What follows belongs to an exercise in optimizing a design on an open flow for small area; a production flow would make more cautious choices.
RTL that was checked went through simulation tests only; none was proved equivalent to the original.
Some runs may be left out. An edit can pass the tests and still lose a function that they never use.
The RTL of run 3 was laid out without a check of its function.
Power figures rest on the tool's default switching activity, not on a simulated workload.

`flow/run.sh`:
```
#!/bin/bash
set -euo pipefail
export CTS_ARGS="-sink_clustering_enable -repair_clock_nets -dont_use_dummy_load -sink_clustering_size 14 -sink_clustering_max_diameter 60 -buf_list sky130_fd_sc_hd__clkbuf_16"
export BUFFER_PORTS_ARGS="-buffer_cell sky130_fd_sc_hd__buf_1"
bash standard.sh > standard.log 2>&1
```
`standard.sh`:
```
#!/bin/bash
# synth_recipe.tcl (not shown) runs the flow's synth.tcl, then flattens the netlist and writes it again
# the make line also repeats each setting of config.mk as NAME=value (left out here)
make -C /OpenROAD-flow-scripts/flow DESIGN_CONFIG=/design/flow/config.mk WORK_HOME=/design/flow/orfs CLKGATE_MAP_FILE= SYNTH_SCRIPT=/design/flow/synth_recipe.tcl "${@:-finish}"
```
`config.mk`:
```
export PLATFORM = sky130hd
export DESIGN_NAME = mycpu_top
export DESIGN_NICKNAME = mycpu_top
export VERILOG_FILES = /design/flow/design.v
export SDC_FILE = /design/flow/constraint.sdc
export NUM_CORES = 4
export LEC_CHECK = 0
export CAP_MARGIN = 20
export CORE_MARGIN = 2
export CORE_UTILIZATION = 40
export PLACE_DENSITY = 0.48
export SLEW_MARGIN = 20
```
`constraint.sdc`:
```
create_clock -name core_clock -period 20.0 [get_ports {clk}]
set_input_delay 4.0000 -clock core_clock [delete_from_list [all_inputs] [get_ports {clk}]]
set_output_delay 4.0000 -clock core_clock [all_outputs]
set_load 0.01 [all_outputs]
```
`design.v`:
```
module alu(
	input      [31:0] A,
	input      [31:0] B,
	input      [ 3:0] ALUop,
	output            Overflow,
	output            CarryOut,
	output reg [31:0] Result
);
wire        sub  = (ALUop == 4'd3) | (ALUop == 4'd4);
wire [31:0] Bx   = B ^ {32{sub}};
wire [32:0] sum  = {1'b0, A} + {1'b0, Bx} + {32'd0, sub};
wire        s33  = A[31] ^ Bx[31] ^ sum[32];    
assign Overflow = s33 ^ sum[31];
assign CarryOut = ~sum[32];
wire        left = (ALUop == 4'd7);
wire [31:0] Brev;
genvar gi;
generate for (gi = 0; gi < 32; gi = gi + 1) begin : rv
	assign Brev[gi] = B[31-gi];
end endgenerate
wire [31:0] sh_in  = left ? Brev : B;
wire        fill   = (ALUop == 4'd9) & B[31];
wire [63:0] sh_ext = {{32{fill}}, sh_in} >> A[4:0];
wire [31:0] sh_out = sh_ext[31:0];
wire [31:0] sh_rev;
generate for (gi = 0; gi < 32; gi = gi + 1) begin : rv2
	assign sh_rev[gi] = sh_out[31-gi];
end endgenerate
wire        big    = |A[31:5];
always @(*) begin
	case (ALUop)
	4'd0: Result = A & B;
	4'd1: Result = A | B;
	4'd2: Result = sum[31:0];
	4'd3: Result = sum[31:0];
	4'd4: Result = {31'd0, s33};
	4'd5: Result = ~(A | B);
	4'd6: Result = A ^ B;
	4'd7: Result = big ? 32'd0 : sh_rev;
	4'd8: Result = sh_out;
	4'd9: Result = sh_out;
	default: Result = 32'd0;
	endcase
end
endmodule
`timescale 10ns / 1ns
module regfile(
	input         clk,
	input         rst,
	input         wen,
	input  [ 4:0] waddr,
	input  [ 4:0] raddr1,
	input  [ 4:0] raddr2,
	input  [31:0] wdata,
	output [31:0] rdata1,
	output [31:0] rdata2
);
reg  [32*32-1:32] rf;
genvar i;
generate for (i = 1; i < 32; i = i + 1) begin : regs
	always @(posedge clk)
		if (wen && waddr == i)
			rf[32*i +: 32] <= wdata;
end endgenerate
reg [31:0] o1, o2;
integer k;
always @(*) begin
	o1 = 32'd0;
	o2 = 32'd0;
	for (k = 1; k < 32; k = k + 1) begin
		o1 = o1 | ({32{raddr1 == k}} & rf[32*k +: 32]);
		o2 = o2 | ({32{raddr2 == k}} & rf[32*k +: 32]);
	end
end
assign rdata1 = o1;
assign rdata2 = o2;
endmodule
module mymul(
	input             CLK,
	input             st0,
	input             st1,
	input             st2,
	input      [32:0] A,
	input      [32:0] B,
	output     [39:0] P
);
reg  [33:0] H;       
wire [ 9:0] c = st0 ? {2'b0, B[7:0]} :
                st1 ? {2'b0, B[15:8]} :
                st2 ? {2'b0, B[23:16]} :
                      {B[32], B[32:24]};
wire [33:0] hin = st0 ? 34'd0 : H;
wire [34:0] Ax = {A[32], A[32], A};      
wire [10:0] cx = {c, 1'b0};
reg  [41:0] rows [0:5];
integer i, j;
always @(*) begin
	for (i = 0; i < 6; i = i + 1) rows[i] = 42'd0;
	for (i = 0; i < 5; i = i + 1) begin : bth
		reg one, two, neg;
		reg [34:0] pp;
		one = cx[2*i+1] ^ cx[2*i];
		two = (cx[2*i+2] & ~cx[2*i+1] & ~cx[2*i]) | (~cx[2*i+2] & cx[2*i+1] & cx[2*i]);
		neg = cx[2*i+2];
		for (j = 0; j < 35; j = j + 1)
			pp[j] = ((one & Ax[j]) | (two & (j == 0 ? 1'b0 : Ax[j-1]))) ^ neg;
		rows[i] = rows[i] | ({7'd0, ~pp[34], pp[33:0]} << (2*i));
		if (i < 4) begin
			rows[i+1][2*i] = neg;
			rows[i][2*i+35] = 1'b1;
		end
		else
			rows[5][2*i] = neg;
	end
	rows[5][33] = 1'b1;
end
wire [41:0] hterm = {8'd0, ~hin[33], hin[32:0]};
function [83:0] csa;    
	input [41:0] a, b, d;
	begin
		csa[41:0]  = a ^ b ^ d;
		csa[83:42] = {(a[40:0] & b[40:0]) | (a[40:0] & d[40:0]) | (b[40:0] & d[40:0]), 1'b0};
	end
endfunction
wire [83:0] s1 = csa(rows[0], rows[1], rows[2]);
wire [83:0] s2 = csa(s1[41:0], s1[83:42], rows[3]);
wire [83:0] s3 = csa(s2[41:0], s2[83:42], rows[4]);
wire [83:0] s4 = csa(s3[41:0], s3[83:42], rows[5]);
wire [83:0] s5 = csa(s4[41:0], s4[83:42], hterm);
wire [41:0] t  = s5[41:0] + s5[83:42];
always @(posedge CLK) begin
	if (st0 | st1 | st2)
		H <= t[41:8];
end
assign P = t[39:0];
endmodule
module mydiv(
	input             aclk,
	input             aresetn,
	input      [39:0] s_axis_divisor_tdata,
	output            s_axis_divisor_tready,
	input             s_axis_divisor_tvalid,
	input      [39:0] s_axis_dividend_tdata,
	output            s_axis_dividend_tready,
	input             s_axis_dividend_tvalid,
	output     [79:0] m_axis_dout_tdata,
	output reg        m_axis_dout_tvalid
);
reg        busy;
reg [ 4:0] cnt;
reg [31:0] q;       
reg [31:0] r;       
reg [31:0] d;       
reg        q_neg;
reg        r_neg;
function [31:0] cneg;
	input [31:0] x;
	input        s;
	integer i;
	reg c;
	begin
		c = 1'b0;
		for (i = 0; i < 32; i = i + 1) begin
			cneg[i] = x[i] ^ (s & c);
			c = c | x[i];
		end
	end
endfunction
wire        start   = s_axis_divisor_tvalid & s_axis_dividend_tvalid & ~busy;
wire [31:0] a_mag   = cneg(s_axis_dividend_tdata[31:0], s_axis_dividend_tdata[39]);
wire [31:0] b_mag   = cneg(s_axis_divisor_tdata[31:0],  s_axis_divisor_tdata[39]);
wire [32:0] r_sh    = {r, q[31]};
wire [33:0] trial   = {1'b0, r_sh} - {2'b0, d};
wire        take    = ~trial[33];
wire [31:0] r_next  = take ? trial[31:0] : r_sh[31:0];
wire [31:0] q_next  = {q[30:0], take};
assign s_axis_divisor_tready  = ~busy;
assign s_axis_dividend_tready = ~busy;
assign m_axis_dout_tdata = {8'd0, cneg(q, q_neg), 8'd0, cneg(r, r_neg)};
always @(posedge aclk) begin
	if (~aresetn) begin
		busy               <= 1'b0;
		m_axis_dout_tvalid <= 1'b0;
	end
	else begin
		m_axis_dout_tvalid <= busy & (cnt == 5'd31);
		if (start)
			busy <= 1'b1;
		else if (cnt == 5'd31)
			busy <= 1'b0;
	end
end
always @(posedge aclk) begin
	if (start) begin
		cnt   <= 5'd0;
		q     <= a_mag;
		r     <= 32'd0;
		d     <= b_mag;
		q_neg <= s_axis_dividend_tdata[39] ^ s_axis_divisor_tdata[39];
		r_neg <= s_axis_dividend_tdata[39];
	end
	else if (busy) begin
		q   <= q_next;
		r   <= r_next;
		cnt <= cnt + 5'd1;
	end
end
endmodule
`timescale 10 ns / 1 ns
module mycpu_top(
	input  resetn,
	input  clk,
	input  [5:0] int_n_i,
	output  [31:0] debug_wb_pc,
	output  [ 3:0] debug_wb_rf_wen,
	output  [ 4:0] debug_wb_rf_wnum,
	output  [31:0] debug_wb_rf_wdata,
	output inst_sram_en,
	output [ 3:0] inst_sram_wen,
	output [31:0] inst_sram_addr,
	output [31:0] inst_sram_wdata,
	input  [31:0] inst_sram_rdata,
	output data_sram_en,
	output [ 3:0] data_sram_wen,
	output [31:0] data_sram_addr,
	output [31:0] data_sram_wdata,
	input  [31:0] data_sram_rdata
);
reg  		cp0_status_IM7;
reg  		cp0_status_IM6;
reg  		cp0_status_IM5;
reg  		cp0_status_IM4;
reg 		cp0_status_IM3;
reg  		cp0_status_IM2;
reg  		cp0_status_IM1;
reg  		cp0_status_IM0;
reg  		cp0_status_EXL;
reg  		cp0_status_IE ;
reg 		cp0_cause_BD;
reg 		cp0_cause_TI;
reg 		cp0_cause_IP7;
reg 		cp0_cause_IP6;
reg 		cp0_cause_IP5;
reg 		cp0_cause_IP4;
reg 		cp0_cause_IP3;
reg 		cp0_cause_IP2;
reg 		cp0_cause_IP1;
reg 		cp0_cause_IP0;
reg [ 4:0]	cp0_cause_ExcCode;
wire [ 5:0]  hw_int_i;
wire Need_int; 
reg  Need_int2;
wire ex_valid;
wire INT;
wire count_cmp_eq;
wire timer_int;
wire [5:0] int_pending;
wire  [31:0] cp0_status;
wire  [31:0] cp0_cause;
wire fetch_error;
wire   Maintain_inst;
reg  [31:0]  LO;
reg  [31:0]  HI;
wire [31:0]  LO_true;
wire [31:0]  HI_true;
wire 		 cp0_wen;
wire [ 4:0] cp0_waddr;
wire [31:0] cp0_rdata;
wire [31:0] cp0_epc_true;
reg  [31:0] cp0_Badvaddr;
reg  [31:0] cp0_count;
reg  [31:0] cp0_compare;
reg  [31:0] cp0_epc;
wire [39:0] mul_result;   
reg         mul_st0, mul_st1, mul_st2, mul_st3;
wire [32:0] mul_a;
wire [32:0] mul_b;
wire [39:0] s_axis_divisor_tdata;
wire        s_axis_divisor_tready;
reg         s_axis_divisor_tvalid;
wire [39:0] s_axis_dividend_tdata;
wire        s_axis_dividend_tready;
reg         s_axis_dividend_tvalid;
wire [79:0] m_axis_dout_tdata;
wire        m_axis_dout_tvalid;
wire [31:0]  rdata1;   
wire [31:0]  rdata2;   
wire [31:0]  rdata1_true;
wire [31:0]  rdata2_true;
wire [31:0]  wdata;    
wire [ 4:0]  waddr;    
wire [31:0]  data1;        
wire [31:0]  data2;        
wire [ 3:0]  alu_control;  
wire [31:0]  alu_result1;  
wire [31:0]  alu_result2;  
wire         carryout;     
wire         overflow;     
wire         zero;         
wire [31:0]  J_address;      
reg  [31:0]  PC;
wire [31:0]  PC_next;
wire [31:0]  shift_imm_left_2;   
wire [31:0]  extension_zero;     
wire [27:0]  shift_left_2;       
wire [31:0]  sign_extension;     
wire [31:0]  zero_extension;     
wire         PC_write;            
wire [5:0]   op;
wire [5:0]   func;
wire [4:0]   rs;
wire [4:0]   rt;
wire [4:0]   rd;
wire [4:0]   sa;               
wire         rst;              
reg          rst2;
reg          rst3;
reg          rst4;
reg          rst5;
wire [31:0]  Instruction;      
wire [31:0]  Address;          
wire [31:0]  Write_data;       
wire [31:0]  Read_data;        
wire         Mem_en;
wire         Mem_wen;
wire [ 2:0]  load_type;
wire [ 2:0]  store_type;
wire [31:0] exe_pc;
wire [31:0] mem_pc;
wire [31:0] wb_pc;
wire ADD;
wire ADDI;
wire ADDIU;
wire ADDU;
wire AND;
wire ANDI;
wire BEQ;
wire BGEZ;
wire BGEZAL;
wire BGTZ;
wire BLEZ;
wire BLTZ;
wire BLTZAL;
wire BNE;
wire BREAK;
wire DIV;
wire DIVU;
wire ERET;
wire J;
wire JAL;
wire JALR;
wire JR;
wire LB;
wire LBU;
wire LH;
wire LHU;
wire LUI;
wire LW;
wire LWL;
wire LWR;
wire MFC0;
wire MFHI;
wire MFLO;
wire MTC0;
wire MTHI;
wire MTLO;
wire MULT;
wire MULTU;
wire NOR;
wire OR;
wire ORI;
wire SB;
wire SH;
wire SLL;
wire SLLV;
wire SLT;
wire SLTI;
wire SLTIU;
wire SLTU;
wire SRA;
wire SRAV;
wire SRL;
wire SRLV;
wire SUB;
wire SUBU;
wire SW;
wire SWL;
wire SWR;
wire SYSCALL;
wire XOR;
wire XORI;
wire Branch; 
wire         RegWrite;
wire         wb_RegWrite;
wire [ 2:0]  ALUSrcB;    
wire [ 2:0]  PCSrc;
wire [ 1:0]  RegDst;
wire [ 2:0]  MemtoReg;
wire [31:0]  offset;
wire [ 1:0]  ALUSrcA;
wire         ALUSrcB2;    
wire        valid_in; 
reg         pipe1_valid;
reg [ 96:0] pipe1_data;
wire        pipe1_allowin;
wire        pipe1_ready_go;
wire        pipe1_to_pipe2_valid;
reg         pipe2_valid;
reg [206:0] pipe2_data;
wire        pipe2_allowin;
wire        pipe2_ready_go;
wire        pipe2_to_pipe3_valid;
reg         pipe3_valid;
reg [232:0] pipe3_data; 
wire        pipe3_allowin;
wire        pipe3_ready_go;
wire        pipe3_to_pipe4_valid;
reg         pipe4_valid;
reg [152:0] pipe4_data;
wire        pipe4_allowin;
wire        pipe4_ready_go;
assign cp0_wen 		= ~pipe2_data[202] & ~(rst4 & ex_valid) & ~(rst5 & pipe3_data[232]) & MTC0;
assign cp0_waddr 	= rd;
assign op           = pipe1_data[ 31: 26];             
assign rs           = pipe1_data[ 25: 21];             
assign rt           = pipe1_data[ 20: 16];             
assign rd           = pipe1_data[ 15: 11];             
assign sa           = pipe1_data[ 10:  6];             
assign func         = pipe1_data[  5:  0];             
assign J_address        = {PC[31:28],shift_left_2};
assign shift_left_2     = {pipe1_data[25: 0],2'b00};
assign sign_extension   = {{16{pipe1_data[15]}},pipe1_data[15: 0]};
assign shift_imm_left_2 = sign_extension<<2;
assign zero_extension   = {{16{1'b0}},pipe1_data[15: 0]};
assign extension_zero   = {pipe1_data[15: 0],16'd0};
assign wb_RegWrite      = (pipe4_valid)?pipe4_data[82:82]:0;
assign ADD     = (op==6'b000000) & (sa==5'b00000) & (func==6'b100000);
assign ADDI    = (op==6'b001000);
assign ADDIU   = (op==6'b001001);
assign ADDU    = (op==6'b000000) & (sa==5'b00000) & (func==6'b100001);
assign AND     = (op==6'b000000) & (sa==5'b00000) & (func==6'b100100);
assign ANDI    = (op==6'b001100);
assign BEQ     = (op==6'b000100);
assign BGEZ    = (op==6'b000001) & (rt==5'b00001);
assign BGEZAL  = (op==6'b000001) & (rt==5'b10001);
assign BGTZ    = (op==6'b000111) & (rt==5'b00000);
assign BLEZ    = (op==6'b000110) & (rt==5'b00000);
assign BLTZ    = (op==6'b000001) & (rt==5'b00000);
assign BLTZAL  = (op==6'b000001) & (rt==5'b10000);
assign BNE     = (op==6'b000101);
assign BREAK   = (op==6'b000000) & (func==6'b001101);
assign DIV     = (op==6'b000000) & (rd==5'b00000) & (sa==5'b00000) & (func==6'b011010);
assign DIVU    = (op==6'b000000) & (rd==5'b00000) & (sa==5'b00000) & (func==6'b011011);
assign ERET    = ({op,rs,rt,rd,sa,func} == 32'b010000_1000_0000_0000_0000_0000_011000);
assign J       = (op==6'b000010);
assign JAL     = (op==6'b000011);
assign JALR    = (op==6'b000000) & (rt==5'b00000) & (sa==5'b00000) & (func==6'b001001);
assign JR      = (op==6'b000000) & ({rt,rd,sa}==15'b000000000000000) & (func==6'b001000); 
assign LB      = (op==6'b100000);
assign LBU     = (op==6'b100100);
assign LH      = (op==6'b100001);
assign LHU     = (op==6'b100101);
assign LUI     = (op==6'b001111) & (rs==5'b00000);
assign LW      = (op==6'b100011);
assign LWL     = (op==6'b100010);
assign LWR     = (op==6'b100110);
assign MFC0    = (op==6'b010000) & (rs==5'b00000) & (sa==5'b00000) & (func[5:3]==3'b000);
assign MFHI    = (op==6'b000000) & ({rs,rt,sa}==15'b000000000000000) & (func==6'b010000);
assign MFLO    = (op==6'b000000) & ({rs,rt,sa}==15'b000000000000000) & (func==6'b010010);
assign MTC0    = (op==6'b010000) & (rs==5'b00100) & (sa==5'b00000) & (func[5:3]==3'b000);
assign MTHI    = (op==6'b000000) & ({rt,rd,sa} == 15'b000000000000000) & (func==6'b010001);
assign MTLO    = (op==6'b000000) & ({rt,rd,sa} == 15'b000000000000000) & (func==6'b010011);
assign MULT    = (op==6'b000000) & (rd==5'b00000) & (sa==5'b00000) & (func==6'b011000);
assign MULTU   = (op==6'b000000) & (rd==5'b00000) & (sa==5'b00000) & (func==6'b011001);
assign NOR     = (op==6'b000000) & (sa==5'b00000) & (func==6'b100111);
assign OR      = (op==6'b000000) & (sa==5'b00000) & (func==6'b100101);
assign ORI     = (op==6'b001101);
assign SB      = (op==6'b101000);
assign SH      = (op==6'b101001);
assign SLL     = (op==6'b000000) & (rs==5'b00000) & (func==6'b000000);
assign SLLV    = (op==6'b000000) & (sa==5'b00000) & (func==6'b000100);
assign SLT     = (op==6'b000000) & (sa==5'b00000) & (func==6'b101010);
assign SLTI    = (op==6'b001010);
assign SLTIU   = (op==6'b001011);
assign SLTU    = (op==6'b000000) & (sa==5'b00000) & (func==6'b101011);
assign SRA     = (op==6'b000000) & (rs==5'b00000) & (func==6'b000011);
assign SRAV    = (op==6'b000000) & (sa==5'b00000) & (func==6'b000111);
assign SRL     = (op==6'b000000) & (rs==5'b00000) & (func==6'b000010);
assign SRLV    = (op==6'b000000) & (sa==5'b00000) & (func==6'b000110); 
assign SUB     = (op==6'b000000) & (sa==5'b00000) & (func==6'b100010);
assign SUBU    = (op==6'b000000) & (sa==5'b00000) & (func==6'b100011);
assign SW      = (op==6'b101011);
assign SWL     = (op==6'b101010);
assign SWR     = (op==6'b101110);
assign SYSCALL = (op==6'b000000) & (func==6'b001100);
assign XOR     = (op==6'b000000) & (sa==5'b00000) & (func==6'b100110);
assign XORI    = (op==6'b001110);
assign Maintain_inst = ~(ADD | ADDI | ADDIU | ADDU | AND | ANDI | BEQ | BGEZ | BGEZAL |
						BGTZ | BLEZ | BLTZ | BLTZAL | BNE | BREAK | DIV | DIVU | ERET |
						J | JAL | JALR | JR | LB | LBU | LH | LHU | LUI | LW | LWL | LWR |
						MFC0 | MFHI | MFLO | MTC0 | MTHI | MTLO | MULT | MULTU | NOR | OR |
						ORI | SB | SH | SLL | SLLV | SLT | SLTI | SLTIU | SLTU | SRA | SRAV |
						SRL | SRLV | SUB | SUBU | SW | SWL | SWR | SYSCALL | XOR |XORI);
assign Branch  = (BEQ | BNE | BGEZ | BGTZ | BLEZ | BLTZ | BGEZAL | BLTZAL | J | JAL | JR | JALR);
always@(posedge clk) begin
    if(rst==1) begin
      	PC <= 32'hbfc00000;
    end
    else if (pipe1_allowin==1) begin
      	PC <= PC_next;
    end
    end
assign fetch_error = (PC[1:0] != 2'b00)?1:0;
assign ALUSrcA[1] = (MFHI || MFLO)?1:0;
assign ALUSrcA[0] = (SLL||SRA||SRL||MFLO) ? 1:0;
wire fw1_2 = MFHI ? pipe2_data[4] : MFLO ? pipe2_data[3] :
             (pipe2_valid && (pipe2_data[16:12] == pipe1_data[25:21]) && pipe2_data[17] == 1'b1 && (pipe2_data[11:9] != 3'b1));
wire fw1_3 = MFHI ? pipe3_data[7] : MFLO ? pipe3_data[6] :
             (pipe3_valid && (pipe3_data[20:16] == pipe1_data[25:21]) && pipe3_data[21] == 1'b1 && (pipe3_data[15:13] != 3'b1));
wire fw1_4 = MFHI ? pipe4_data[74] : MFLO ? pipe4_data[73] :
             (pipe4_valid && (pipe4_data[87:83] == pipe1_data[25:21]) && pipe4_data[82] == 1'b1 && (pipe4_data[81:79] != 3'b1));
wire [31:0] base1 = MFHI ? (mul_st3 ? mul_result[39:8] : HI) :
                    MFLO ? (mul_st3 ? {mul_result[7:0], LO[23:0]} : LO) : rdata1;
assign rdata1_true = fw1_2 ? wdata : fw1_3 ? pipe3_data[215:184] : fw1_4 ? pipe4_data[119:88] : base1;
assign HI_true = rdata1_true;
assign LO_true = rdata1_true;
assign data1  = (ALUSrcA == 2'b0)? {32{~MTC0}} & rdata1_true:
				(ALUSrcA == 2'b1)? sa:
				(ALUSrcA == 2'b10 && m_axis_dout_tvalid)?m_axis_dout_tdata[31:0]:
				(ALUSrcA == 2'b10 && (m_axis_dout_tvalid == 0))?HI_true:
				(ALUSrcA == 2'b11 && m_axis_dout_tvalid)?m_axis_dout_tdata[71:40]:
                (ALUSrcA == 2'b11 && (m_axis_dout_tvalid == 0))?LO_true:0;
assign ALUSrcB[2] = (MFHI || MFLO || MTHI || MTLO|| MFC0)?1:0;
assign ALUSrcB[1] = (LUI || ORI || XORI || ANDI)?1:0;
assign ALUSrcB[0] = (SW||LW||ADDIU||SLTI||SLTIU||LUI||ADDI||LB || LBU || LH || LHU|| LWL || LWR || SB || SH || SWL || SWR|| MFC0)?1:0;
wire fw2_2 = MFC0 ? cp0_fw2 :
             (pipe2_valid && (pipe2_data[16:12] == pipe1_data[20:16]) && pipe2_data[17] == 1'b1 && (pipe2_data[11:9] != 3'b1));
wire fw2_3 = MFC0 ? cp0_fw3 :
             (pipe3_valid && (pipe3_data[20:16] == pipe1_data[20:16]) && pipe3_data[21] == 1'b1 && (pipe3_data[15:13] != 3'b1));
wire fw2_4 = ~MFC0 &
             (pipe4_valid && (pipe4_data[87:83] == pipe1_data[20:16]) && pipe4_data[82] == 1'b1 && (pipe4_data[81:79] != 3'b1));
wire [31:0] base2 = MFC0 ? cp0_raw : rdata2;
assign rdata2_true = fw2_2 ? wdata : fw2_3 ? pipe3_data[215:184] : fw2_4 ? pipe4_data[119:88] : base2;
wire cp0_fwreg = (rd == 5'd12) | (rd == 5'd13) | (rd == 5'd14);
wire cp0_fw2   = cp0_fwreg && pipe2_data[194] && rd == pipe2_data[199:195];
wire cp0_fw3   = cp0_fwreg && pipe3_data[223] && rd == pipe3_data[228:224];
wire [31:0] cp0_raw = ({32{rd == 5'd8}} & cp0_Badvaddr)
					| ({32{rd==5'd9 }} & cp0_count)
					| ({32{rd==5'd11}} & cp0_compare)
					| ({32{rd==5'd12}} & cp0_status)
					| ({32{rd==5'd13}} & cp0_cause)
					| ({32{rd==5'd14}} & cp0_epc);
assign cp0_rdata = rdata2_true;
assign cp0_epc_true = cp0_epc;    
assign data2      =({32{ALUSrcB==3'd0}} & rdata2_true)
		         | ({32{ALUSrcB==3'd1}} & sign_extension)
		         | ({32{ALUSrcB==3'd2}} & zero_extension)		   
		         | ({32{ALUSrcB==3'd3}} & extension_zero)
		         | ({32{ALUSrcB==3'd4}} & 32'b0) 
		         | ({32{ALUSrcB==3'd5}} & cp0_rdata); 
assign ALUSrcB2 =   (
					(BNE && !zero)
					|| (BEQ && zero) 
					|| (BGEZ && ~rdata1_true[31]) 
					|| (BGTZ && ~rdata1_true[31] && (rdata1_true | 32'b0))
					|| (BLEZ && (rdata1_true[31] || rdata1_true == 32'b0))
					|| (BLTZ && rdata1_true[31])
					|| (BLTZAL && rdata1_true[31])
					|| (BGEZAL && ~rdata1_true[31])
					)?1:0;
assign offset   = (ALUSrcB2==0 || (rst5 & pipe3_data[232]) || PC==32'hbfc00000)?4:shift_imm_left_2; 
assign alu_control = ({4{AND||ANDI}} & 4'b0000)
                   | ({4{OR || ORI}} & 4'b0001)
				   | ({4{SW || LW || ADDU || ADDIU ||ADD ||ADDI ||MFHI ||MFLO ||MTHI ||MTLO ||LB || LBU || LH || LHU || LWL || LWR || SB || SH || SWL || SWR||MFC0 ||MTC0}} & 4'b0010)
				   | ({4{SLTIU || SLTU || SUB || SUBU}} & 4'b0011)
				   | ({4{SLT || SLTI}} & 4'b0100)
				   | ({4{NOR}} & 4'b0101)
				   | ({4{XOR || XORI}} & 4'b0110)
				   | ({4{SLL || SLLV}} & 4'b0111)
				   | ({4{SRL || SRLV}} & 4'b1000)
				   | ({4{SRA || SRAV}} & 4'b1001);
assign inst_sram_en    = 1;
assign inst_sram_wen   = 4'b0000;
assign inst_sram_wdata = 32'b0;
assign Mem_en   = (SW || SB || SH || SWL || SWR || LW ||LB || LBU || LH || LHU || LWL || LWR || SB || SH || SWL || SWR)?1:0;
assign Mem_wen  = ( ~pipe2_data[202] & ~(rst4 & ex_valid) & ~(rst5 & pipe3_data[232]) & (SW || SB || SH || SWL || SWR));
assign PCSrc[2] = (ERET)?1:0;
assign PCSrc[1] = (JR || JALR)?1:0;
assign PCSrc[0] = (J || JAL || JALR)?1:0;
assign PC_next  = (PC==32'hbfc00000)?alu_result2:
			   (rst5 & ex_valid)?32'hbfc00380:
			   (rst5 & pipe3_data[232])?alu_result2:
              ({32{PCSrc == 3'd0}} & alu_result2)  
   			| ({32{PCSrc == 3'd1}} & J_address)   
   			| ({32{PCSrc[2:1] == 2'd1}} & rdata1_true)        
   			| ({32{PCSrc == 3'd4}} & cp0_epc_true);  
assign RegWrite  =   ( ~pipe2_data[202] & ~(rst4 & ex_valid) & ~(rst5 & pipe3_data[232]) &
					(LW |LB |LBU |LH |LHU |LWL |LWR | ADDU | SLTU | NOR | XOR | XORI| SRA | SRAV | SRL | 
					SRLV | SLLV | OR | SLT| SLL | AND | ANDI | ADDIU | JAL | LUI | SLL | SUB | SUBU | SLTI | 
					ADDI | SLTIU | ADD | ORI | BLTZAL | BGEZAL | JALR | MFHI | MFLO | MFC0));
assign RegDst[1] = (JAL || BLTZAL || BGEZAL || JALR)?1:0;
assign RegDst[0] = (ADDU || OR || SLT|| SLL || SLLV || SRL || SRLV || SRA || SRAV || ADD || SUB || SUBU || SLTU || 
					AND || NOR || XOR || JALR || MFLO || MFHI)?1:0;
assign waddr=({5{RegDst==2'd0}} & pipe1_data[20:16]) 
           | ({5{RegDst==2'd1}} & pipe1_data[15:11])
		   | ({5{RegDst==2'd2}} & 5'd31)    
		   | ({5{RegDst==2'd3}} & pipe1_data[15:11]);  
assign MemtoReg[2] = (JAL || BLTZAL || BGEZAL || JALR)?1:0;
assign MemtoReg[1] = (SLTIU ||LUI || SLTU)?1:0;
assign MemtoReg[0] = (SLTIU ||LW || SLTU|| LB ||LBU ||LH ||LHU ||LWL ||LWR)?1:0;
assign load_type =  ({3{LW}} & 3'b000)
					| ({3{LB}} & 3'b001) | ({3{LBU}} & 3'b010) 
					| ({3{LH}} & 3'b011) | ({3{LHU}} & 3'b100)
				    | ({3{LWL}} & 3'b101) | ({3{LWR}} & 3'b110)
				    | ({3{~LW & ~LB & ~LBU & ~LH & ~LHU & ~LWL & ~LWR}} & 3'b111);
assign store_type = ({3{SW}} & 3'b000)
					| ({3{SB}} & 3'b001)
					| ({3{SH}} & 3'b010)
					| ({3{SWL}} & 3'b011)
					| ({3{SWR}} & 3'b100)
					| ({3{~SW & ~SB & ~SH & ~SWL & ~SWR}} & 3'b101);
wire Overflow_type;
assign Overflow_type = (ADD | ADDI | SUB);
assign valid_in=1;
assign pipe1_ready_go = !( ~(rst5 & (ex_valid | pipe3_data[232])) & ( pipe2_valid && pipe2_data[11: 9] == 3'b1 && (pipe2_data[16:12] == rs || pipe2_data[16:12] == rt))
						|| ~(rst5 & pipe3_data[232]) & ( pipe3_valid && pipe3_data[15:13] == 3'b1 && (pipe3_data[20:16] == rs || pipe3_data[20:16] == rt))
						||( pipe4_valid && pipe4_data[81:79] == 3'b1 && (pipe4_data[87:83] == rs || pipe4_data[87:83] == rt)) 
						|| ~(rst5 & pipe3_data[232]) & ( pipe2_valid && (pipe2_data[6:5] != 2'b0))
						|| ~(rst5 & pipe4_data[152]) & ( pipe3_valid && (pipe3_data[9:8] != 2'b0))
						||  ( pipe4_valid && (pipe4_data[76:75] != 2'b0))
						||~(rst5 & pipe3_data[232]) & ( rst3  && (pipe2_data[8:7]!=2'b0) && (m_axis_dout_tvalid == 0)));
 assign pipe1_allowin        = !pipe1_valid || pipe1_ready_go && pipe2_allowin;
 assign pipe1_to_pipe2_valid = pipe1_valid && pipe1_ready_go;
 assign Instruction          = inst_sram_rdata;
always @(posedge clk) begin
     if(rst) begin
	     pipe1_valid <= 1'b0;
	 end
	 else if(pipe1_allowin) begin
	     pipe1_valid <= valid_in;
	 end
	 if(valid_in && pipe1_allowin) begin
	     pipe1_data[95:64] <= PC;
		 pipe1_data[31: 0] <= Instruction;
	 end
end 
wire [31:0] de_pc;
assign de_pc = pipe1_data[95:64];
 assign pipe2_ready_go       = pipe2_valid;
 assign pipe2_allowin        = !pipe2_valid || (pipe2_ready_go && pipe3_allowin);
 assign pipe2_to_pipe3_valid = pipe2_valid && pipe2_ready_go;
 wire exe_overflow_type;
 assign exe_overflow_type = pipe2_data[205];
 always @(posedge clk) begin
     if(rst) begin
	     pipe2_valid <= 1'b0;
	   end
	 else if(pipe2_allowin) begin
	     pipe2_valid<=pipe1_to_pipe2_valid;
	   end
	 if(rst) begin
	     pipe2_data[206:194] <= 13'd0;
	     pipe2_data[193:191] <= 3'b101;
	     pipe2_data[190:188] <= 3'b111;
	     pipe2_data[187:184] <= 4'd0;
	     pipe2_data[119:88] <= 32'd0;
	     pipe2_data[19:0] <= 20'd0;
	 end
	 else if(pipe1_to_pipe2_valid && pipe2_allowin) begin
	 	 pipe2_data[206]     <= (pipe1_data[65:64] != 2'b00); 
	     pipe2_data[205]     <= Overflow_type;
	 	 pipe2_data[204]     <= Maintain_inst;
	 	 pipe2_data[203]     <= BREAK;
	 	 pipe2_data[202]     <= ERET;
	 	 pipe2_data[201]     <= SYSCALL;
	     pipe2_data[200]     <= Branch;
	 	 pipe2_data[199:195] <= cp0_waddr;
	 	 pipe2_data[194] 	 <= cp0_wen;
	     pipe2_data[193:191] <= store_type;
	 	 pipe2_data[190:188] <= load_type; 
	 	 pipe2_data[187:184] <= 4'b0; 
	     pipe2_data[183:152] <= rdata2_true;             
	     pipe2_data[151:120] <= pipe1_data[95:64];  
		 pipe2_data[ 87: 56] <= data1;              
		 pipe2_data[ 55: 24] <= data2;               
		 pipe2_data[ 23: 20] <= alu_control;
		 pipe2_data[ 19]     <= Mem_en ;
		 pipe2_data[ 18]     <= Mem_wen ;    
		 pipe2_data[ 17]     <= RegWrite; 
		 pipe2_data[ 16: 12] <= waddr;
		 pipe2_data[ 11:  9] <= MemtoReg;
		 pipe2_data[  8:  5] <= {DIV, DIVU, MULT, MULTU} & {4{~(rst4 & ex_valid)}} & {4{~(rst5 & pipe3_data[232])}};
		 pipe2_data[  4:  3] <= {MTHI, MTLO} & {2{~(rst4 & ex_valid)}}  & {2{~(rst5 & pipe3_data[232])}};
		 pipe2_data[  2:  1] <= 2'b0; 
		 pipe2_data[0]       <= 1'b0;
	 end 
 end
wire   debug_Memwen;
wire   debug_RegWrite;
wire   debug_mem_syscall;
wire   debug_mem_eret;
assign debug_Memwen = pipe2_data[18];
assign debug_RegWrite = pipe2_data[17];
assign debug_mem_syscall = pipe3_data[229];
assign debug_mem_eret     = pipe3_data[230];
assign exe_pc = pipe2_data[151:120];
assign wdata=({32{pipe2_data[11: 9]==3'd0}} & alu_result1) 
		   | ({32{pipe2_data[11: 9]==3'd2}} & pipe2_data[55:24])
		   | ({32{pipe2_data[11: 9]==3'd3}} & carryout) 
		   | ({32{pipe2_data[11: 9]==3'd4}} & (pipe2_data[151:120] + 32'd8)); 
assign Address       =  alu_result1;
wire [ 1:0] st_rot  = (pipe2_data[193:191] == 3'd0) ? 2'd0 :
                      (pipe2_data[193:191] == 3'd3) ? alu_result1[1:0] + 2'd1 :
                      alu_result1[1:0];
wire [31:0] st_rot1 = st_rot[0] ? {pipe2_data[175:152], pipe2_data[183:176]} : pipe2_data[183:152];
assign Write_data   = st_rot[1] ? {st_rot1[15:0], st_rot1[31:16]} : st_rot1;
assign data_sram_en  =  pipe2_data[19] & ~ex_valid;
wire [3:0] SB_wen;
wire [3:0] SH_wen;
wire [3:0] SWL_wen;
wire [3:0] SWR_wen;
assign SB_wen        =  (alu_result1[1:0] == 2'b00)?4'b0001:
						(alu_result1[1:0] == 2'b01)?4'b0010:
						(alu_result1[1:0] == 2'b10)?4'b0100:
						(alu_result1[1:0] == 2'b11)?4'b1000:
						4'b0000;
assign SH_wen        =  (alu_result1[1:0] == 2'b00)?4'b0011:
						(alu_result1[1:0] == 2'b10)?4'b1100:
						4'b0000;
assign SWL_wen       =  (alu_result1[1:0] == 2'b00)?4'b0001:
						(alu_result1[1:0] == 2'b01)?4'b0011:
						(alu_result1[1:0] == 2'b10)?4'b0111:
						(alu_result1[1:0] == 2'b11)?4'b1111:
						4'b0000;
assign SWR_wen       =  (alu_result1[1:0] == 2'b00)?4'b1111:
						(alu_result1[1:0] == 2'b01)?4'b1110:
						(alu_result1[1:0] == 2'b10)?4'b1100:
						(alu_result1[1:0] == 2'b11)?4'b1000:
						4'b0000;
assign data_sram_wen =  (ex_valid)?4'b0000:
						(pipe2_data[18] == 1'b1 && pipe2_data[193:191] == 3'b000)?4'b1111:
						(pipe2_data[18] == 1'b1 && pipe2_data[193:191] == 3'b001)?SB_wen:
						(pipe2_data[18] == 1'b1 && pipe2_data[193:191] == 3'b010)?SH_wen:
						(pipe2_data[18] == 1'b1 && pipe2_data[193:191] == 3'b011)?SWL_wen:
						(pipe2_data[18] == 1'b1 && pipe2_data[193:191] == 3'b100)?SWR_wen:
						4'b0000;
assign cp0_status = {9'd0, 1'd1, 6'd0, cp0_status_IM7, cp0_status_IM6, cp0_status_IM5,
					cp0_status_IM4, cp0_status_IM3, cp0_status_IM2, cp0_status_IM1,
					cp0_status_IM0, 6'd0, cp0_status_EXL, cp0_status_IE};
assign cp0_cause  = {cp0_cause_BD, cp0_cause_TI, 14'd0, cp0_cause_IP7, cp0_cause_IP6,
					cp0_cause_IP5, cp0_cause_IP4, cp0_cause_IP3, cp0_cause_IP2,
					cp0_cause_IP1, cp0_cause_IP0, 1'b0, cp0_cause_ExcCode, 2'd0};
assign count_cmp_eq = cp0_compare == cp0_count;
assign timer_int    = cp0_cause_TI; 
assign hw_int_i     = ~int_n_i;
assign int_pending[5]   = hw_int_i[5] | timer_int;
assign int_pending[4:0] = hw_int_i[4:0]; 
reg count_add_en;
always @(posedge clk)
	count_add_en <= (rst || rst3 & (pipe2_data[194] && pipe2_data[199:195] == 5'd9))?1'b0 : ~count_add_en;
assign INT =   ((cp0_cause_IP7 & cp0_status_IM7) |
				(cp0_cause_IP6 & cp0_status_IM6) |
				(cp0_cause_IP5 & cp0_status_IM5) |
				(cp0_cause_IP4 & cp0_status_IM4) |
				(cp0_cause_IP3 & cp0_status_IM3) |
				(cp0_cause_IP2 & cp0_status_IM2) |
				(cp0_cause_IP1 & cp0_status_IM1) |
				(cp0_cause_IP0 & cp0_status_IM0)) & cp0_status_IE & ~cp0_status_EXL;
assign ex_valid = 	~cp0_status_EXL &
					(INT | pipe2_data[201] | pipe2_data[203] | pipe2_data[204] |  
					(pipe2_data[205] & overflow) |  
					((pipe2_data[190:188] == 3'd3) & (alu_result1[0] != 1'b0)) | 
					((pipe2_data[190:188] == 3'd4) & (alu_result1[0] != 1'b0)) | 
					((pipe2_data[190:188] == 3'd0) & (alu_result1[1:0] != 2'b00)) |  
					((pipe2_data[193:191] == 3'd2) & (alu_result1[0] != 1'd0)) | 
					((pipe2_data[193:191] == 3'd0) & (alu_result1[1:0] != 2'b00))  | 
					pipe2_data[206]  
					); 
always @(posedge clk) begin
	if (rst) begin
		cp0_Badvaddr <= 32'd0;
	end
	else if (~cp0_status_EXL & pipe2_data[206]) begin 
		cp0_Badvaddr <= pipe2_data[151:120];
	end
	else if (~cp0_status_EXL & (
		((pipe2_data[190:188] == 3'd3) & (alu_result1[0] != 1'b0)) | 
		((pipe2_data[190:188] == 3'd4) & (alu_result1[0] != 1'b0)) | 
		((pipe2_data[190:188] == 3'd0) & (alu_result1[1:0] != 2'b00)) |  
		((pipe2_data[193:191] == 3'd2) & (alu_result1[0] != 1'd0)) | 
		((pipe2_data[193:191] == 3'd0) & (alu_result1[1:0] != 2'b00))   
		))begin
		cp0_Badvaddr <= alu_result1;
	end
end
always @(posedge clk) begin
	if (rst) begin
		cp0_count <= 32'd0;
	end
	else if (pipe2_data[194] && pipe2_data[199:195] == 5'd9) begin
		cp0_count <= alu_result1;
	end
	else if (count_add_en) begin
		cp0_count <= cp0_count + 1'b1;
	end
end
always @(posedge clk) begin
	if (rst) begin
		cp0_compare <= 32'h0;
	end
	else if (pipe2_data[194] && pipe2_data[199:195] == 5'd11) begin
		cp0_compare <= alu_result1;
	end
end
always @(posedge clk) begin
	if (rst) begin
		cp0_status_IM7 <= 1'b0;
		cp0_status_IM6 <= 1'b0;
		cp0_status_IM5 <= 1'b0;
		cp0_status_IM4 <= 1'b0;
		cp0_status_IM3 <= 1'b0;
		cp0_status_IM2 <= 1'b0;
		cp0_status_IM1 <= 1'b0;
		cp0_status_IM0 <= 1'b0;
		cp0_status_EXL <= 1'b0;
		cp0_status_IE  <= 1'b0;		
	end
	else begin
		if (ex_valid ) begin
			cp0_status_EXL <= 1'b1; 
		end
		else if (pipe2_data[202]) begin 
			cp0_status_EXL <= 1'b0;
		end
		else if (pipe2_data[194] && pipe2_data[199:195] == 5'd12) begin
			cp0_status_EXL <= alu_result1[1];
		end
		if (pipe2_data[194] && pipe2_data[199:195] == 5'd12) begin
			cp0_status_IM7 <= alu_result1[15];
			cp0_status_IM6 <= alu_result1[14];
			cp0_status_IM5 <= alu_result1[13];
			cp0_status_IM4 <= alu_result1[12];
			cp0_status_IM3 <= alu_result1[11];
			cp0_status_IM2 <= alu_result1[10];
			cp0_status_IM1 <= alu_result1[9];
			cp0_status_IM0 <= alu_result1[8];
			cp0_status_IE  <= alu_result1[0];
		end
	end
end
wire ExcCode;
assign ExcCode  = (INT)?5'h0:
				  (pipe2_data[204])?5'ha: 
				  (pipe2_data[201])?5'h8: 
				  (pipe2_data[203])?5'h9: 
				  cp0_cause_ExcCode;
always @(posedge clk) begin
	if (rst) begin
		cp0_cause_TI <= 1'b0;
	end
	else if (pipe2_data[194] && pipe2_data[199:195] == 5'd11) begin 
		cp0_cause_TI <= 1'b0;
	end
	else if (count_cmp_eq) begin
		cp0_cause_TI <= 1'b1;
	end
	if (rst) begin
		cp0_cause_BD      <= 1'b0; 
 		cp0_cause_IP7     <= 1'b0;
 		cp0_cause_IP6     <= 1'b0;
 		cp0_cause_IP5     <= 1'b0;
 		cp0_cause_IP4     <= 1'b0;
 		cp0_cause_IP3     <= 1'b0;
 		cp0_cause_IP2     <= 1'b0;
 		cp0_cause_IP1     <= 1'b0;
 		cp0_cause_IP0     <= 1'b0;
 		cp0_cause_ExcCode <= 5'h1f;
	end
	else begin
		if (ex_valid) begin
			if (INT) begin 
				cp0_cause_ExcCode <= 5'h0;
			end
			else if (pipe2_data[204]) begin
				cp0_cause_ExcCode <= 5'ha; 
			end
			else if (pipe2_data[201]) begin
				cp0_cause_ExcCode <= 5'h8; 
			end
			else if (pipe2_data[205] & overflow) begin
				cp0_cause_ExcCode <= 5'hc; 
			end
			else if (pipe2_data[203]) begin
				cp0_cause_ExcCode <= 5'h9; 
			end
			else if ((pipe2_data[190:188] == 3'd3 & alu_result1[0] != 1'b0) | 
					(pipe2_data[190:188] == 3'd4 & alu_result1[0] != 1'b0) | 
					(pipe2_data[190:188] == 3'd0 & alu_result1[1:0] != 2'd0) |
					pipe2_data[206]) 
			begin
				cp0_cause_ExcCode <= 5'h4; 
			end
			else if ((pipe2_data[193:191] == 3'd2 & alu_result1[0] != 1'd0) | 
					(pipe2_data[193:191] == 3'd0 & alu_result1[1:0] != 2'd0)) begin
				cp0_cause_ExcCode <= 5'h5; 
			end
			if (pipe3_data[229]) begin
				cp0_cause_BD <= 1'b1;
			end
			else if (~pipe3_data[229]) begin
				cp0_cause_BD <= 1'b0;
			end
		end
		if (pipe2_data[194] && pipe2_data[199:195] == 5'd13) begin
			cp0_cause_IP1 <= alu_result1[9];
			cp0_cause_IP0 <= alu_result1[8];
		end
		cp0_cause_IP7 <= int_pending[5];
		cp0_cause_IP6 <= int_pending[4];
		cp0_cause_IP5 <= int_pending[3];
		cp0_cause_IP4 <= int_pending[2];
		cp0_cause_IP3 <= int_pending[1];
		cp0_cause_IP2 <= int_pending[0];
	end
end
assign Need_int = (cp0_cause_ExcCode != 5'h1f)?1:0;
always @(posedge clk) begin
	if (rst) begin
		Need_int2 <= 1'b0;
	end
	else begin
		Need_int2 <= Need_int;
	end
end
always @(posedge clk) begin
	if (rst) begin
		cp0_epc <= 32'd0;
	end
	else if (pipe2_data[194] && pipe2_data[199:195] == 5'd14) begin
		cp0_epc <= alu_result1; 
	end
	else if (pipe3_data[229] && ex_valid ) begin  
		cp0_epc <= pipe3_data[151:120];  
	end
	else if (~pipe3_data[229] && ex_valid ) begin  
		cp0_epc <= pipe2_data[151:120];  
	end
end
 assign pipe3_ready_go       = pipe3_valid;
 assign pipe3_allowin        = !pipe3_valid || (pipe3_ready_go && pipe4_allowin);
 assign pipe3_to_pipe4_valid = pipe3_valid && pipe3_ready_go;
 always @(posedge clk) begin
     if(rst) begin
	     pipe3_valid <= 1'b0;
	   end
	 else if(pipe3_allowin) begin
	     pipe3_valid <= pipe2_to_pipe3_valid;
	   end
	 if(rst) begin
	     pipe3_data[232:216] <= 17'd0;   
	     pipe3_data[55:6] <= 50'd0;
	     pipe3_data[3:0] <= 4'd0;
	 end
	 else if(pipe2_to_pipe3_valid && pipe3_allowin) begin
	 	 pipe3_data[232]     <= ex_valid;
	 	 pipe3_data[231]     <= pipe2_data[202]; 
	 	 pipe3_data[230]     <= pipe2_data[201];      
         pipe3_data[229]     <= pipe2_data[200];      
	 	 pipe3_data[228:224] <= pipe2_data[199:195];  
	 	 pipe3_data[223] 	 <= pipe2_data[194];	  
	 	 pipe3_data[222:220] <= pipe2_data[190:188]; 
	     pipe3_data[219:216] <= pipe2_data[187:184]; 
	 	 pipe3_data[215:184] <= wdata;  
	     pipe3_data[183:152] <= pipe2_data[183:152]; 
	     pipe3_data[151:120] <= pipe2_data[151:120]; 
		 pipe3_data[ 87: 56] <= alu_result1;          
		 pipe3_data[ 55: 24] <= pipe2_data[55:24];   
		 pipe3_data[ 23: 23] <= pipe2_data[19:19];   
		 pipe3_data[ 22: 22] <= pipe2_data[18:18] & ~ex_valid;   
		 pipe3_data[ 21: 21] <= pipe2_data[17:17] & ~ex_valid; 
		 pipe3_data[ 20: 16] <= pipe2_data[16:12];   
		 pipe3_data[ 15: 13] <= {2'b00, pipe2_data[11:9] == 3'd1};   
		 pipe3_data[ 12: 12] <= carryout;
		 pipe3_data[ 11:  8] <= {1'b0, |pipe2_data[8:7], 1'b0, |pipe2_data[6:5]};   
		 pipe3_data[  7:  6] <= pipe2_data[4:3];  
		 pipe3_data[  5:  4] <= alu_result1[1:0];  
		 pipe3_data[  3:  0] <= 4'b0;
	   end
 end
assign mem_pc = pipe3_data[151:120];
wire debug_mem_Mem;
wire debug_mem_RegWrite;
assign debug_mem_Mem = pipe3_data[22];
assign debug_mem_RegWrite = pipe3_data[21];
wire [31: 0] wdata_final;
wire [ 1:0] ld_off  = pipe3_data[5:4];
wire [ 2:0] ld_t    = pipe3_data[222:220];
wire        ld      = (pipe3_data[15:13] == 3'd1) && (ld_t != 3'd7);
wire [ 1:0] ld_rot  = (ld_t == 3'd0) ? 2'd0 : (ld_t == 3'd5) ? ld_off + 2'd1 : ld_off;
wire [31:0] ld_r1   = ld_rot[0] ? {Read_data[7:0], Read_data[31:8]} : Read_data;
wire [31:0] ld_r2   = ld_rot[1] ? {ld_r1[15:0], ld_r1[31:16]} : ld_r1;
wire        ld_sx   = ((ld_t == 3'd1) & ld_r2[7]) | ((ld_t == 3'd3) & ~ld_off[0] & ld_r2[15]);
reg  [ 3:0] ld_mem;    
reg  [ 3:0] ld_rt;     
always @(*) begin
	ld_mem = 4'b0000;
	ld_rt  = 4'b0000;
	case (ld_t)
	3'd0: ld_mem = 4'b1111;
	3'd1, 3'd2: ld_mem = 4'b0001;
	3'd3, 3'd4: ld_mem = ld_off[0] ? 4'b0000 : 4'b0011;
	3'd5: begin   
		ld_mem = ~(4'b0111 >> ld_off);
		ld_rt  =  (4'b0111 >> ld_off);
	end
	3'd6: begin   
		ld_mem =  (4'b1111 >> ld_off);
		ld_rt  = ~(4'b1111 >> ld_off);
	end
	default: ;
	endcase
end
genvar lk;
generate for (lk = 0; lk < 4; lk = lk + 1) begin : ldl
	assign wdata_final[8*lk+7:8*lk] = ~ld        ? pipe3_data[184+8*lk+7:184+8*lk] :
	                                  ld_mem[lk] ? ld_r2[8*lk+7:8*lk] :
	                                  ld_rt[lk]  ? pipe3_data[152+8*lk+7:152+8*lk] :
	                                  {8{ld_sx}};
end endgenerate
 assign pipe4_ready_go=pipe4_valid;
 assign pipe4_allowin=!pipe4_valid || pipe4_ready_go  ;
 always @(posedge clk)
 begin
     if(rst) begin
	     pipe4_valid <= 1'b0;
	   end
	 else if(pipe4_allowin) begin
	     pipe4_valid <= pipe3_to_pipe4_valid;
	   end
	 if(rst) begin
	     pipe4_data[152] <= 1'b0;   
	     pipe4_data[82:0] <= 83'd0;
	 end
	 else if(pipe3_to_pipe4_valid && pipe4_allowin) begin
	 	 pipe4_data[152]     <= pipe3_data[232]; 
	     pipe4_data[151:120] <= pipe3_data[151:120]; 
	     pipe4_data[119: 88] <= wdata_final;               
		 pipe4_data[ 87: 83] <= pipe3_data[ 20: 16]; 
		 pipe4_data[ 82: 82] <= pipe3_data[ 21: 21]; 
		 pipe4_data[ 81: 79] <= pipe3_data[ 15: 13]; 
		 pipe4_data[ 78: 75] <= pipe3_data[ 11:  8];  
		 pipe4_data[ 74: 73] <= pipe3_data[  7:  6];  
	 	 pipe4_data[ 72: 68] <= pipe3_data[228:224];  
	 	 pipe4_data[67]      <= pipe3_data[223];	  
		 pipe4_data[ 66:  0] <= 0;
	   end 
 end 
assign wb_pc = pipe4_data[151:120];
assign rst               = ~resetn;
always@(posedge clk) begin
    rst2 <= resetn;
end
always@(posedge clk) begin
    rst3 <= rst2;
end
always@(posedge clk) begin
    rst4 <= rst3;
end
always@(posedge clk) begin
    rst5 <= rst4;
end
assign inst_sram_addr    = (rst)?PC:
							(pipe1_ready_go==0)?PC:PC_next; 
assign data_sram_addr    = Address;
assign data_sram_wdata   = Write_data;
assign Read_data         = data_sram_rdata;
assign debug_wb_rf_wnum  = pipe4_data[87:83];
assign debug_wb_rf_wdata = pipe4_data[119:88];
assign debug_wb_pc       = pipe4_data[151:120];
assign debug_wb_rf_wen={4{wb_RegWrite}};	
always @(posedge clk) begin
	if (rst) begin
		HI <= 32'b0;		
	end
	else if (pipe4_data[74]) begin
		HI <= pipe4_data[119:88];    
	end
	else if (mul_st3) begin
	    HI <= mul_result[39:8];   
	end
	else if ((pipe4_data[78] || pipe4_data[77]) && m_axis_dout_tvalid) begin
		HI <= m_axis_dout_tdata[31:0];   
	end
end
wire [3:0] lo_mulw = {mul_st3, mul_st2, mul_st1, mul_st0};
wire [3:0] lo_prot = {1'b0, mul_st3, mul_st3 | mul_st2, mul_st3 | mul_st2 | mul_st1};
integer lj;
always @(posedge clk) begin
	for (lj = 0; lj < 4; lj = lj + 1) begin
		if (rst)
			LO[8*lj +: 8] <= 8'b0;
		else if (lo_mulw[lj])
			LO[8*lj +: 8] <= mul_result[7:0];   
		else if (pipe4_data[73] && !lo_prot[lj])
			LO[8*lj +: 8] <= pipe4_data[88+8*lj +: 8];  
		else if ((pipe4_data[78] || pipe4_data[77]) && m_axis_dout_tvalid && !lo_prot[lj])
			LO[8*lj +: 8] <= m_axis_dout_tdata[40+8*lj +: 8];   
	end
end
regfile r(
	.clk(clk),
	.rst(rst),
	.waddr(pipe4_data[87:83]),
	.raddr1(pipe1_data[25:21]),
	.raddr2(pipe1_data[20:16]),
	.wen(wb_RegWrite),
	.wdata(pipe4_data[119:88]),
	.rdata1(rdata1),
	.rdata2(rdata2)
);
alu a1(
	.A(pipe2_data[87:56]),
	.B(pipe2_data[55:24]),
	.ALUop(pipe2_data[23:20]),
	.Overflow(overflow),
	.CarryOut(carryout),
    .Result(alu_result1)
);
assign alu_result2 = PC + offset;
assign zero = (rdata1_true == rdata2_true);
assign mul_a = {pipe2_data[6] & pipe2_data[87], pipe2_data[87:56]};
assign mul_b = {pipe2_data[6] & pipe2_data[55], pipe2_data[55:24]};
always @(posedge clk) begin
	mul_st0 <= ~rst & pipe1_to_pipe2_valid & pipe2_allowin & (MULT | MULTU) & ~(rst4 & ex_valid) & ~(rst5 & pipe3_data[232]);
	mul_st1 <= ~rst & mul_st0;
	mul_st2 <= ~rst & mul_st1;
	mul_st3 <= ~rst & mul_st2;
end
mymul mul1(
     .CLK(clk),
     .st0(mul_st0),
     .st1(mul_st1),
     .st2(mul_st2),
     .A(mul_a),
     .B(mul_b),
     .P(mul_result)
);
wire div_issue;
assign div_issue = (DIV || DIVU) && pipe1_to_pipe2_valid && pipe2_allowin && ~(rst4 & ex_valid) && ~(rst5 & pipe3_data[232]);
always @(posedge clk) begin
	if (rst) begin
		s_axis_divisor_tvalid <= 1'b0;
	end
	else if (div_issue) begin
        s_axis_divisor_tvalid <= 1'b1;
    end
	else if (s_axis_divisor_tready) begin
		s_axis_divisor_tvalid <= 1'b0;
	end
end
always @(posedge clk) begin
	if (rst) begin
		s_axis_dividend_tvalid <= 1'b0;
	end
	else if (div_issue) begin
        s_axis_dividend_tvalid <= 1'b1;
    end
	else if (s_axis_divisor_tready) begin
		s_axis_dividend_tvalid <= 1'b0;
	end
end
assign s_axis_divisor_tdata = ({40{pipe2_data[8]}} & {{8{pipe2_data[55]}},pipe2_data[55:24]}) | ({40{pipe2_data[7]}} & {8'b0,pipe2_data[55:24]});
assign s_axis_dividend_tdata = ({40{pipe2_data[8]}} & {{8{pipe2_data[87]}},pipe2_data[87:56]}) | ({40{pipe2_data[7]}} & {8'b0,pipe2_data[87:56]});
mydiv div1(
     .s_axis_divisor_tdata    (s_axis_divisor_tdata  ),
     .s_axis_divisor_tready   (s_axis_divisor_tready ),
     .s_axis_divisor_tvalid   (s_axis_divisor_tvalid ),
     .s_axis_dividend_tdata   (s_axis_dividend_tdata ),
     .s_axis_dividend_tready  (s_axis_dividend_tready),
     .s_axis_dividend_tvalid  (s_axis_dividend_tvalid),
     .aclk                    (clk                   ),
     .aresetn                 (resetn                ),
     .m_axis_dout_tdata       (m_axis_dout_tdata     ),
     .m_axis_dout_tvalid      (m_axis_dout_tvalid    )
);
endmodule
```
==> summary.txt, run 1 <==
status=timing/DRC/antenna clean; P_int=about 8400 uW; clk root buf=clkbuf_16; commonest non-fill, non-tap cells in the layout=edfxtp_1 (1455), nand2_1 (1033), nor2_1 (781); CP Launch Point=pipe2_data[49]; Post-synth ARST share=0%; antenna violations before repair=between 100 and 150; most frequent cells after synthesis=edfxtp_1 (1455), nand2_1 (1033), nor2_1 (887); Max Clock Freq=between 0.05 and 0.06 GHz; Setup Viol. Count Final=0; vias per cell=just over 7; Num CTS Buffers=200; family with the most delay on the worst path=compound AO/OA/AOI/OAI gates; Syn Area/Cell=between 9 and 10 um^2; Reg-to-Reg Start=pipe2_data[49]; Ys Warns=6; Simple-Gate Fraction of Synth Area=between 10% and 20%; Skew-Pair Late Insertion Delay=~0.95 ns; CTS hold repair buffers=0; Antenna Violating Nets Remaining=0; post-synthesis sequential area ratio=between 40% and 50%; CTS tree=built; switching share of power=45.3%; Hold Path Cell Cnt=0; Hold Vio Cnt, Final=0; FF+latch area=51000 um^2; Die Wd=approximately 530 um; DRT iter0 DRCs=between 20000 and 25000; WP buf/inv=9; invs w/o clock=a little over 400; clock-pin slew on the worst setup and hold paths=approximately 0.060 ns; clk sinks=roughly 1800; Crit. End Element=output pin; Post-Syn Instances=~11000; DR DRC count=0; Worst path depth=55; Max-Cap Viols=0; Non-CTS buffers=roughly 800; Unique masters post-synth=107; final slew viol count=0; Multi-input gate area=approximately 56000 um^2; Seq area share=around two fifths; Area-dominant class=multi-input gates; max_slew headroom=7.49%; Hold Path Origin=rst2; count leader, synth=edfxtp_1; Critical Path AT=roughly 15 ns; DP Wirelength=475000 um; Tapcells=about 3700; Setup CP Type=flop to output pin; largest family of logic cells by synthesized area=compound AO/OA/AOI/OAI gates; Sequential Power=approximately 4500 uW; synthesized flop and latch total=1822; number of synthesized flops with an enable pin=about 1500; H-Tree Depth=4; share of cells above drive strength 1=10.5%; Main synth FF type=edfxtp_1; antenna cells=56; vias in the first global route=between 90000 and 100k; Startpoint Class=flop; # nets final=11900; Setup TNS Final=0 ns; Crit Reg-Reg Endpoint=PC[31]; largest area contributor in the netlist=edfxtp_1; WHS Endpoint=rst3; Worst Reg-to-Reg Cells=54; Die H=531 um; Clk pwr share=between 20% and 30%; Largest stage delay, worst path=0.65 ns; # port buffers=245; Switch Pwr=around 7000 uW; initial core utilization=about two fifths; register share of total power=around 29%; multi-input gates=between 8000 and 9000; R2R setup slack=5.63 ns; Max clock buf depth=4; buffering overhead=between 4 and 5%; final core utilization=between 40 and 50%; first-pass GRT wire length=899000 um; crit-path most repeated cell=inv_1; multiplexer share of the synthesized area=under 10%; Rows=between 150 and 200; clock buf count=200; Synth Area in XOR/XNOR=about 3.5%; IO Pins=roughly 280; Clock group=roughly 3300 uW; die area=between 200000 and 300000 um^2; VDD IR max=slightly above 0.0003 V; PwrDens=around 120 nW/um^2; Max FO, Critical Path=12
==> run 1: stage by stage <==
step	cells	hold slack (ns)	cell area (um^2)	setup slack, ns
4_1_cts	15100	0.328	123000	0.0161
5_1_grt	15100	0.351	123000	0.0434
2_1_floorplan	11400	0.310	111000	3.39
3_3_place_gp	14900	0.312	118000	0.882
3_5_place_dp	14900	0.312	118000	1.04
6_report	15200	0.327	124000	0.655
==> run 1: timing repair <==
| item | in CTS | in global routing |
|---|---|---|
| endpoints found under the setup margin | 0 | 10 |
| gates resized for setup | 0 | 25 |
| setup buffers | 0 | 6 |
| hold endpoints to repair | 0 | 0 |
==> run 1: sequential cells by signal, summed over array words and instances, names as in the netlist, 34 cells and up <==
| signal | flops |
|---|---|
| pipe3_data | 120 |
| pipe2_data | 168 |
| pipe4_data | 76 |
| mul1.H | 34 |
| r.rf | 992 |
==> run 1: per-layer routing <==
layer	vias to the layer above	track usage, %	share of wire [%]
met1	54500	61.9	38
met3	2369	16.3	15
met5	-	0	0.042
li1	42900	-	-
met4	42	32.5	8.5
met2	10100	63.5	39
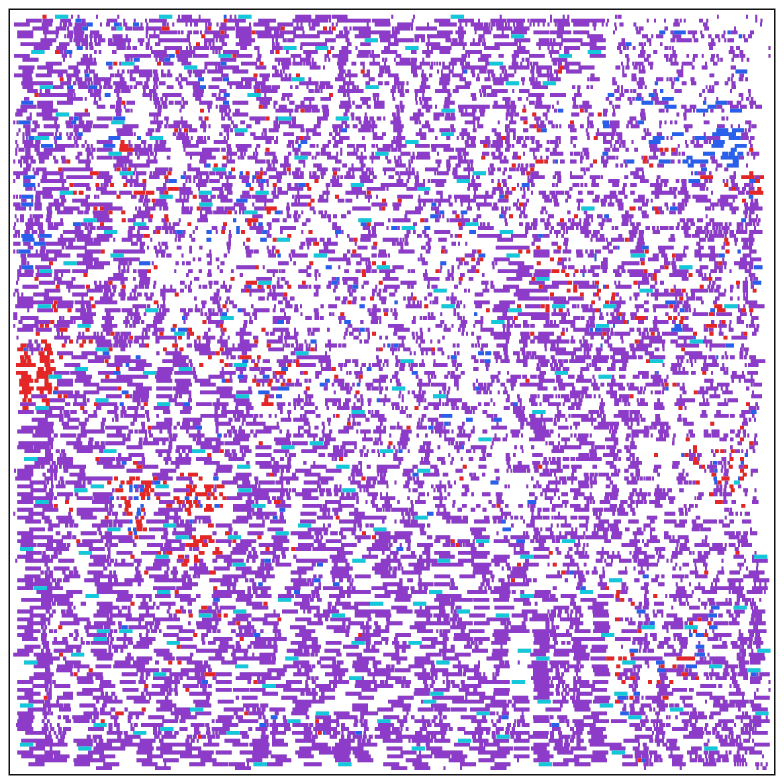
**Above:** run 1 (sizing map).
size	color	cells
drive 6 and up	cyan	205
drive 1 or less	purple	10202
drive 3 to 4	red	670
drive 2	blue	318

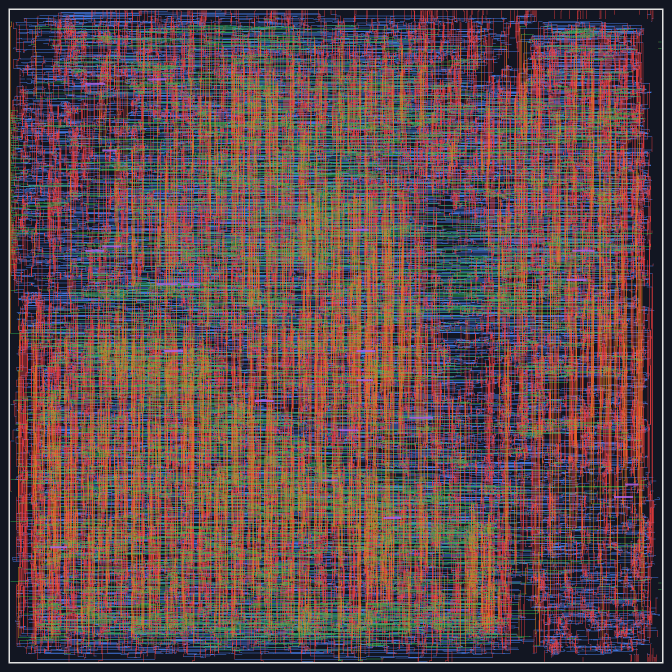
**Above:** run 1 (metal layers overlaid).
layer	color	wire length
met5	purple	284 um
met3	green	99.9 mm
met4	orange	57.9 mm
met1	blue	257 mm
met2	red	268 mm
routed via count: 110000
WL/cell: 45.0 um
routed wire length: 682000 um
Total GRT Usage: 46.8%

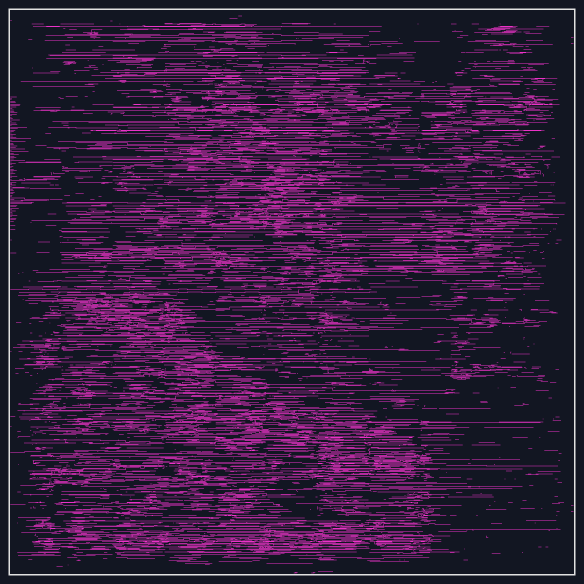
**Above:** run 1 (M3 wires).
nets with wire on the layer	2241
main direction	horizontal
wire length on this layer	99.9 mm
longest straight run	256 um
M3 GR Usage: 16.3%

**Run 1: the metal 2 layer**

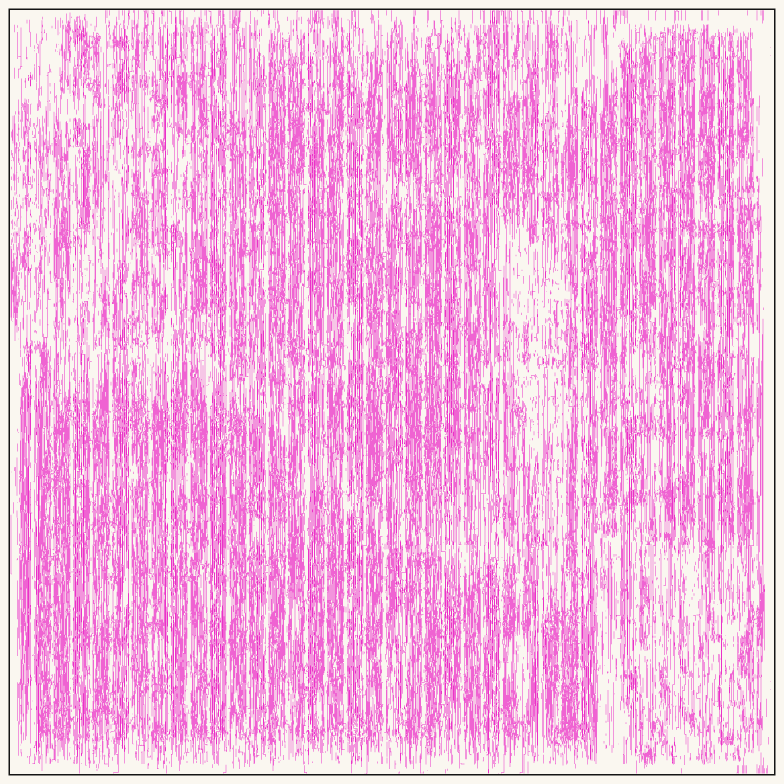

## Run 2: what changed since run 1
==> run.sh (new file) <==
#!/bin/bash
# synth_recipe.tcl (not shown) runs the flow's synth.tcl, then flattens the netlist and writes it again
# the make line also repeats each setting of config.mk as NAME=value (left out here)
make -C /OpenROAD-flow-scripts/flow DESIGN_CONFIG=/design/flow/config.mk WORK_HOME=/design/flow/orfs CLKGATE_MAP_FILE= SYNTH_SCRIPT=/design/flow/synth_recipe.tcl finish
removed: flow/run.sh
removed: standard.sh
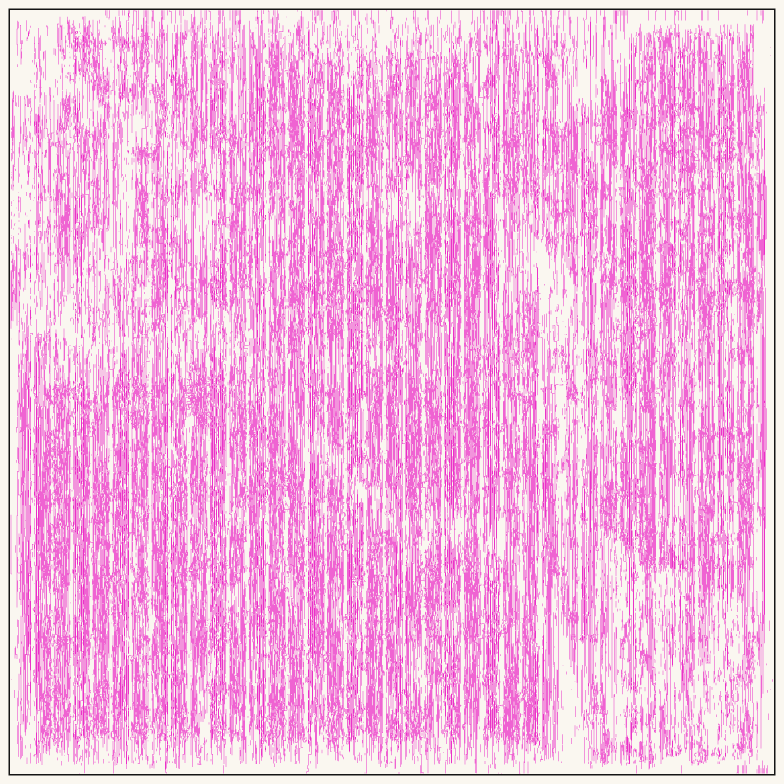
**Above:** run 2 (the metal 2 layer).
nets with wire on the layer	9774
share of all routed wire	40%
main direction	vertical
longest straight run	255 um

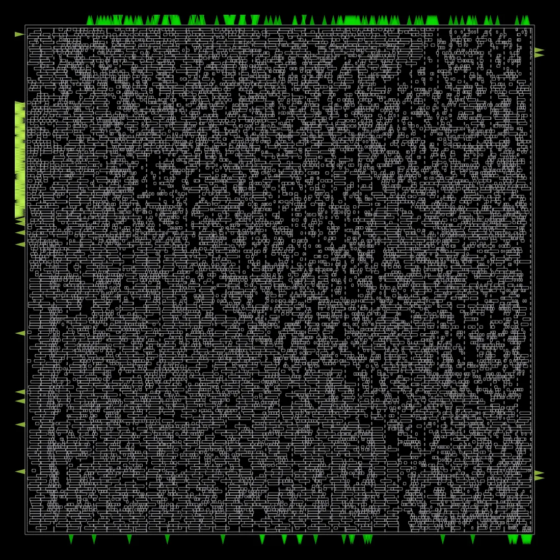
**Above:** run 2 (placement view).
# fillers: 26300
core footprint: 276000 um^2
Non-Filler Instances: 15400
final core utilization: 46.0%

==> run 2 against run 1 <==
Net effect: still clean on timing, DRC and antenna; hold slack better by 0.0031 ns; register-to-register slack improved by 0.14 ns; fmax down 1.1%; via count up 0.52%; sequential cell count unchanged; die area stayed put; sequential share of layout area decreased by 1.1 points; global-route usage grew 0.16 points; area after synthesis did not move; design area is 2.8% higher; power grew 7.1%.
==> summary.txt, run 2 <==
largest area contributor in the netlist=edfxtp_1 (unchanged); Hold Vio Cnt, Final=0 (unchanged); antenna violations before repair=94 (was 104); most frequent cells after synthesis=edfxtp_1 (1455), nand2_1 (1033), nor2_1 (887) (unchanged); multiplexer share of the synthesized area=3.89% (unchanged); fin area=127000 um^2 (was 124000 um^2); VDD IR max=0.000271 V (was 0.000302 V); Main synth FF type=edfxtp_1 (unchanged); FF+latch area=51000 um^2 (unchanged); Multi-input gate area=55900 um^2 (was 56000 um^2); count leader, synth=edfxtp_1 (unchanged); Synth Area in XOR/XNOR=3.45% (unchanged); Post-Syn Instances=11300 (unchanged); Hold Path Origin=rst2 (unchanged); DR DRC count=0 (unchanged); Startpoint Class=flop (unchanged); Syn Area/Cell=9.82 um^2 (unchanged); initial core utilization=40.2% (unchanged); crit-path most repeated cell=a21oi_1 (was inv_1); Total GRT Usage=47.0% (was 46.8%); Biggest register=r.rf (unchanged); Seq area share=40.2% (was 41.3%); WHS Endpoint=rst3 (unchanged); WL/cell=44.6 um (was 45.0 um); Crit Reg-Reg Endpoint=PC[24] (was PC[31]); final slew viol count=0 (unchanged); Placed Cells=14900 (about the same); clk root buf=clkbuf_16 (unchanged); Die Wd=531 um (unchanged); dpl cell area=120000 um^2 (was 118000 um^2); Die H=531 um (unchanged); multi-input gates=8159 (unchanged); invs w/o clock=411 (was 410); Max clock buf depth=4 (unchanged); Switch Pwr=7430 uW (was 6990 uW); Max Clock Freq=0.0511 GHz (was 0.0517 GHz); Clock group=4080 uW (was 3280 uW); Unique masters post-synth=107 (unchanged); vias in the first global route=100000 (was 99100); clock buf count=254 (was 200); routed via count=110000 (about the same); register share of total power=27.0% (was 28.9%); Ys Warns=6 (unchanged); Antenna Violating Nets Remaining=0 (unchanged); setup ws final=0.432 ns (was 0.655 ns); Clk pwr share=24.7% (was 21.3%); # nets final=11900 (about the same); max_slew headroom=5.80% (was 7.49%); commonest non-fill, non-tap cells in the layout=edfxtp_1 (1455), nand2_1 (1032), nor2_1 (780) (was edfxtp_1 (1455), nand2_1 (1033), nor2_1 (781)); post-synthesis sequential area ratio=45.9% (unchanged); # port buffers=245 (unchanged); Setup TNS Final=0 ns (unchanged); synthesized flop and latch total=1822 (unchanged); max reg flops=992 (unchanged); DP Wirelength=475000 um (about the same); antenna cells=58 (was 56); status=timing/DRC/antenna clean (unchanged)
run 2: cell counts after synthesis:
No cell type changed its count.
run 2: layer usage:
metal	vias to the layer above	track usage, %	share of wire, %
met4	38	32.1	8.1
met5	-	0	0.038
met3	2381	18.3	15
li1	43200	-	-
met2	10100	63.9	40
met1	54800	60.9	37
run 2: timing repair:
item	in CTS	in global routing
setup buffers	0	3
setup endpoints to repair	3	11
pin swaps	0	2
cloned	0	1
hold buffers	0	0
resized for setup	5	24
run 2: how the worst max path moves through the flow:
stage | from | slack [ns] | depth (start not counted) | endpoint
2_1_floorplan | pipe2_data[49] | 3.39 | 56 | inst_sram_addr[30]
3_3_place_gp | mul_st2 | 0.77 | 57 | inst_sram_addr[30]
3_5_place_dp | mul_st2 | 0.90 | 57 | inst_sram_addr[31]
4_1_cts | mul_st2 | 0.06 | 56 | inst_sram_addr[31]
5_1_grt | pipe2_data[52] | 0.005 | 56 | inst_sram_addr[31]
6_report | pipe2_data[33] | 0.43 | 52 | inst_sram_addr[31]
**Run 2: M3 wires**

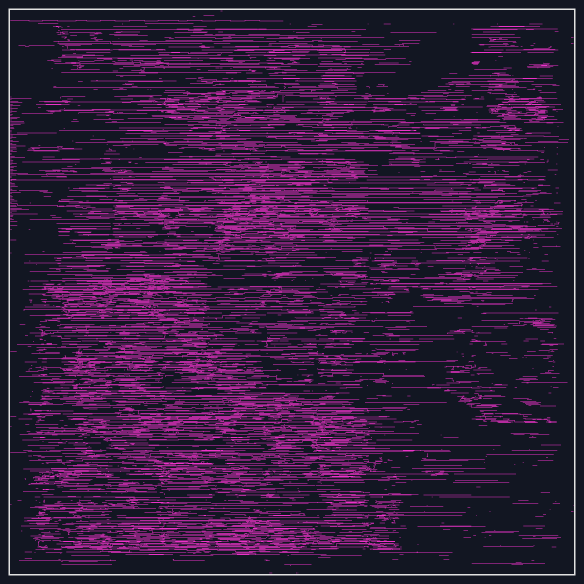

--- run 3: outline of the changes from run 2 ---
design.v: 1186 -> 1252 lines; modules unchanged: 0
  alu: edited, 45 -> 140 lines
  regfile: edited, 31 -> 20 lines
  mymul: edited, 59 -> 14 lines
  mydiv: edited, 72 -> 67 lines
  mycpu_top: edited, 977 -> 1009 lines
==> module mymul as of run 3 <==
module mymul(
	input             CLK,
	input      [32:0] A,
	input      [32:0] B,
	output reg [65:0] P
);
reg [32:0] a_r;
reg [32:0] b_r;
always @(posedge CLK) begin
	a_r <= A;
	b_r <= B;
	P   <= $signed(a_r) * $signed(b_r);
end
endmodule
==> module alu as of run 3 <==
module alu(
	input      [31:0] A,
	input      [31:0] B,
	input      [ 3:0] ALUop,
	output            Overflow,
	output            CarryOut,
	output            Zero,
	output  reg   [31:0] Result
);
reg [32 :0] storage_B;
reg         symbol_A;
reg         symbol_B;
reg         symbol_result;
reg [31:0]  temp_result;
reg         is_sub;
reg [63:0]  sra48;
wire        A_and_SB;
wire        A_nor_SB;
wire        neg_R;
reg [32:0] result_33;
always@(*) begin
is_sub=0;
storage_B=0;
symbol_A=0;
symbol_B=0;
symbol_result=0;
temp_result=0;
Result=0;
sra48=0;
case(ALUop)
4'b0000: begin
        is_sub=0;
        storage_B = B;
        Result=A & storage_B;
        symbol_A=0;
        symbol_B=0;
        symbol_result=0;
        sra48=0;
        end
4'b0001: begin
        is_sub=0;
        storage_B = B;
        Result=A | storage_B;
        symbol_result=0;
        sra48=0;
        end
4'b0010: begin
        is_sub=0;
        symbol_A=A[31];
        symbol_B=B[31];
        storage_B = {symbol_B,B};
        {symbol_result,Result}={symbol_A,A} + storage_B;
        sra48=0;
        end
4'b0011: begin
        is_sub=1;
        symbol_A=A[31];
        symbol_B=B[31];
        storage_B = ~{symbol_B,B};
        {symbol_result,Result}={symbol_A,A} +storage_B + 1;
        sra48=0;
        end
4'b0100:begin
       is_sub=0;
       symbol_A=A[31];
       symbol_B=B[31];
       storage_B = ~{symbol_B,B};
       {symbol_result,temp_result}={symbol_A,A} + storage_B + 1;
       sra48=0;
       if(symbol_result==0)
       Result=0;
       else
       Result=1;
       end
4'b0101:begin
        is_sub=0;
		storage_B = B;
		Result=~A & ~B;
		symbol_result=0;
        symbol_A=0;
        symbol_B=0;
        symbol_result=0;
        sra48=0;
        end
4'b0110:begin
        is_sub=0;
		storage_B = B;
		Result=A^B;
		symbol_result=0;
        symbol_A=0;
        symbol_B=0;
        symbol_result=0;
        sra48=0;
        end		
4'b0111:begin
        is_sub=0;
		storage_B = B;
		Result=B<<A;
		symbol_result=0;
        symbol_A=0;
        symbol_B=0;
        symbol_result=0;
        sra48=0;
        end
4'b1000:begin
        is_sub=0;
		storage_B = B;
		Result=B>>A[4:0];
		symbol_result=0;
        symbol_A=0;
        symbol_B=0;
        symbol_result=0;
        sra48=0;
		end
4'b1001:begin
        is_sub=0;
		storage_B = B;
		sra48={{32{B[31]}},B}>>A[4:0];		
        Result=sra48[31:0];
		symbol_result=0;
        symbol_A=0;
        symbol_B=0;
        symbol_result=0;
        end	
default:begin
        is_sub=0;
        storage_B=0;
        symbol_result=0;
        Result=0;
        sra48=0;
        end
endcase
end
assign A_nor_SB = A[31] ^ storage_B[31];
assign A_and_SB = A[31] & storage_B[31];
assign neg_R    = ~Result[31];
assign CarryOut = is_sub^( (neg_R & A_nor_SB) | A_and_SB);
assign Overflow = (ALUop == 4'b0010 || ALUop == 4'b0011) & symbol_result^Result[31];
assign Zero     = ~(|Result);
endmodule
==> module regfile as of run 3 <==
module regfile(
	input         clk,
	input         rst,
	input         wen,
	input  [ 4:0] waddr,
	input  [ 4:0] raddr1,
	input  [ 4:0] raddr2,
	input  [31:0] wdata,
	output [31:0] rdata1,
	output [31:0] rdata2
);
reg  [31:0] r [31:0];
integer i;
always@(posedge clk) begin
    if(wen==1 && waddr!=0)
      r[waddr]=wdata;
    end
assign rdata1 = (raddr1==5'b0) ? 32'b0 : r[raddr1];
assign rdata2 = (raddr2==5'b0) ? 32'b0 : r[raddr2];
endmodule
==> module mydiv as of run 3 <==
module mydiv(
	input             aclk,
	input             aresetn,
	input      [39:0] s_axis_divisor_tdata,
	output            s_axis_divisor_tready,
	input             s_axis_divisor_tvalid,
	input      [39:0] s_axis_dividend_tdata,
	output            s_axis_dividend_tready,
	input             s_axis_dividend_tvalid,
	output reg [79:0] m_axis_dout_tdata,
	output reg        m_axis_dout_tvalid
);
reg        busy;
reg [ 5:0] cnt;
reg [31:0] q;       
reg [32:0] r;       
reg [31:0] d;       
reg        q_neg;
reg        r_neg;
wire        start   = s_axis_divisor_tvalid & s_axis_dividend_tvalid & ~busy;
wire [31:0] a_mag   = s_axis_dividend_tdata[39] ? (~s_axis_dividend_tdata[31:0] + 32'd1) : s_axis_dividend_tdata[31:0];
wire [31:0] b_mag   = s_axis_divisor_tdata[39]  ? (~s_axis_divisor_tdata[31:0]  + 32'd1) : s_axis_divisor_tdata[31:0];
wire [32:0] r_sh    = {r[31:0], q[31]};
wire [33:0] trial   = {1'b0, r_sh} - {2'b0, d};
wire        take    = ~trial[33];
wire [32:0] r_next  = take ? trial[32:0] : r_sh;
wire [31:0] q_next  = {q[30:0], take};
wire [39:0] q_fin   = q_neg ? (~{8'd0, q_next} + 40'd1) : {8'd0, q_next};
wire [39:0] r_fin   = r_neg ? (~{7'd0, r_next} + 40'd1) : {7'd0, r_next};
assign s_axis_divisor_tready  = ~busy;
assign s_axis_dividend_tready = ~busy;
always @(posedge aclk) begin
	if (~aresetn) begin
		busy               <= 1'b0;
		cnt                <= 6'd0;
		m_axis_dout_tvalid <= 1'b0;
		m_axis_dout_tdata  <= 80'd0;
		q                  <= 32'd0;
		r                  <= 33'd0;
		d                  <= 32'd0;
		q_neg              <= 1'b0;
		r_neg              <= 1'b0;
	end
	else begin
		m_axis_dout_tvalid <= 1'b0;
		if (start) begin
			busy  <= 1'b1;
			cnt   <= 6'd0;
			q     <= a_mag;
			r     <= 33'd0;
			d     <= b_mag;
			q_neg <= s_axis_dividend_tdata[39] ^ s_axis_divisor_tdata[39];
			r_neg <= s_axis_dividend_tdata[39];
		end
		else if (busy) begin
			q   <= q_next;
			r   <= r_next;
			cnt <= cnt + 6'd1;
			if (cnt == 6'd31) begin
				busy               <= 1'b0;
				m_axis_dout_tvalid <= 1'b1;
				m_axis_dout_tdata  <= {q_fin, r_fin};
			end
		end
	end
end
endmodule
--- a/config.mk
+++ b/config.mk
@@ -8,5 +8,5 @@
 export CAP_MARGIN = 20
 export CORE_MARGIN = 2
-export CORE_UTILIZATION = 40
-export PLACE_DENSITY = 0.48
+export CORE_UTILIZATION = 30
+export PLACE_DENSITY = 0.5
 export SLEW_MARGIN = 20
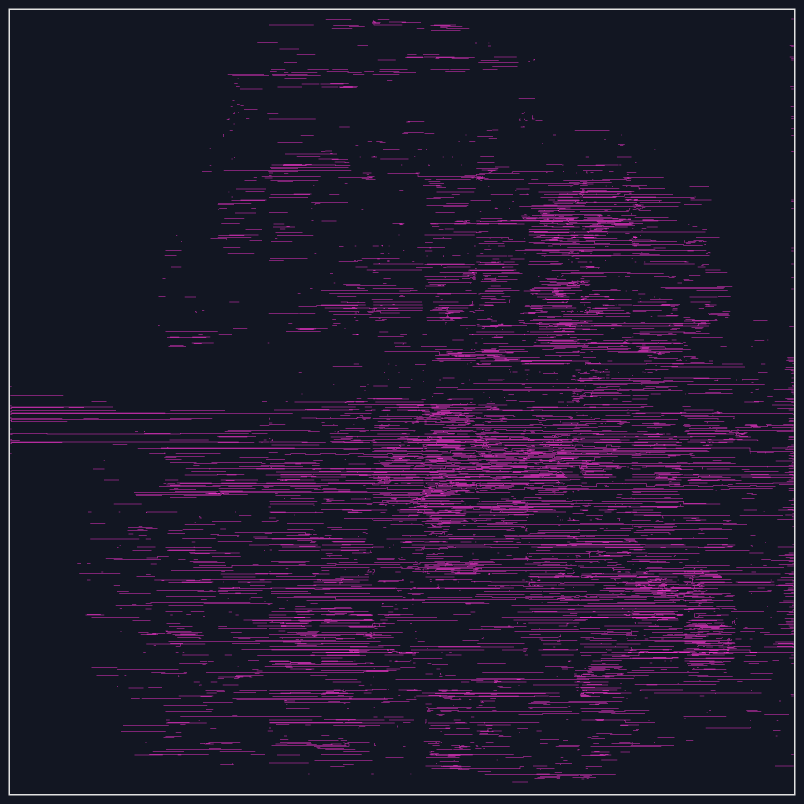
**Above:** run 3 (M3 wires).
nets with wire on the layer	2078
wire length on this layer	74.9 mm

==> run 3 against run 2 <==
Net effect: highest routed layer unchanged; fmax increased by 2.2%; clock-buffer cell count increased by 63; critical endpoint is now inst_sram_addr[27]; power decreased by 23%; global-route usage decreased by 19 points; wire length increased by 14%; area after synthesis increased by 43%; hold slack got worse by 0.0017 ns; sequential share of layout area decreased by 11 points; still clean.
==> summary.txt, run 3 <==
Post-synth ARST share=0% (unchanged); vias per cell=5.82 (was 7.20); commonest non-fill, non-tap cells in the layout=nand2_1 (1963), nor2_1 (1482), inv_1 (1258) (was edfxtp_1 (1455), nand2_1 (1032), nor2_1 (780)); Sequential Power=4850 uW (was 4460 uW); Worst Reg-to-Reg Cells=40 (was 54); core footprint=526000 um^2 (was 276000 um^2); Syn Area/Cell=9.83 um^2 (was 9.82 um^2); setup ws final=0.849 ns (was 0.432 ns); PwrDens=71.8 nW/um^2 (was 130 nW/um^2); Top pwr grp=sequential cells (was combinational cells); number of synthesized flops with an enable pin=1024 (was 1455); Clock group=4640 uW (was 4080 uW); Crit Reg-Reg Endpoint=PC[27] (was PC[24]); register share of total power=38.0% (was 27.0%); Largest stage delay, worst path=0.92 ns (was 0.93 ns); Skew-Pair Late Insertion Delay=1.07 ns (was 0.96 ns); Hold Path Origin=rst2 (unchanged); M3 GR Usage=6.61% (was 18.3%); P_leak=0.0647 uW (was 0.0459 uW); Multi-input gate area=96900 um^2 (was 55900 um^2); Die Wd=731 um (was 531 um); status=timing/DRC/antenna clean (unchanged); worst hold slack=0.328 ns (was 0.330 ns); clock-pin slew on the worst setup and hold paths=0.07 ns (was 0.06 ns); first-pass GRT wire length=1070000 um (was 903000 um); Max clock buf depth=4 (unchanged); Final min period=19.15 ns (was 19.57 ns); final slew viol count=0 (unchanged); synthesized flop and latch total=2088 (was 1822); CP Launch Point=pipe2_data[26] (was pipe2_data[33]); dpl cell area=169000 um^2 (was 120000 um^2); max reg flops=1024 (was 992); combinational power=3290 uW (was 7970 uW); commonest non-fill, non-tap cell in the layout=nand2_1 (was edfxtp_1); die area=534000 um^2 (was 282000 um^2); FF+latch area=52200 um^2 (was 51000 um^2); DR DRC count=0 (unchanged); # nets final=17500 (was 11900); GP Congestion=1.05 (was 1.07); Non-Filler Instances=23200 (was 15400); pre-CTS WS=1.91 ns (was 0.899 ns); VDD IR max=0.0000969 V (was 0.000271 V); Die H=731 um (was 531 um); Hold Path Cell Cnt=0 (unchanged); final core utilization=33.8% (was 46.0%); Reg-to-Reg Start=pipe2_data[26] (was mul_st2); largest area contributor in the netlist=edfxtp_1 (unchanged); vias in the first global route=129000 (was 100000); met1 Track Usage GR=37.7% (was 60.9%); Post-Syn Instances=16100 (was 11300); Startpoint Class=flop (unchanged); DRT iter0 DRCs=17500 (was 22400); Critical Path AT=15.15 ns (was 15.57 ns); initial core utilization=30.2% (was 40.2%); max_slew headroom=7.62% (was 5.80%); count leader, synth=nand2_1 (was edfxtp_1); # port buffers=245 (unchanged); Max FO, Critical Path=15 (was 21); DR top layer=met5 (unchanged); largest net degree at the start of global routing=168 (was 129); Ys Warns=5 (was 6); Max-Cap Viols=0 (unchanged); antenna violations before repair=86 (was 94); Antenna Violating Nets Remaining=0 (unchanged); share of cells above drive strength 1=12.2% (was 11.4%); Max Clock Freq=0.0522 GHz (was 0.0511 GHz); Crit. End Element=output pin (unchanged); Setup Viol. Count Final=0 (unchanged); CTS hold repair buffers=0 (unchanged); ranking of synthesized cells by area=edfxtp_1 (19%), fa_1 (14%), dfxtp_1 (13%), mux4_2 (9.2%), nand2_1 (4.7%) (was edfxtp_1 (39%), dfxtp_1 (6.6%), a22oi_1 (5.2%), nand2_1 (3.5%), a21oi_1 (3.2%)); Unique masters post-synth=121 (was 107); R2R setup slack=6.13 ns (was 5.77 ns); met2 Usage GRT=41.8% (was 63.9%); Biggest register=r.r (was r.rf); IO Pins=283 (unchanged); top flop regs=r.r x1024, pipe2_data x197, pipe3_data x124 (was r.rf x992, pipe2_data x168, pipe3_data x120); Num CTS Buffers=241 (was 210); Setup CP Type=flop to output pin (unchanged); fin area=178000 um^2 (was 127000 um^2); Placed Cells=22600 (was 14900); P_int=8210 uW (was 9080 uW); most frequent cells after synthesis=nand2_1 (1965), nor2_1 (1526), inv_1 (1258) (was edfxtp_1 (1455), nand2_1 (1033), nor2_1 (887)); Synth-to-Final Area Change=12.1% (was 14.4%); clk sinks=2088 (was 1822); Switch Pwr=4560 uW (was 7430 uW); met2 WL post-DR=331000 um (was 271000 um); H-Tree Depth=4 (unchanged); Total GRT Usage=28.4% (was 47.0%); crit-path most repeated cell=o21ai_0 (was a21oi_1); post-synth top area share=19.4% (was 39.3%); DP Wirelength=567000 um (was 475000 um); Hold Vio Cnt, Final=0 (unchanged); # fillers=53600 (was 26300); Clk pwr share=36.3% (was 24.7%); worst setup path endpoint=inst_sram_addr[27] (was inst_sram_addr[31]); combinational share of power=25.7% (was 48.3%); CTS tree=built (unchanged); Setup TNS Final=0 ns (unchanged); Most Crowded Layer GR=met2 (unchanged); Setup Buffers After CTS=0 (unchanged); Routed met3 length=74900 um (was 102000 um); WL/cell=33.7 um (was 44.6 um); clk root buf=clkbuf_16 (unchanged); Rows=266 (was 193); post-synthesis sequential area ratio=32.8% (was 45.9%); Main synth FF type=dfxtp_1 (was edfxtp_1); switching share of power=35.7% (was 45.0%); WHS Endpoint=rst3 (unchanged); Metal-1 WL=317000 um (was 256000 um); Post-CTS Resized=0 (was 5)
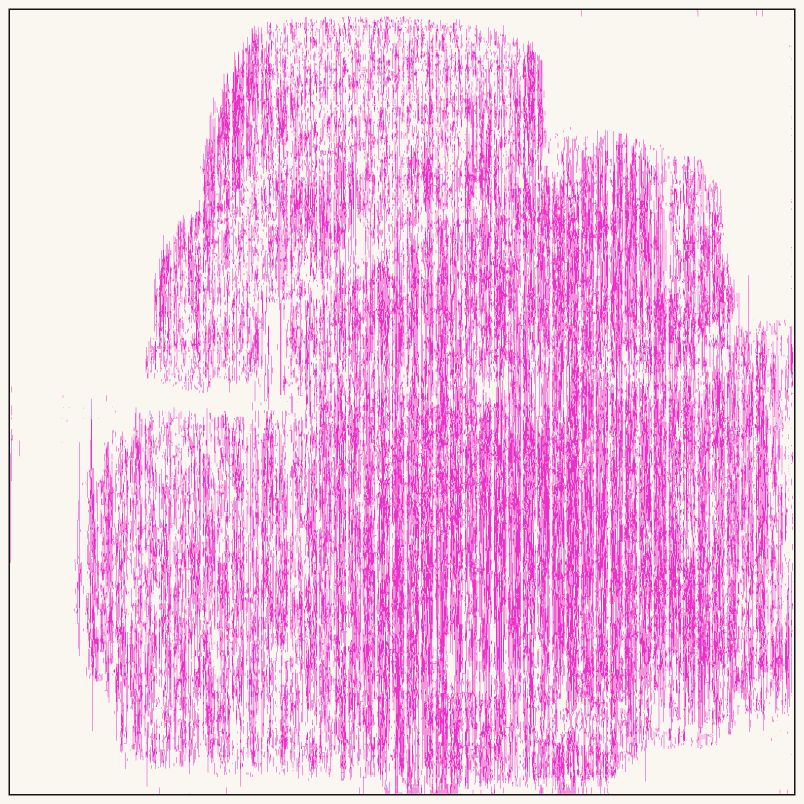
**Above:** run 3 (the metal 2 layer).
wire length on this layer	331 mm
nets with wire on the layer	14529
routed wire length: 780000 um
routed via count: 135000

==> run 3: cell types whose count changed in the layout (fill, tap and decap cells not counted), sizes merged, moves of 266 or more <==
cell    before   now
mux4        45   654
a22oi      767   132
dfxtp      367  1064
nor2       888  1528
inv        404  1271
fa         132  1129
mux2i      269   535
nand2     1033  1965
edfxtp    1455  1024
a21oi      711   993
==> run 3: worst max-delay path, delay by kind of cell (launching register included) <==
family          cells  cell delay [ns]
xor+xnor            1             0.21
buf+inv             5             1.31
fa+ha+maj           3             1.16
simple gates       10             3.45
compound gates     19             6.72
mux                 2             0.53
flops               1             0.80
==> run 3: final cells by class <==
class	instances	area share, %
clock inverters	131	0.817
diodes	67	0.0943
inverters	1272	2.69
repair buffers	820	3.91
clock buffers	317	3.71
well taps	6968	4.90
multi-input cells	11500	54.5
flip-flops and latches	2088	29.3
==> run 3: logic make-up after synthesis <==
kind of cell	share of synthesized area, %
buffers and inverters	6.66
AOI/OAI and AO/OA	13.4
muxes	13.4
other	0.00474
xor gates and xnor gates	2.39
and+or+nand+nor	13.8
DFF	32.8
adders and majority gates	17.5

==> what the ideal ports hide <==
The results above use ideal ports. As a check the final layouts listed here were re-extracted and re-timed, cells and wires unchanged.
Step 1 sets driving cells, clkbuf_16 on the clock port and buf_2 on the other inputs (assumed; they add their load-dependent delay and slew).
Step 2 times the ports against the registers' clock, not the clock port: input delays grow and output delays shrink by t, the midpoint of the rising clock arrivals with the driver on.
a / b / c = no drivers / after step 1 / after step 2; a / b = the first two.
run | t (ns) | setup WS [ns] | worst hold slack (ns) | worst data-port slew with drivers (ns) | pins driven straight from the clock port
run 1 | 0.981 | 0.655 / 0.547 / 1.528 | 0.327 / 0.327 / 0.327 | 0.06 | 1
run 2 | 1.025 | 0.432 / 0.320 / 1.345 | 0.330 / 0.330 / 0.330 | 0.07 | 1
run 3 | 1.128 | 0.849 / 0.711 / 1.840 | 0.328 / 0.328 / 0.328 | 0.11 | 1
After both steps every run listed still meets setup and hold.
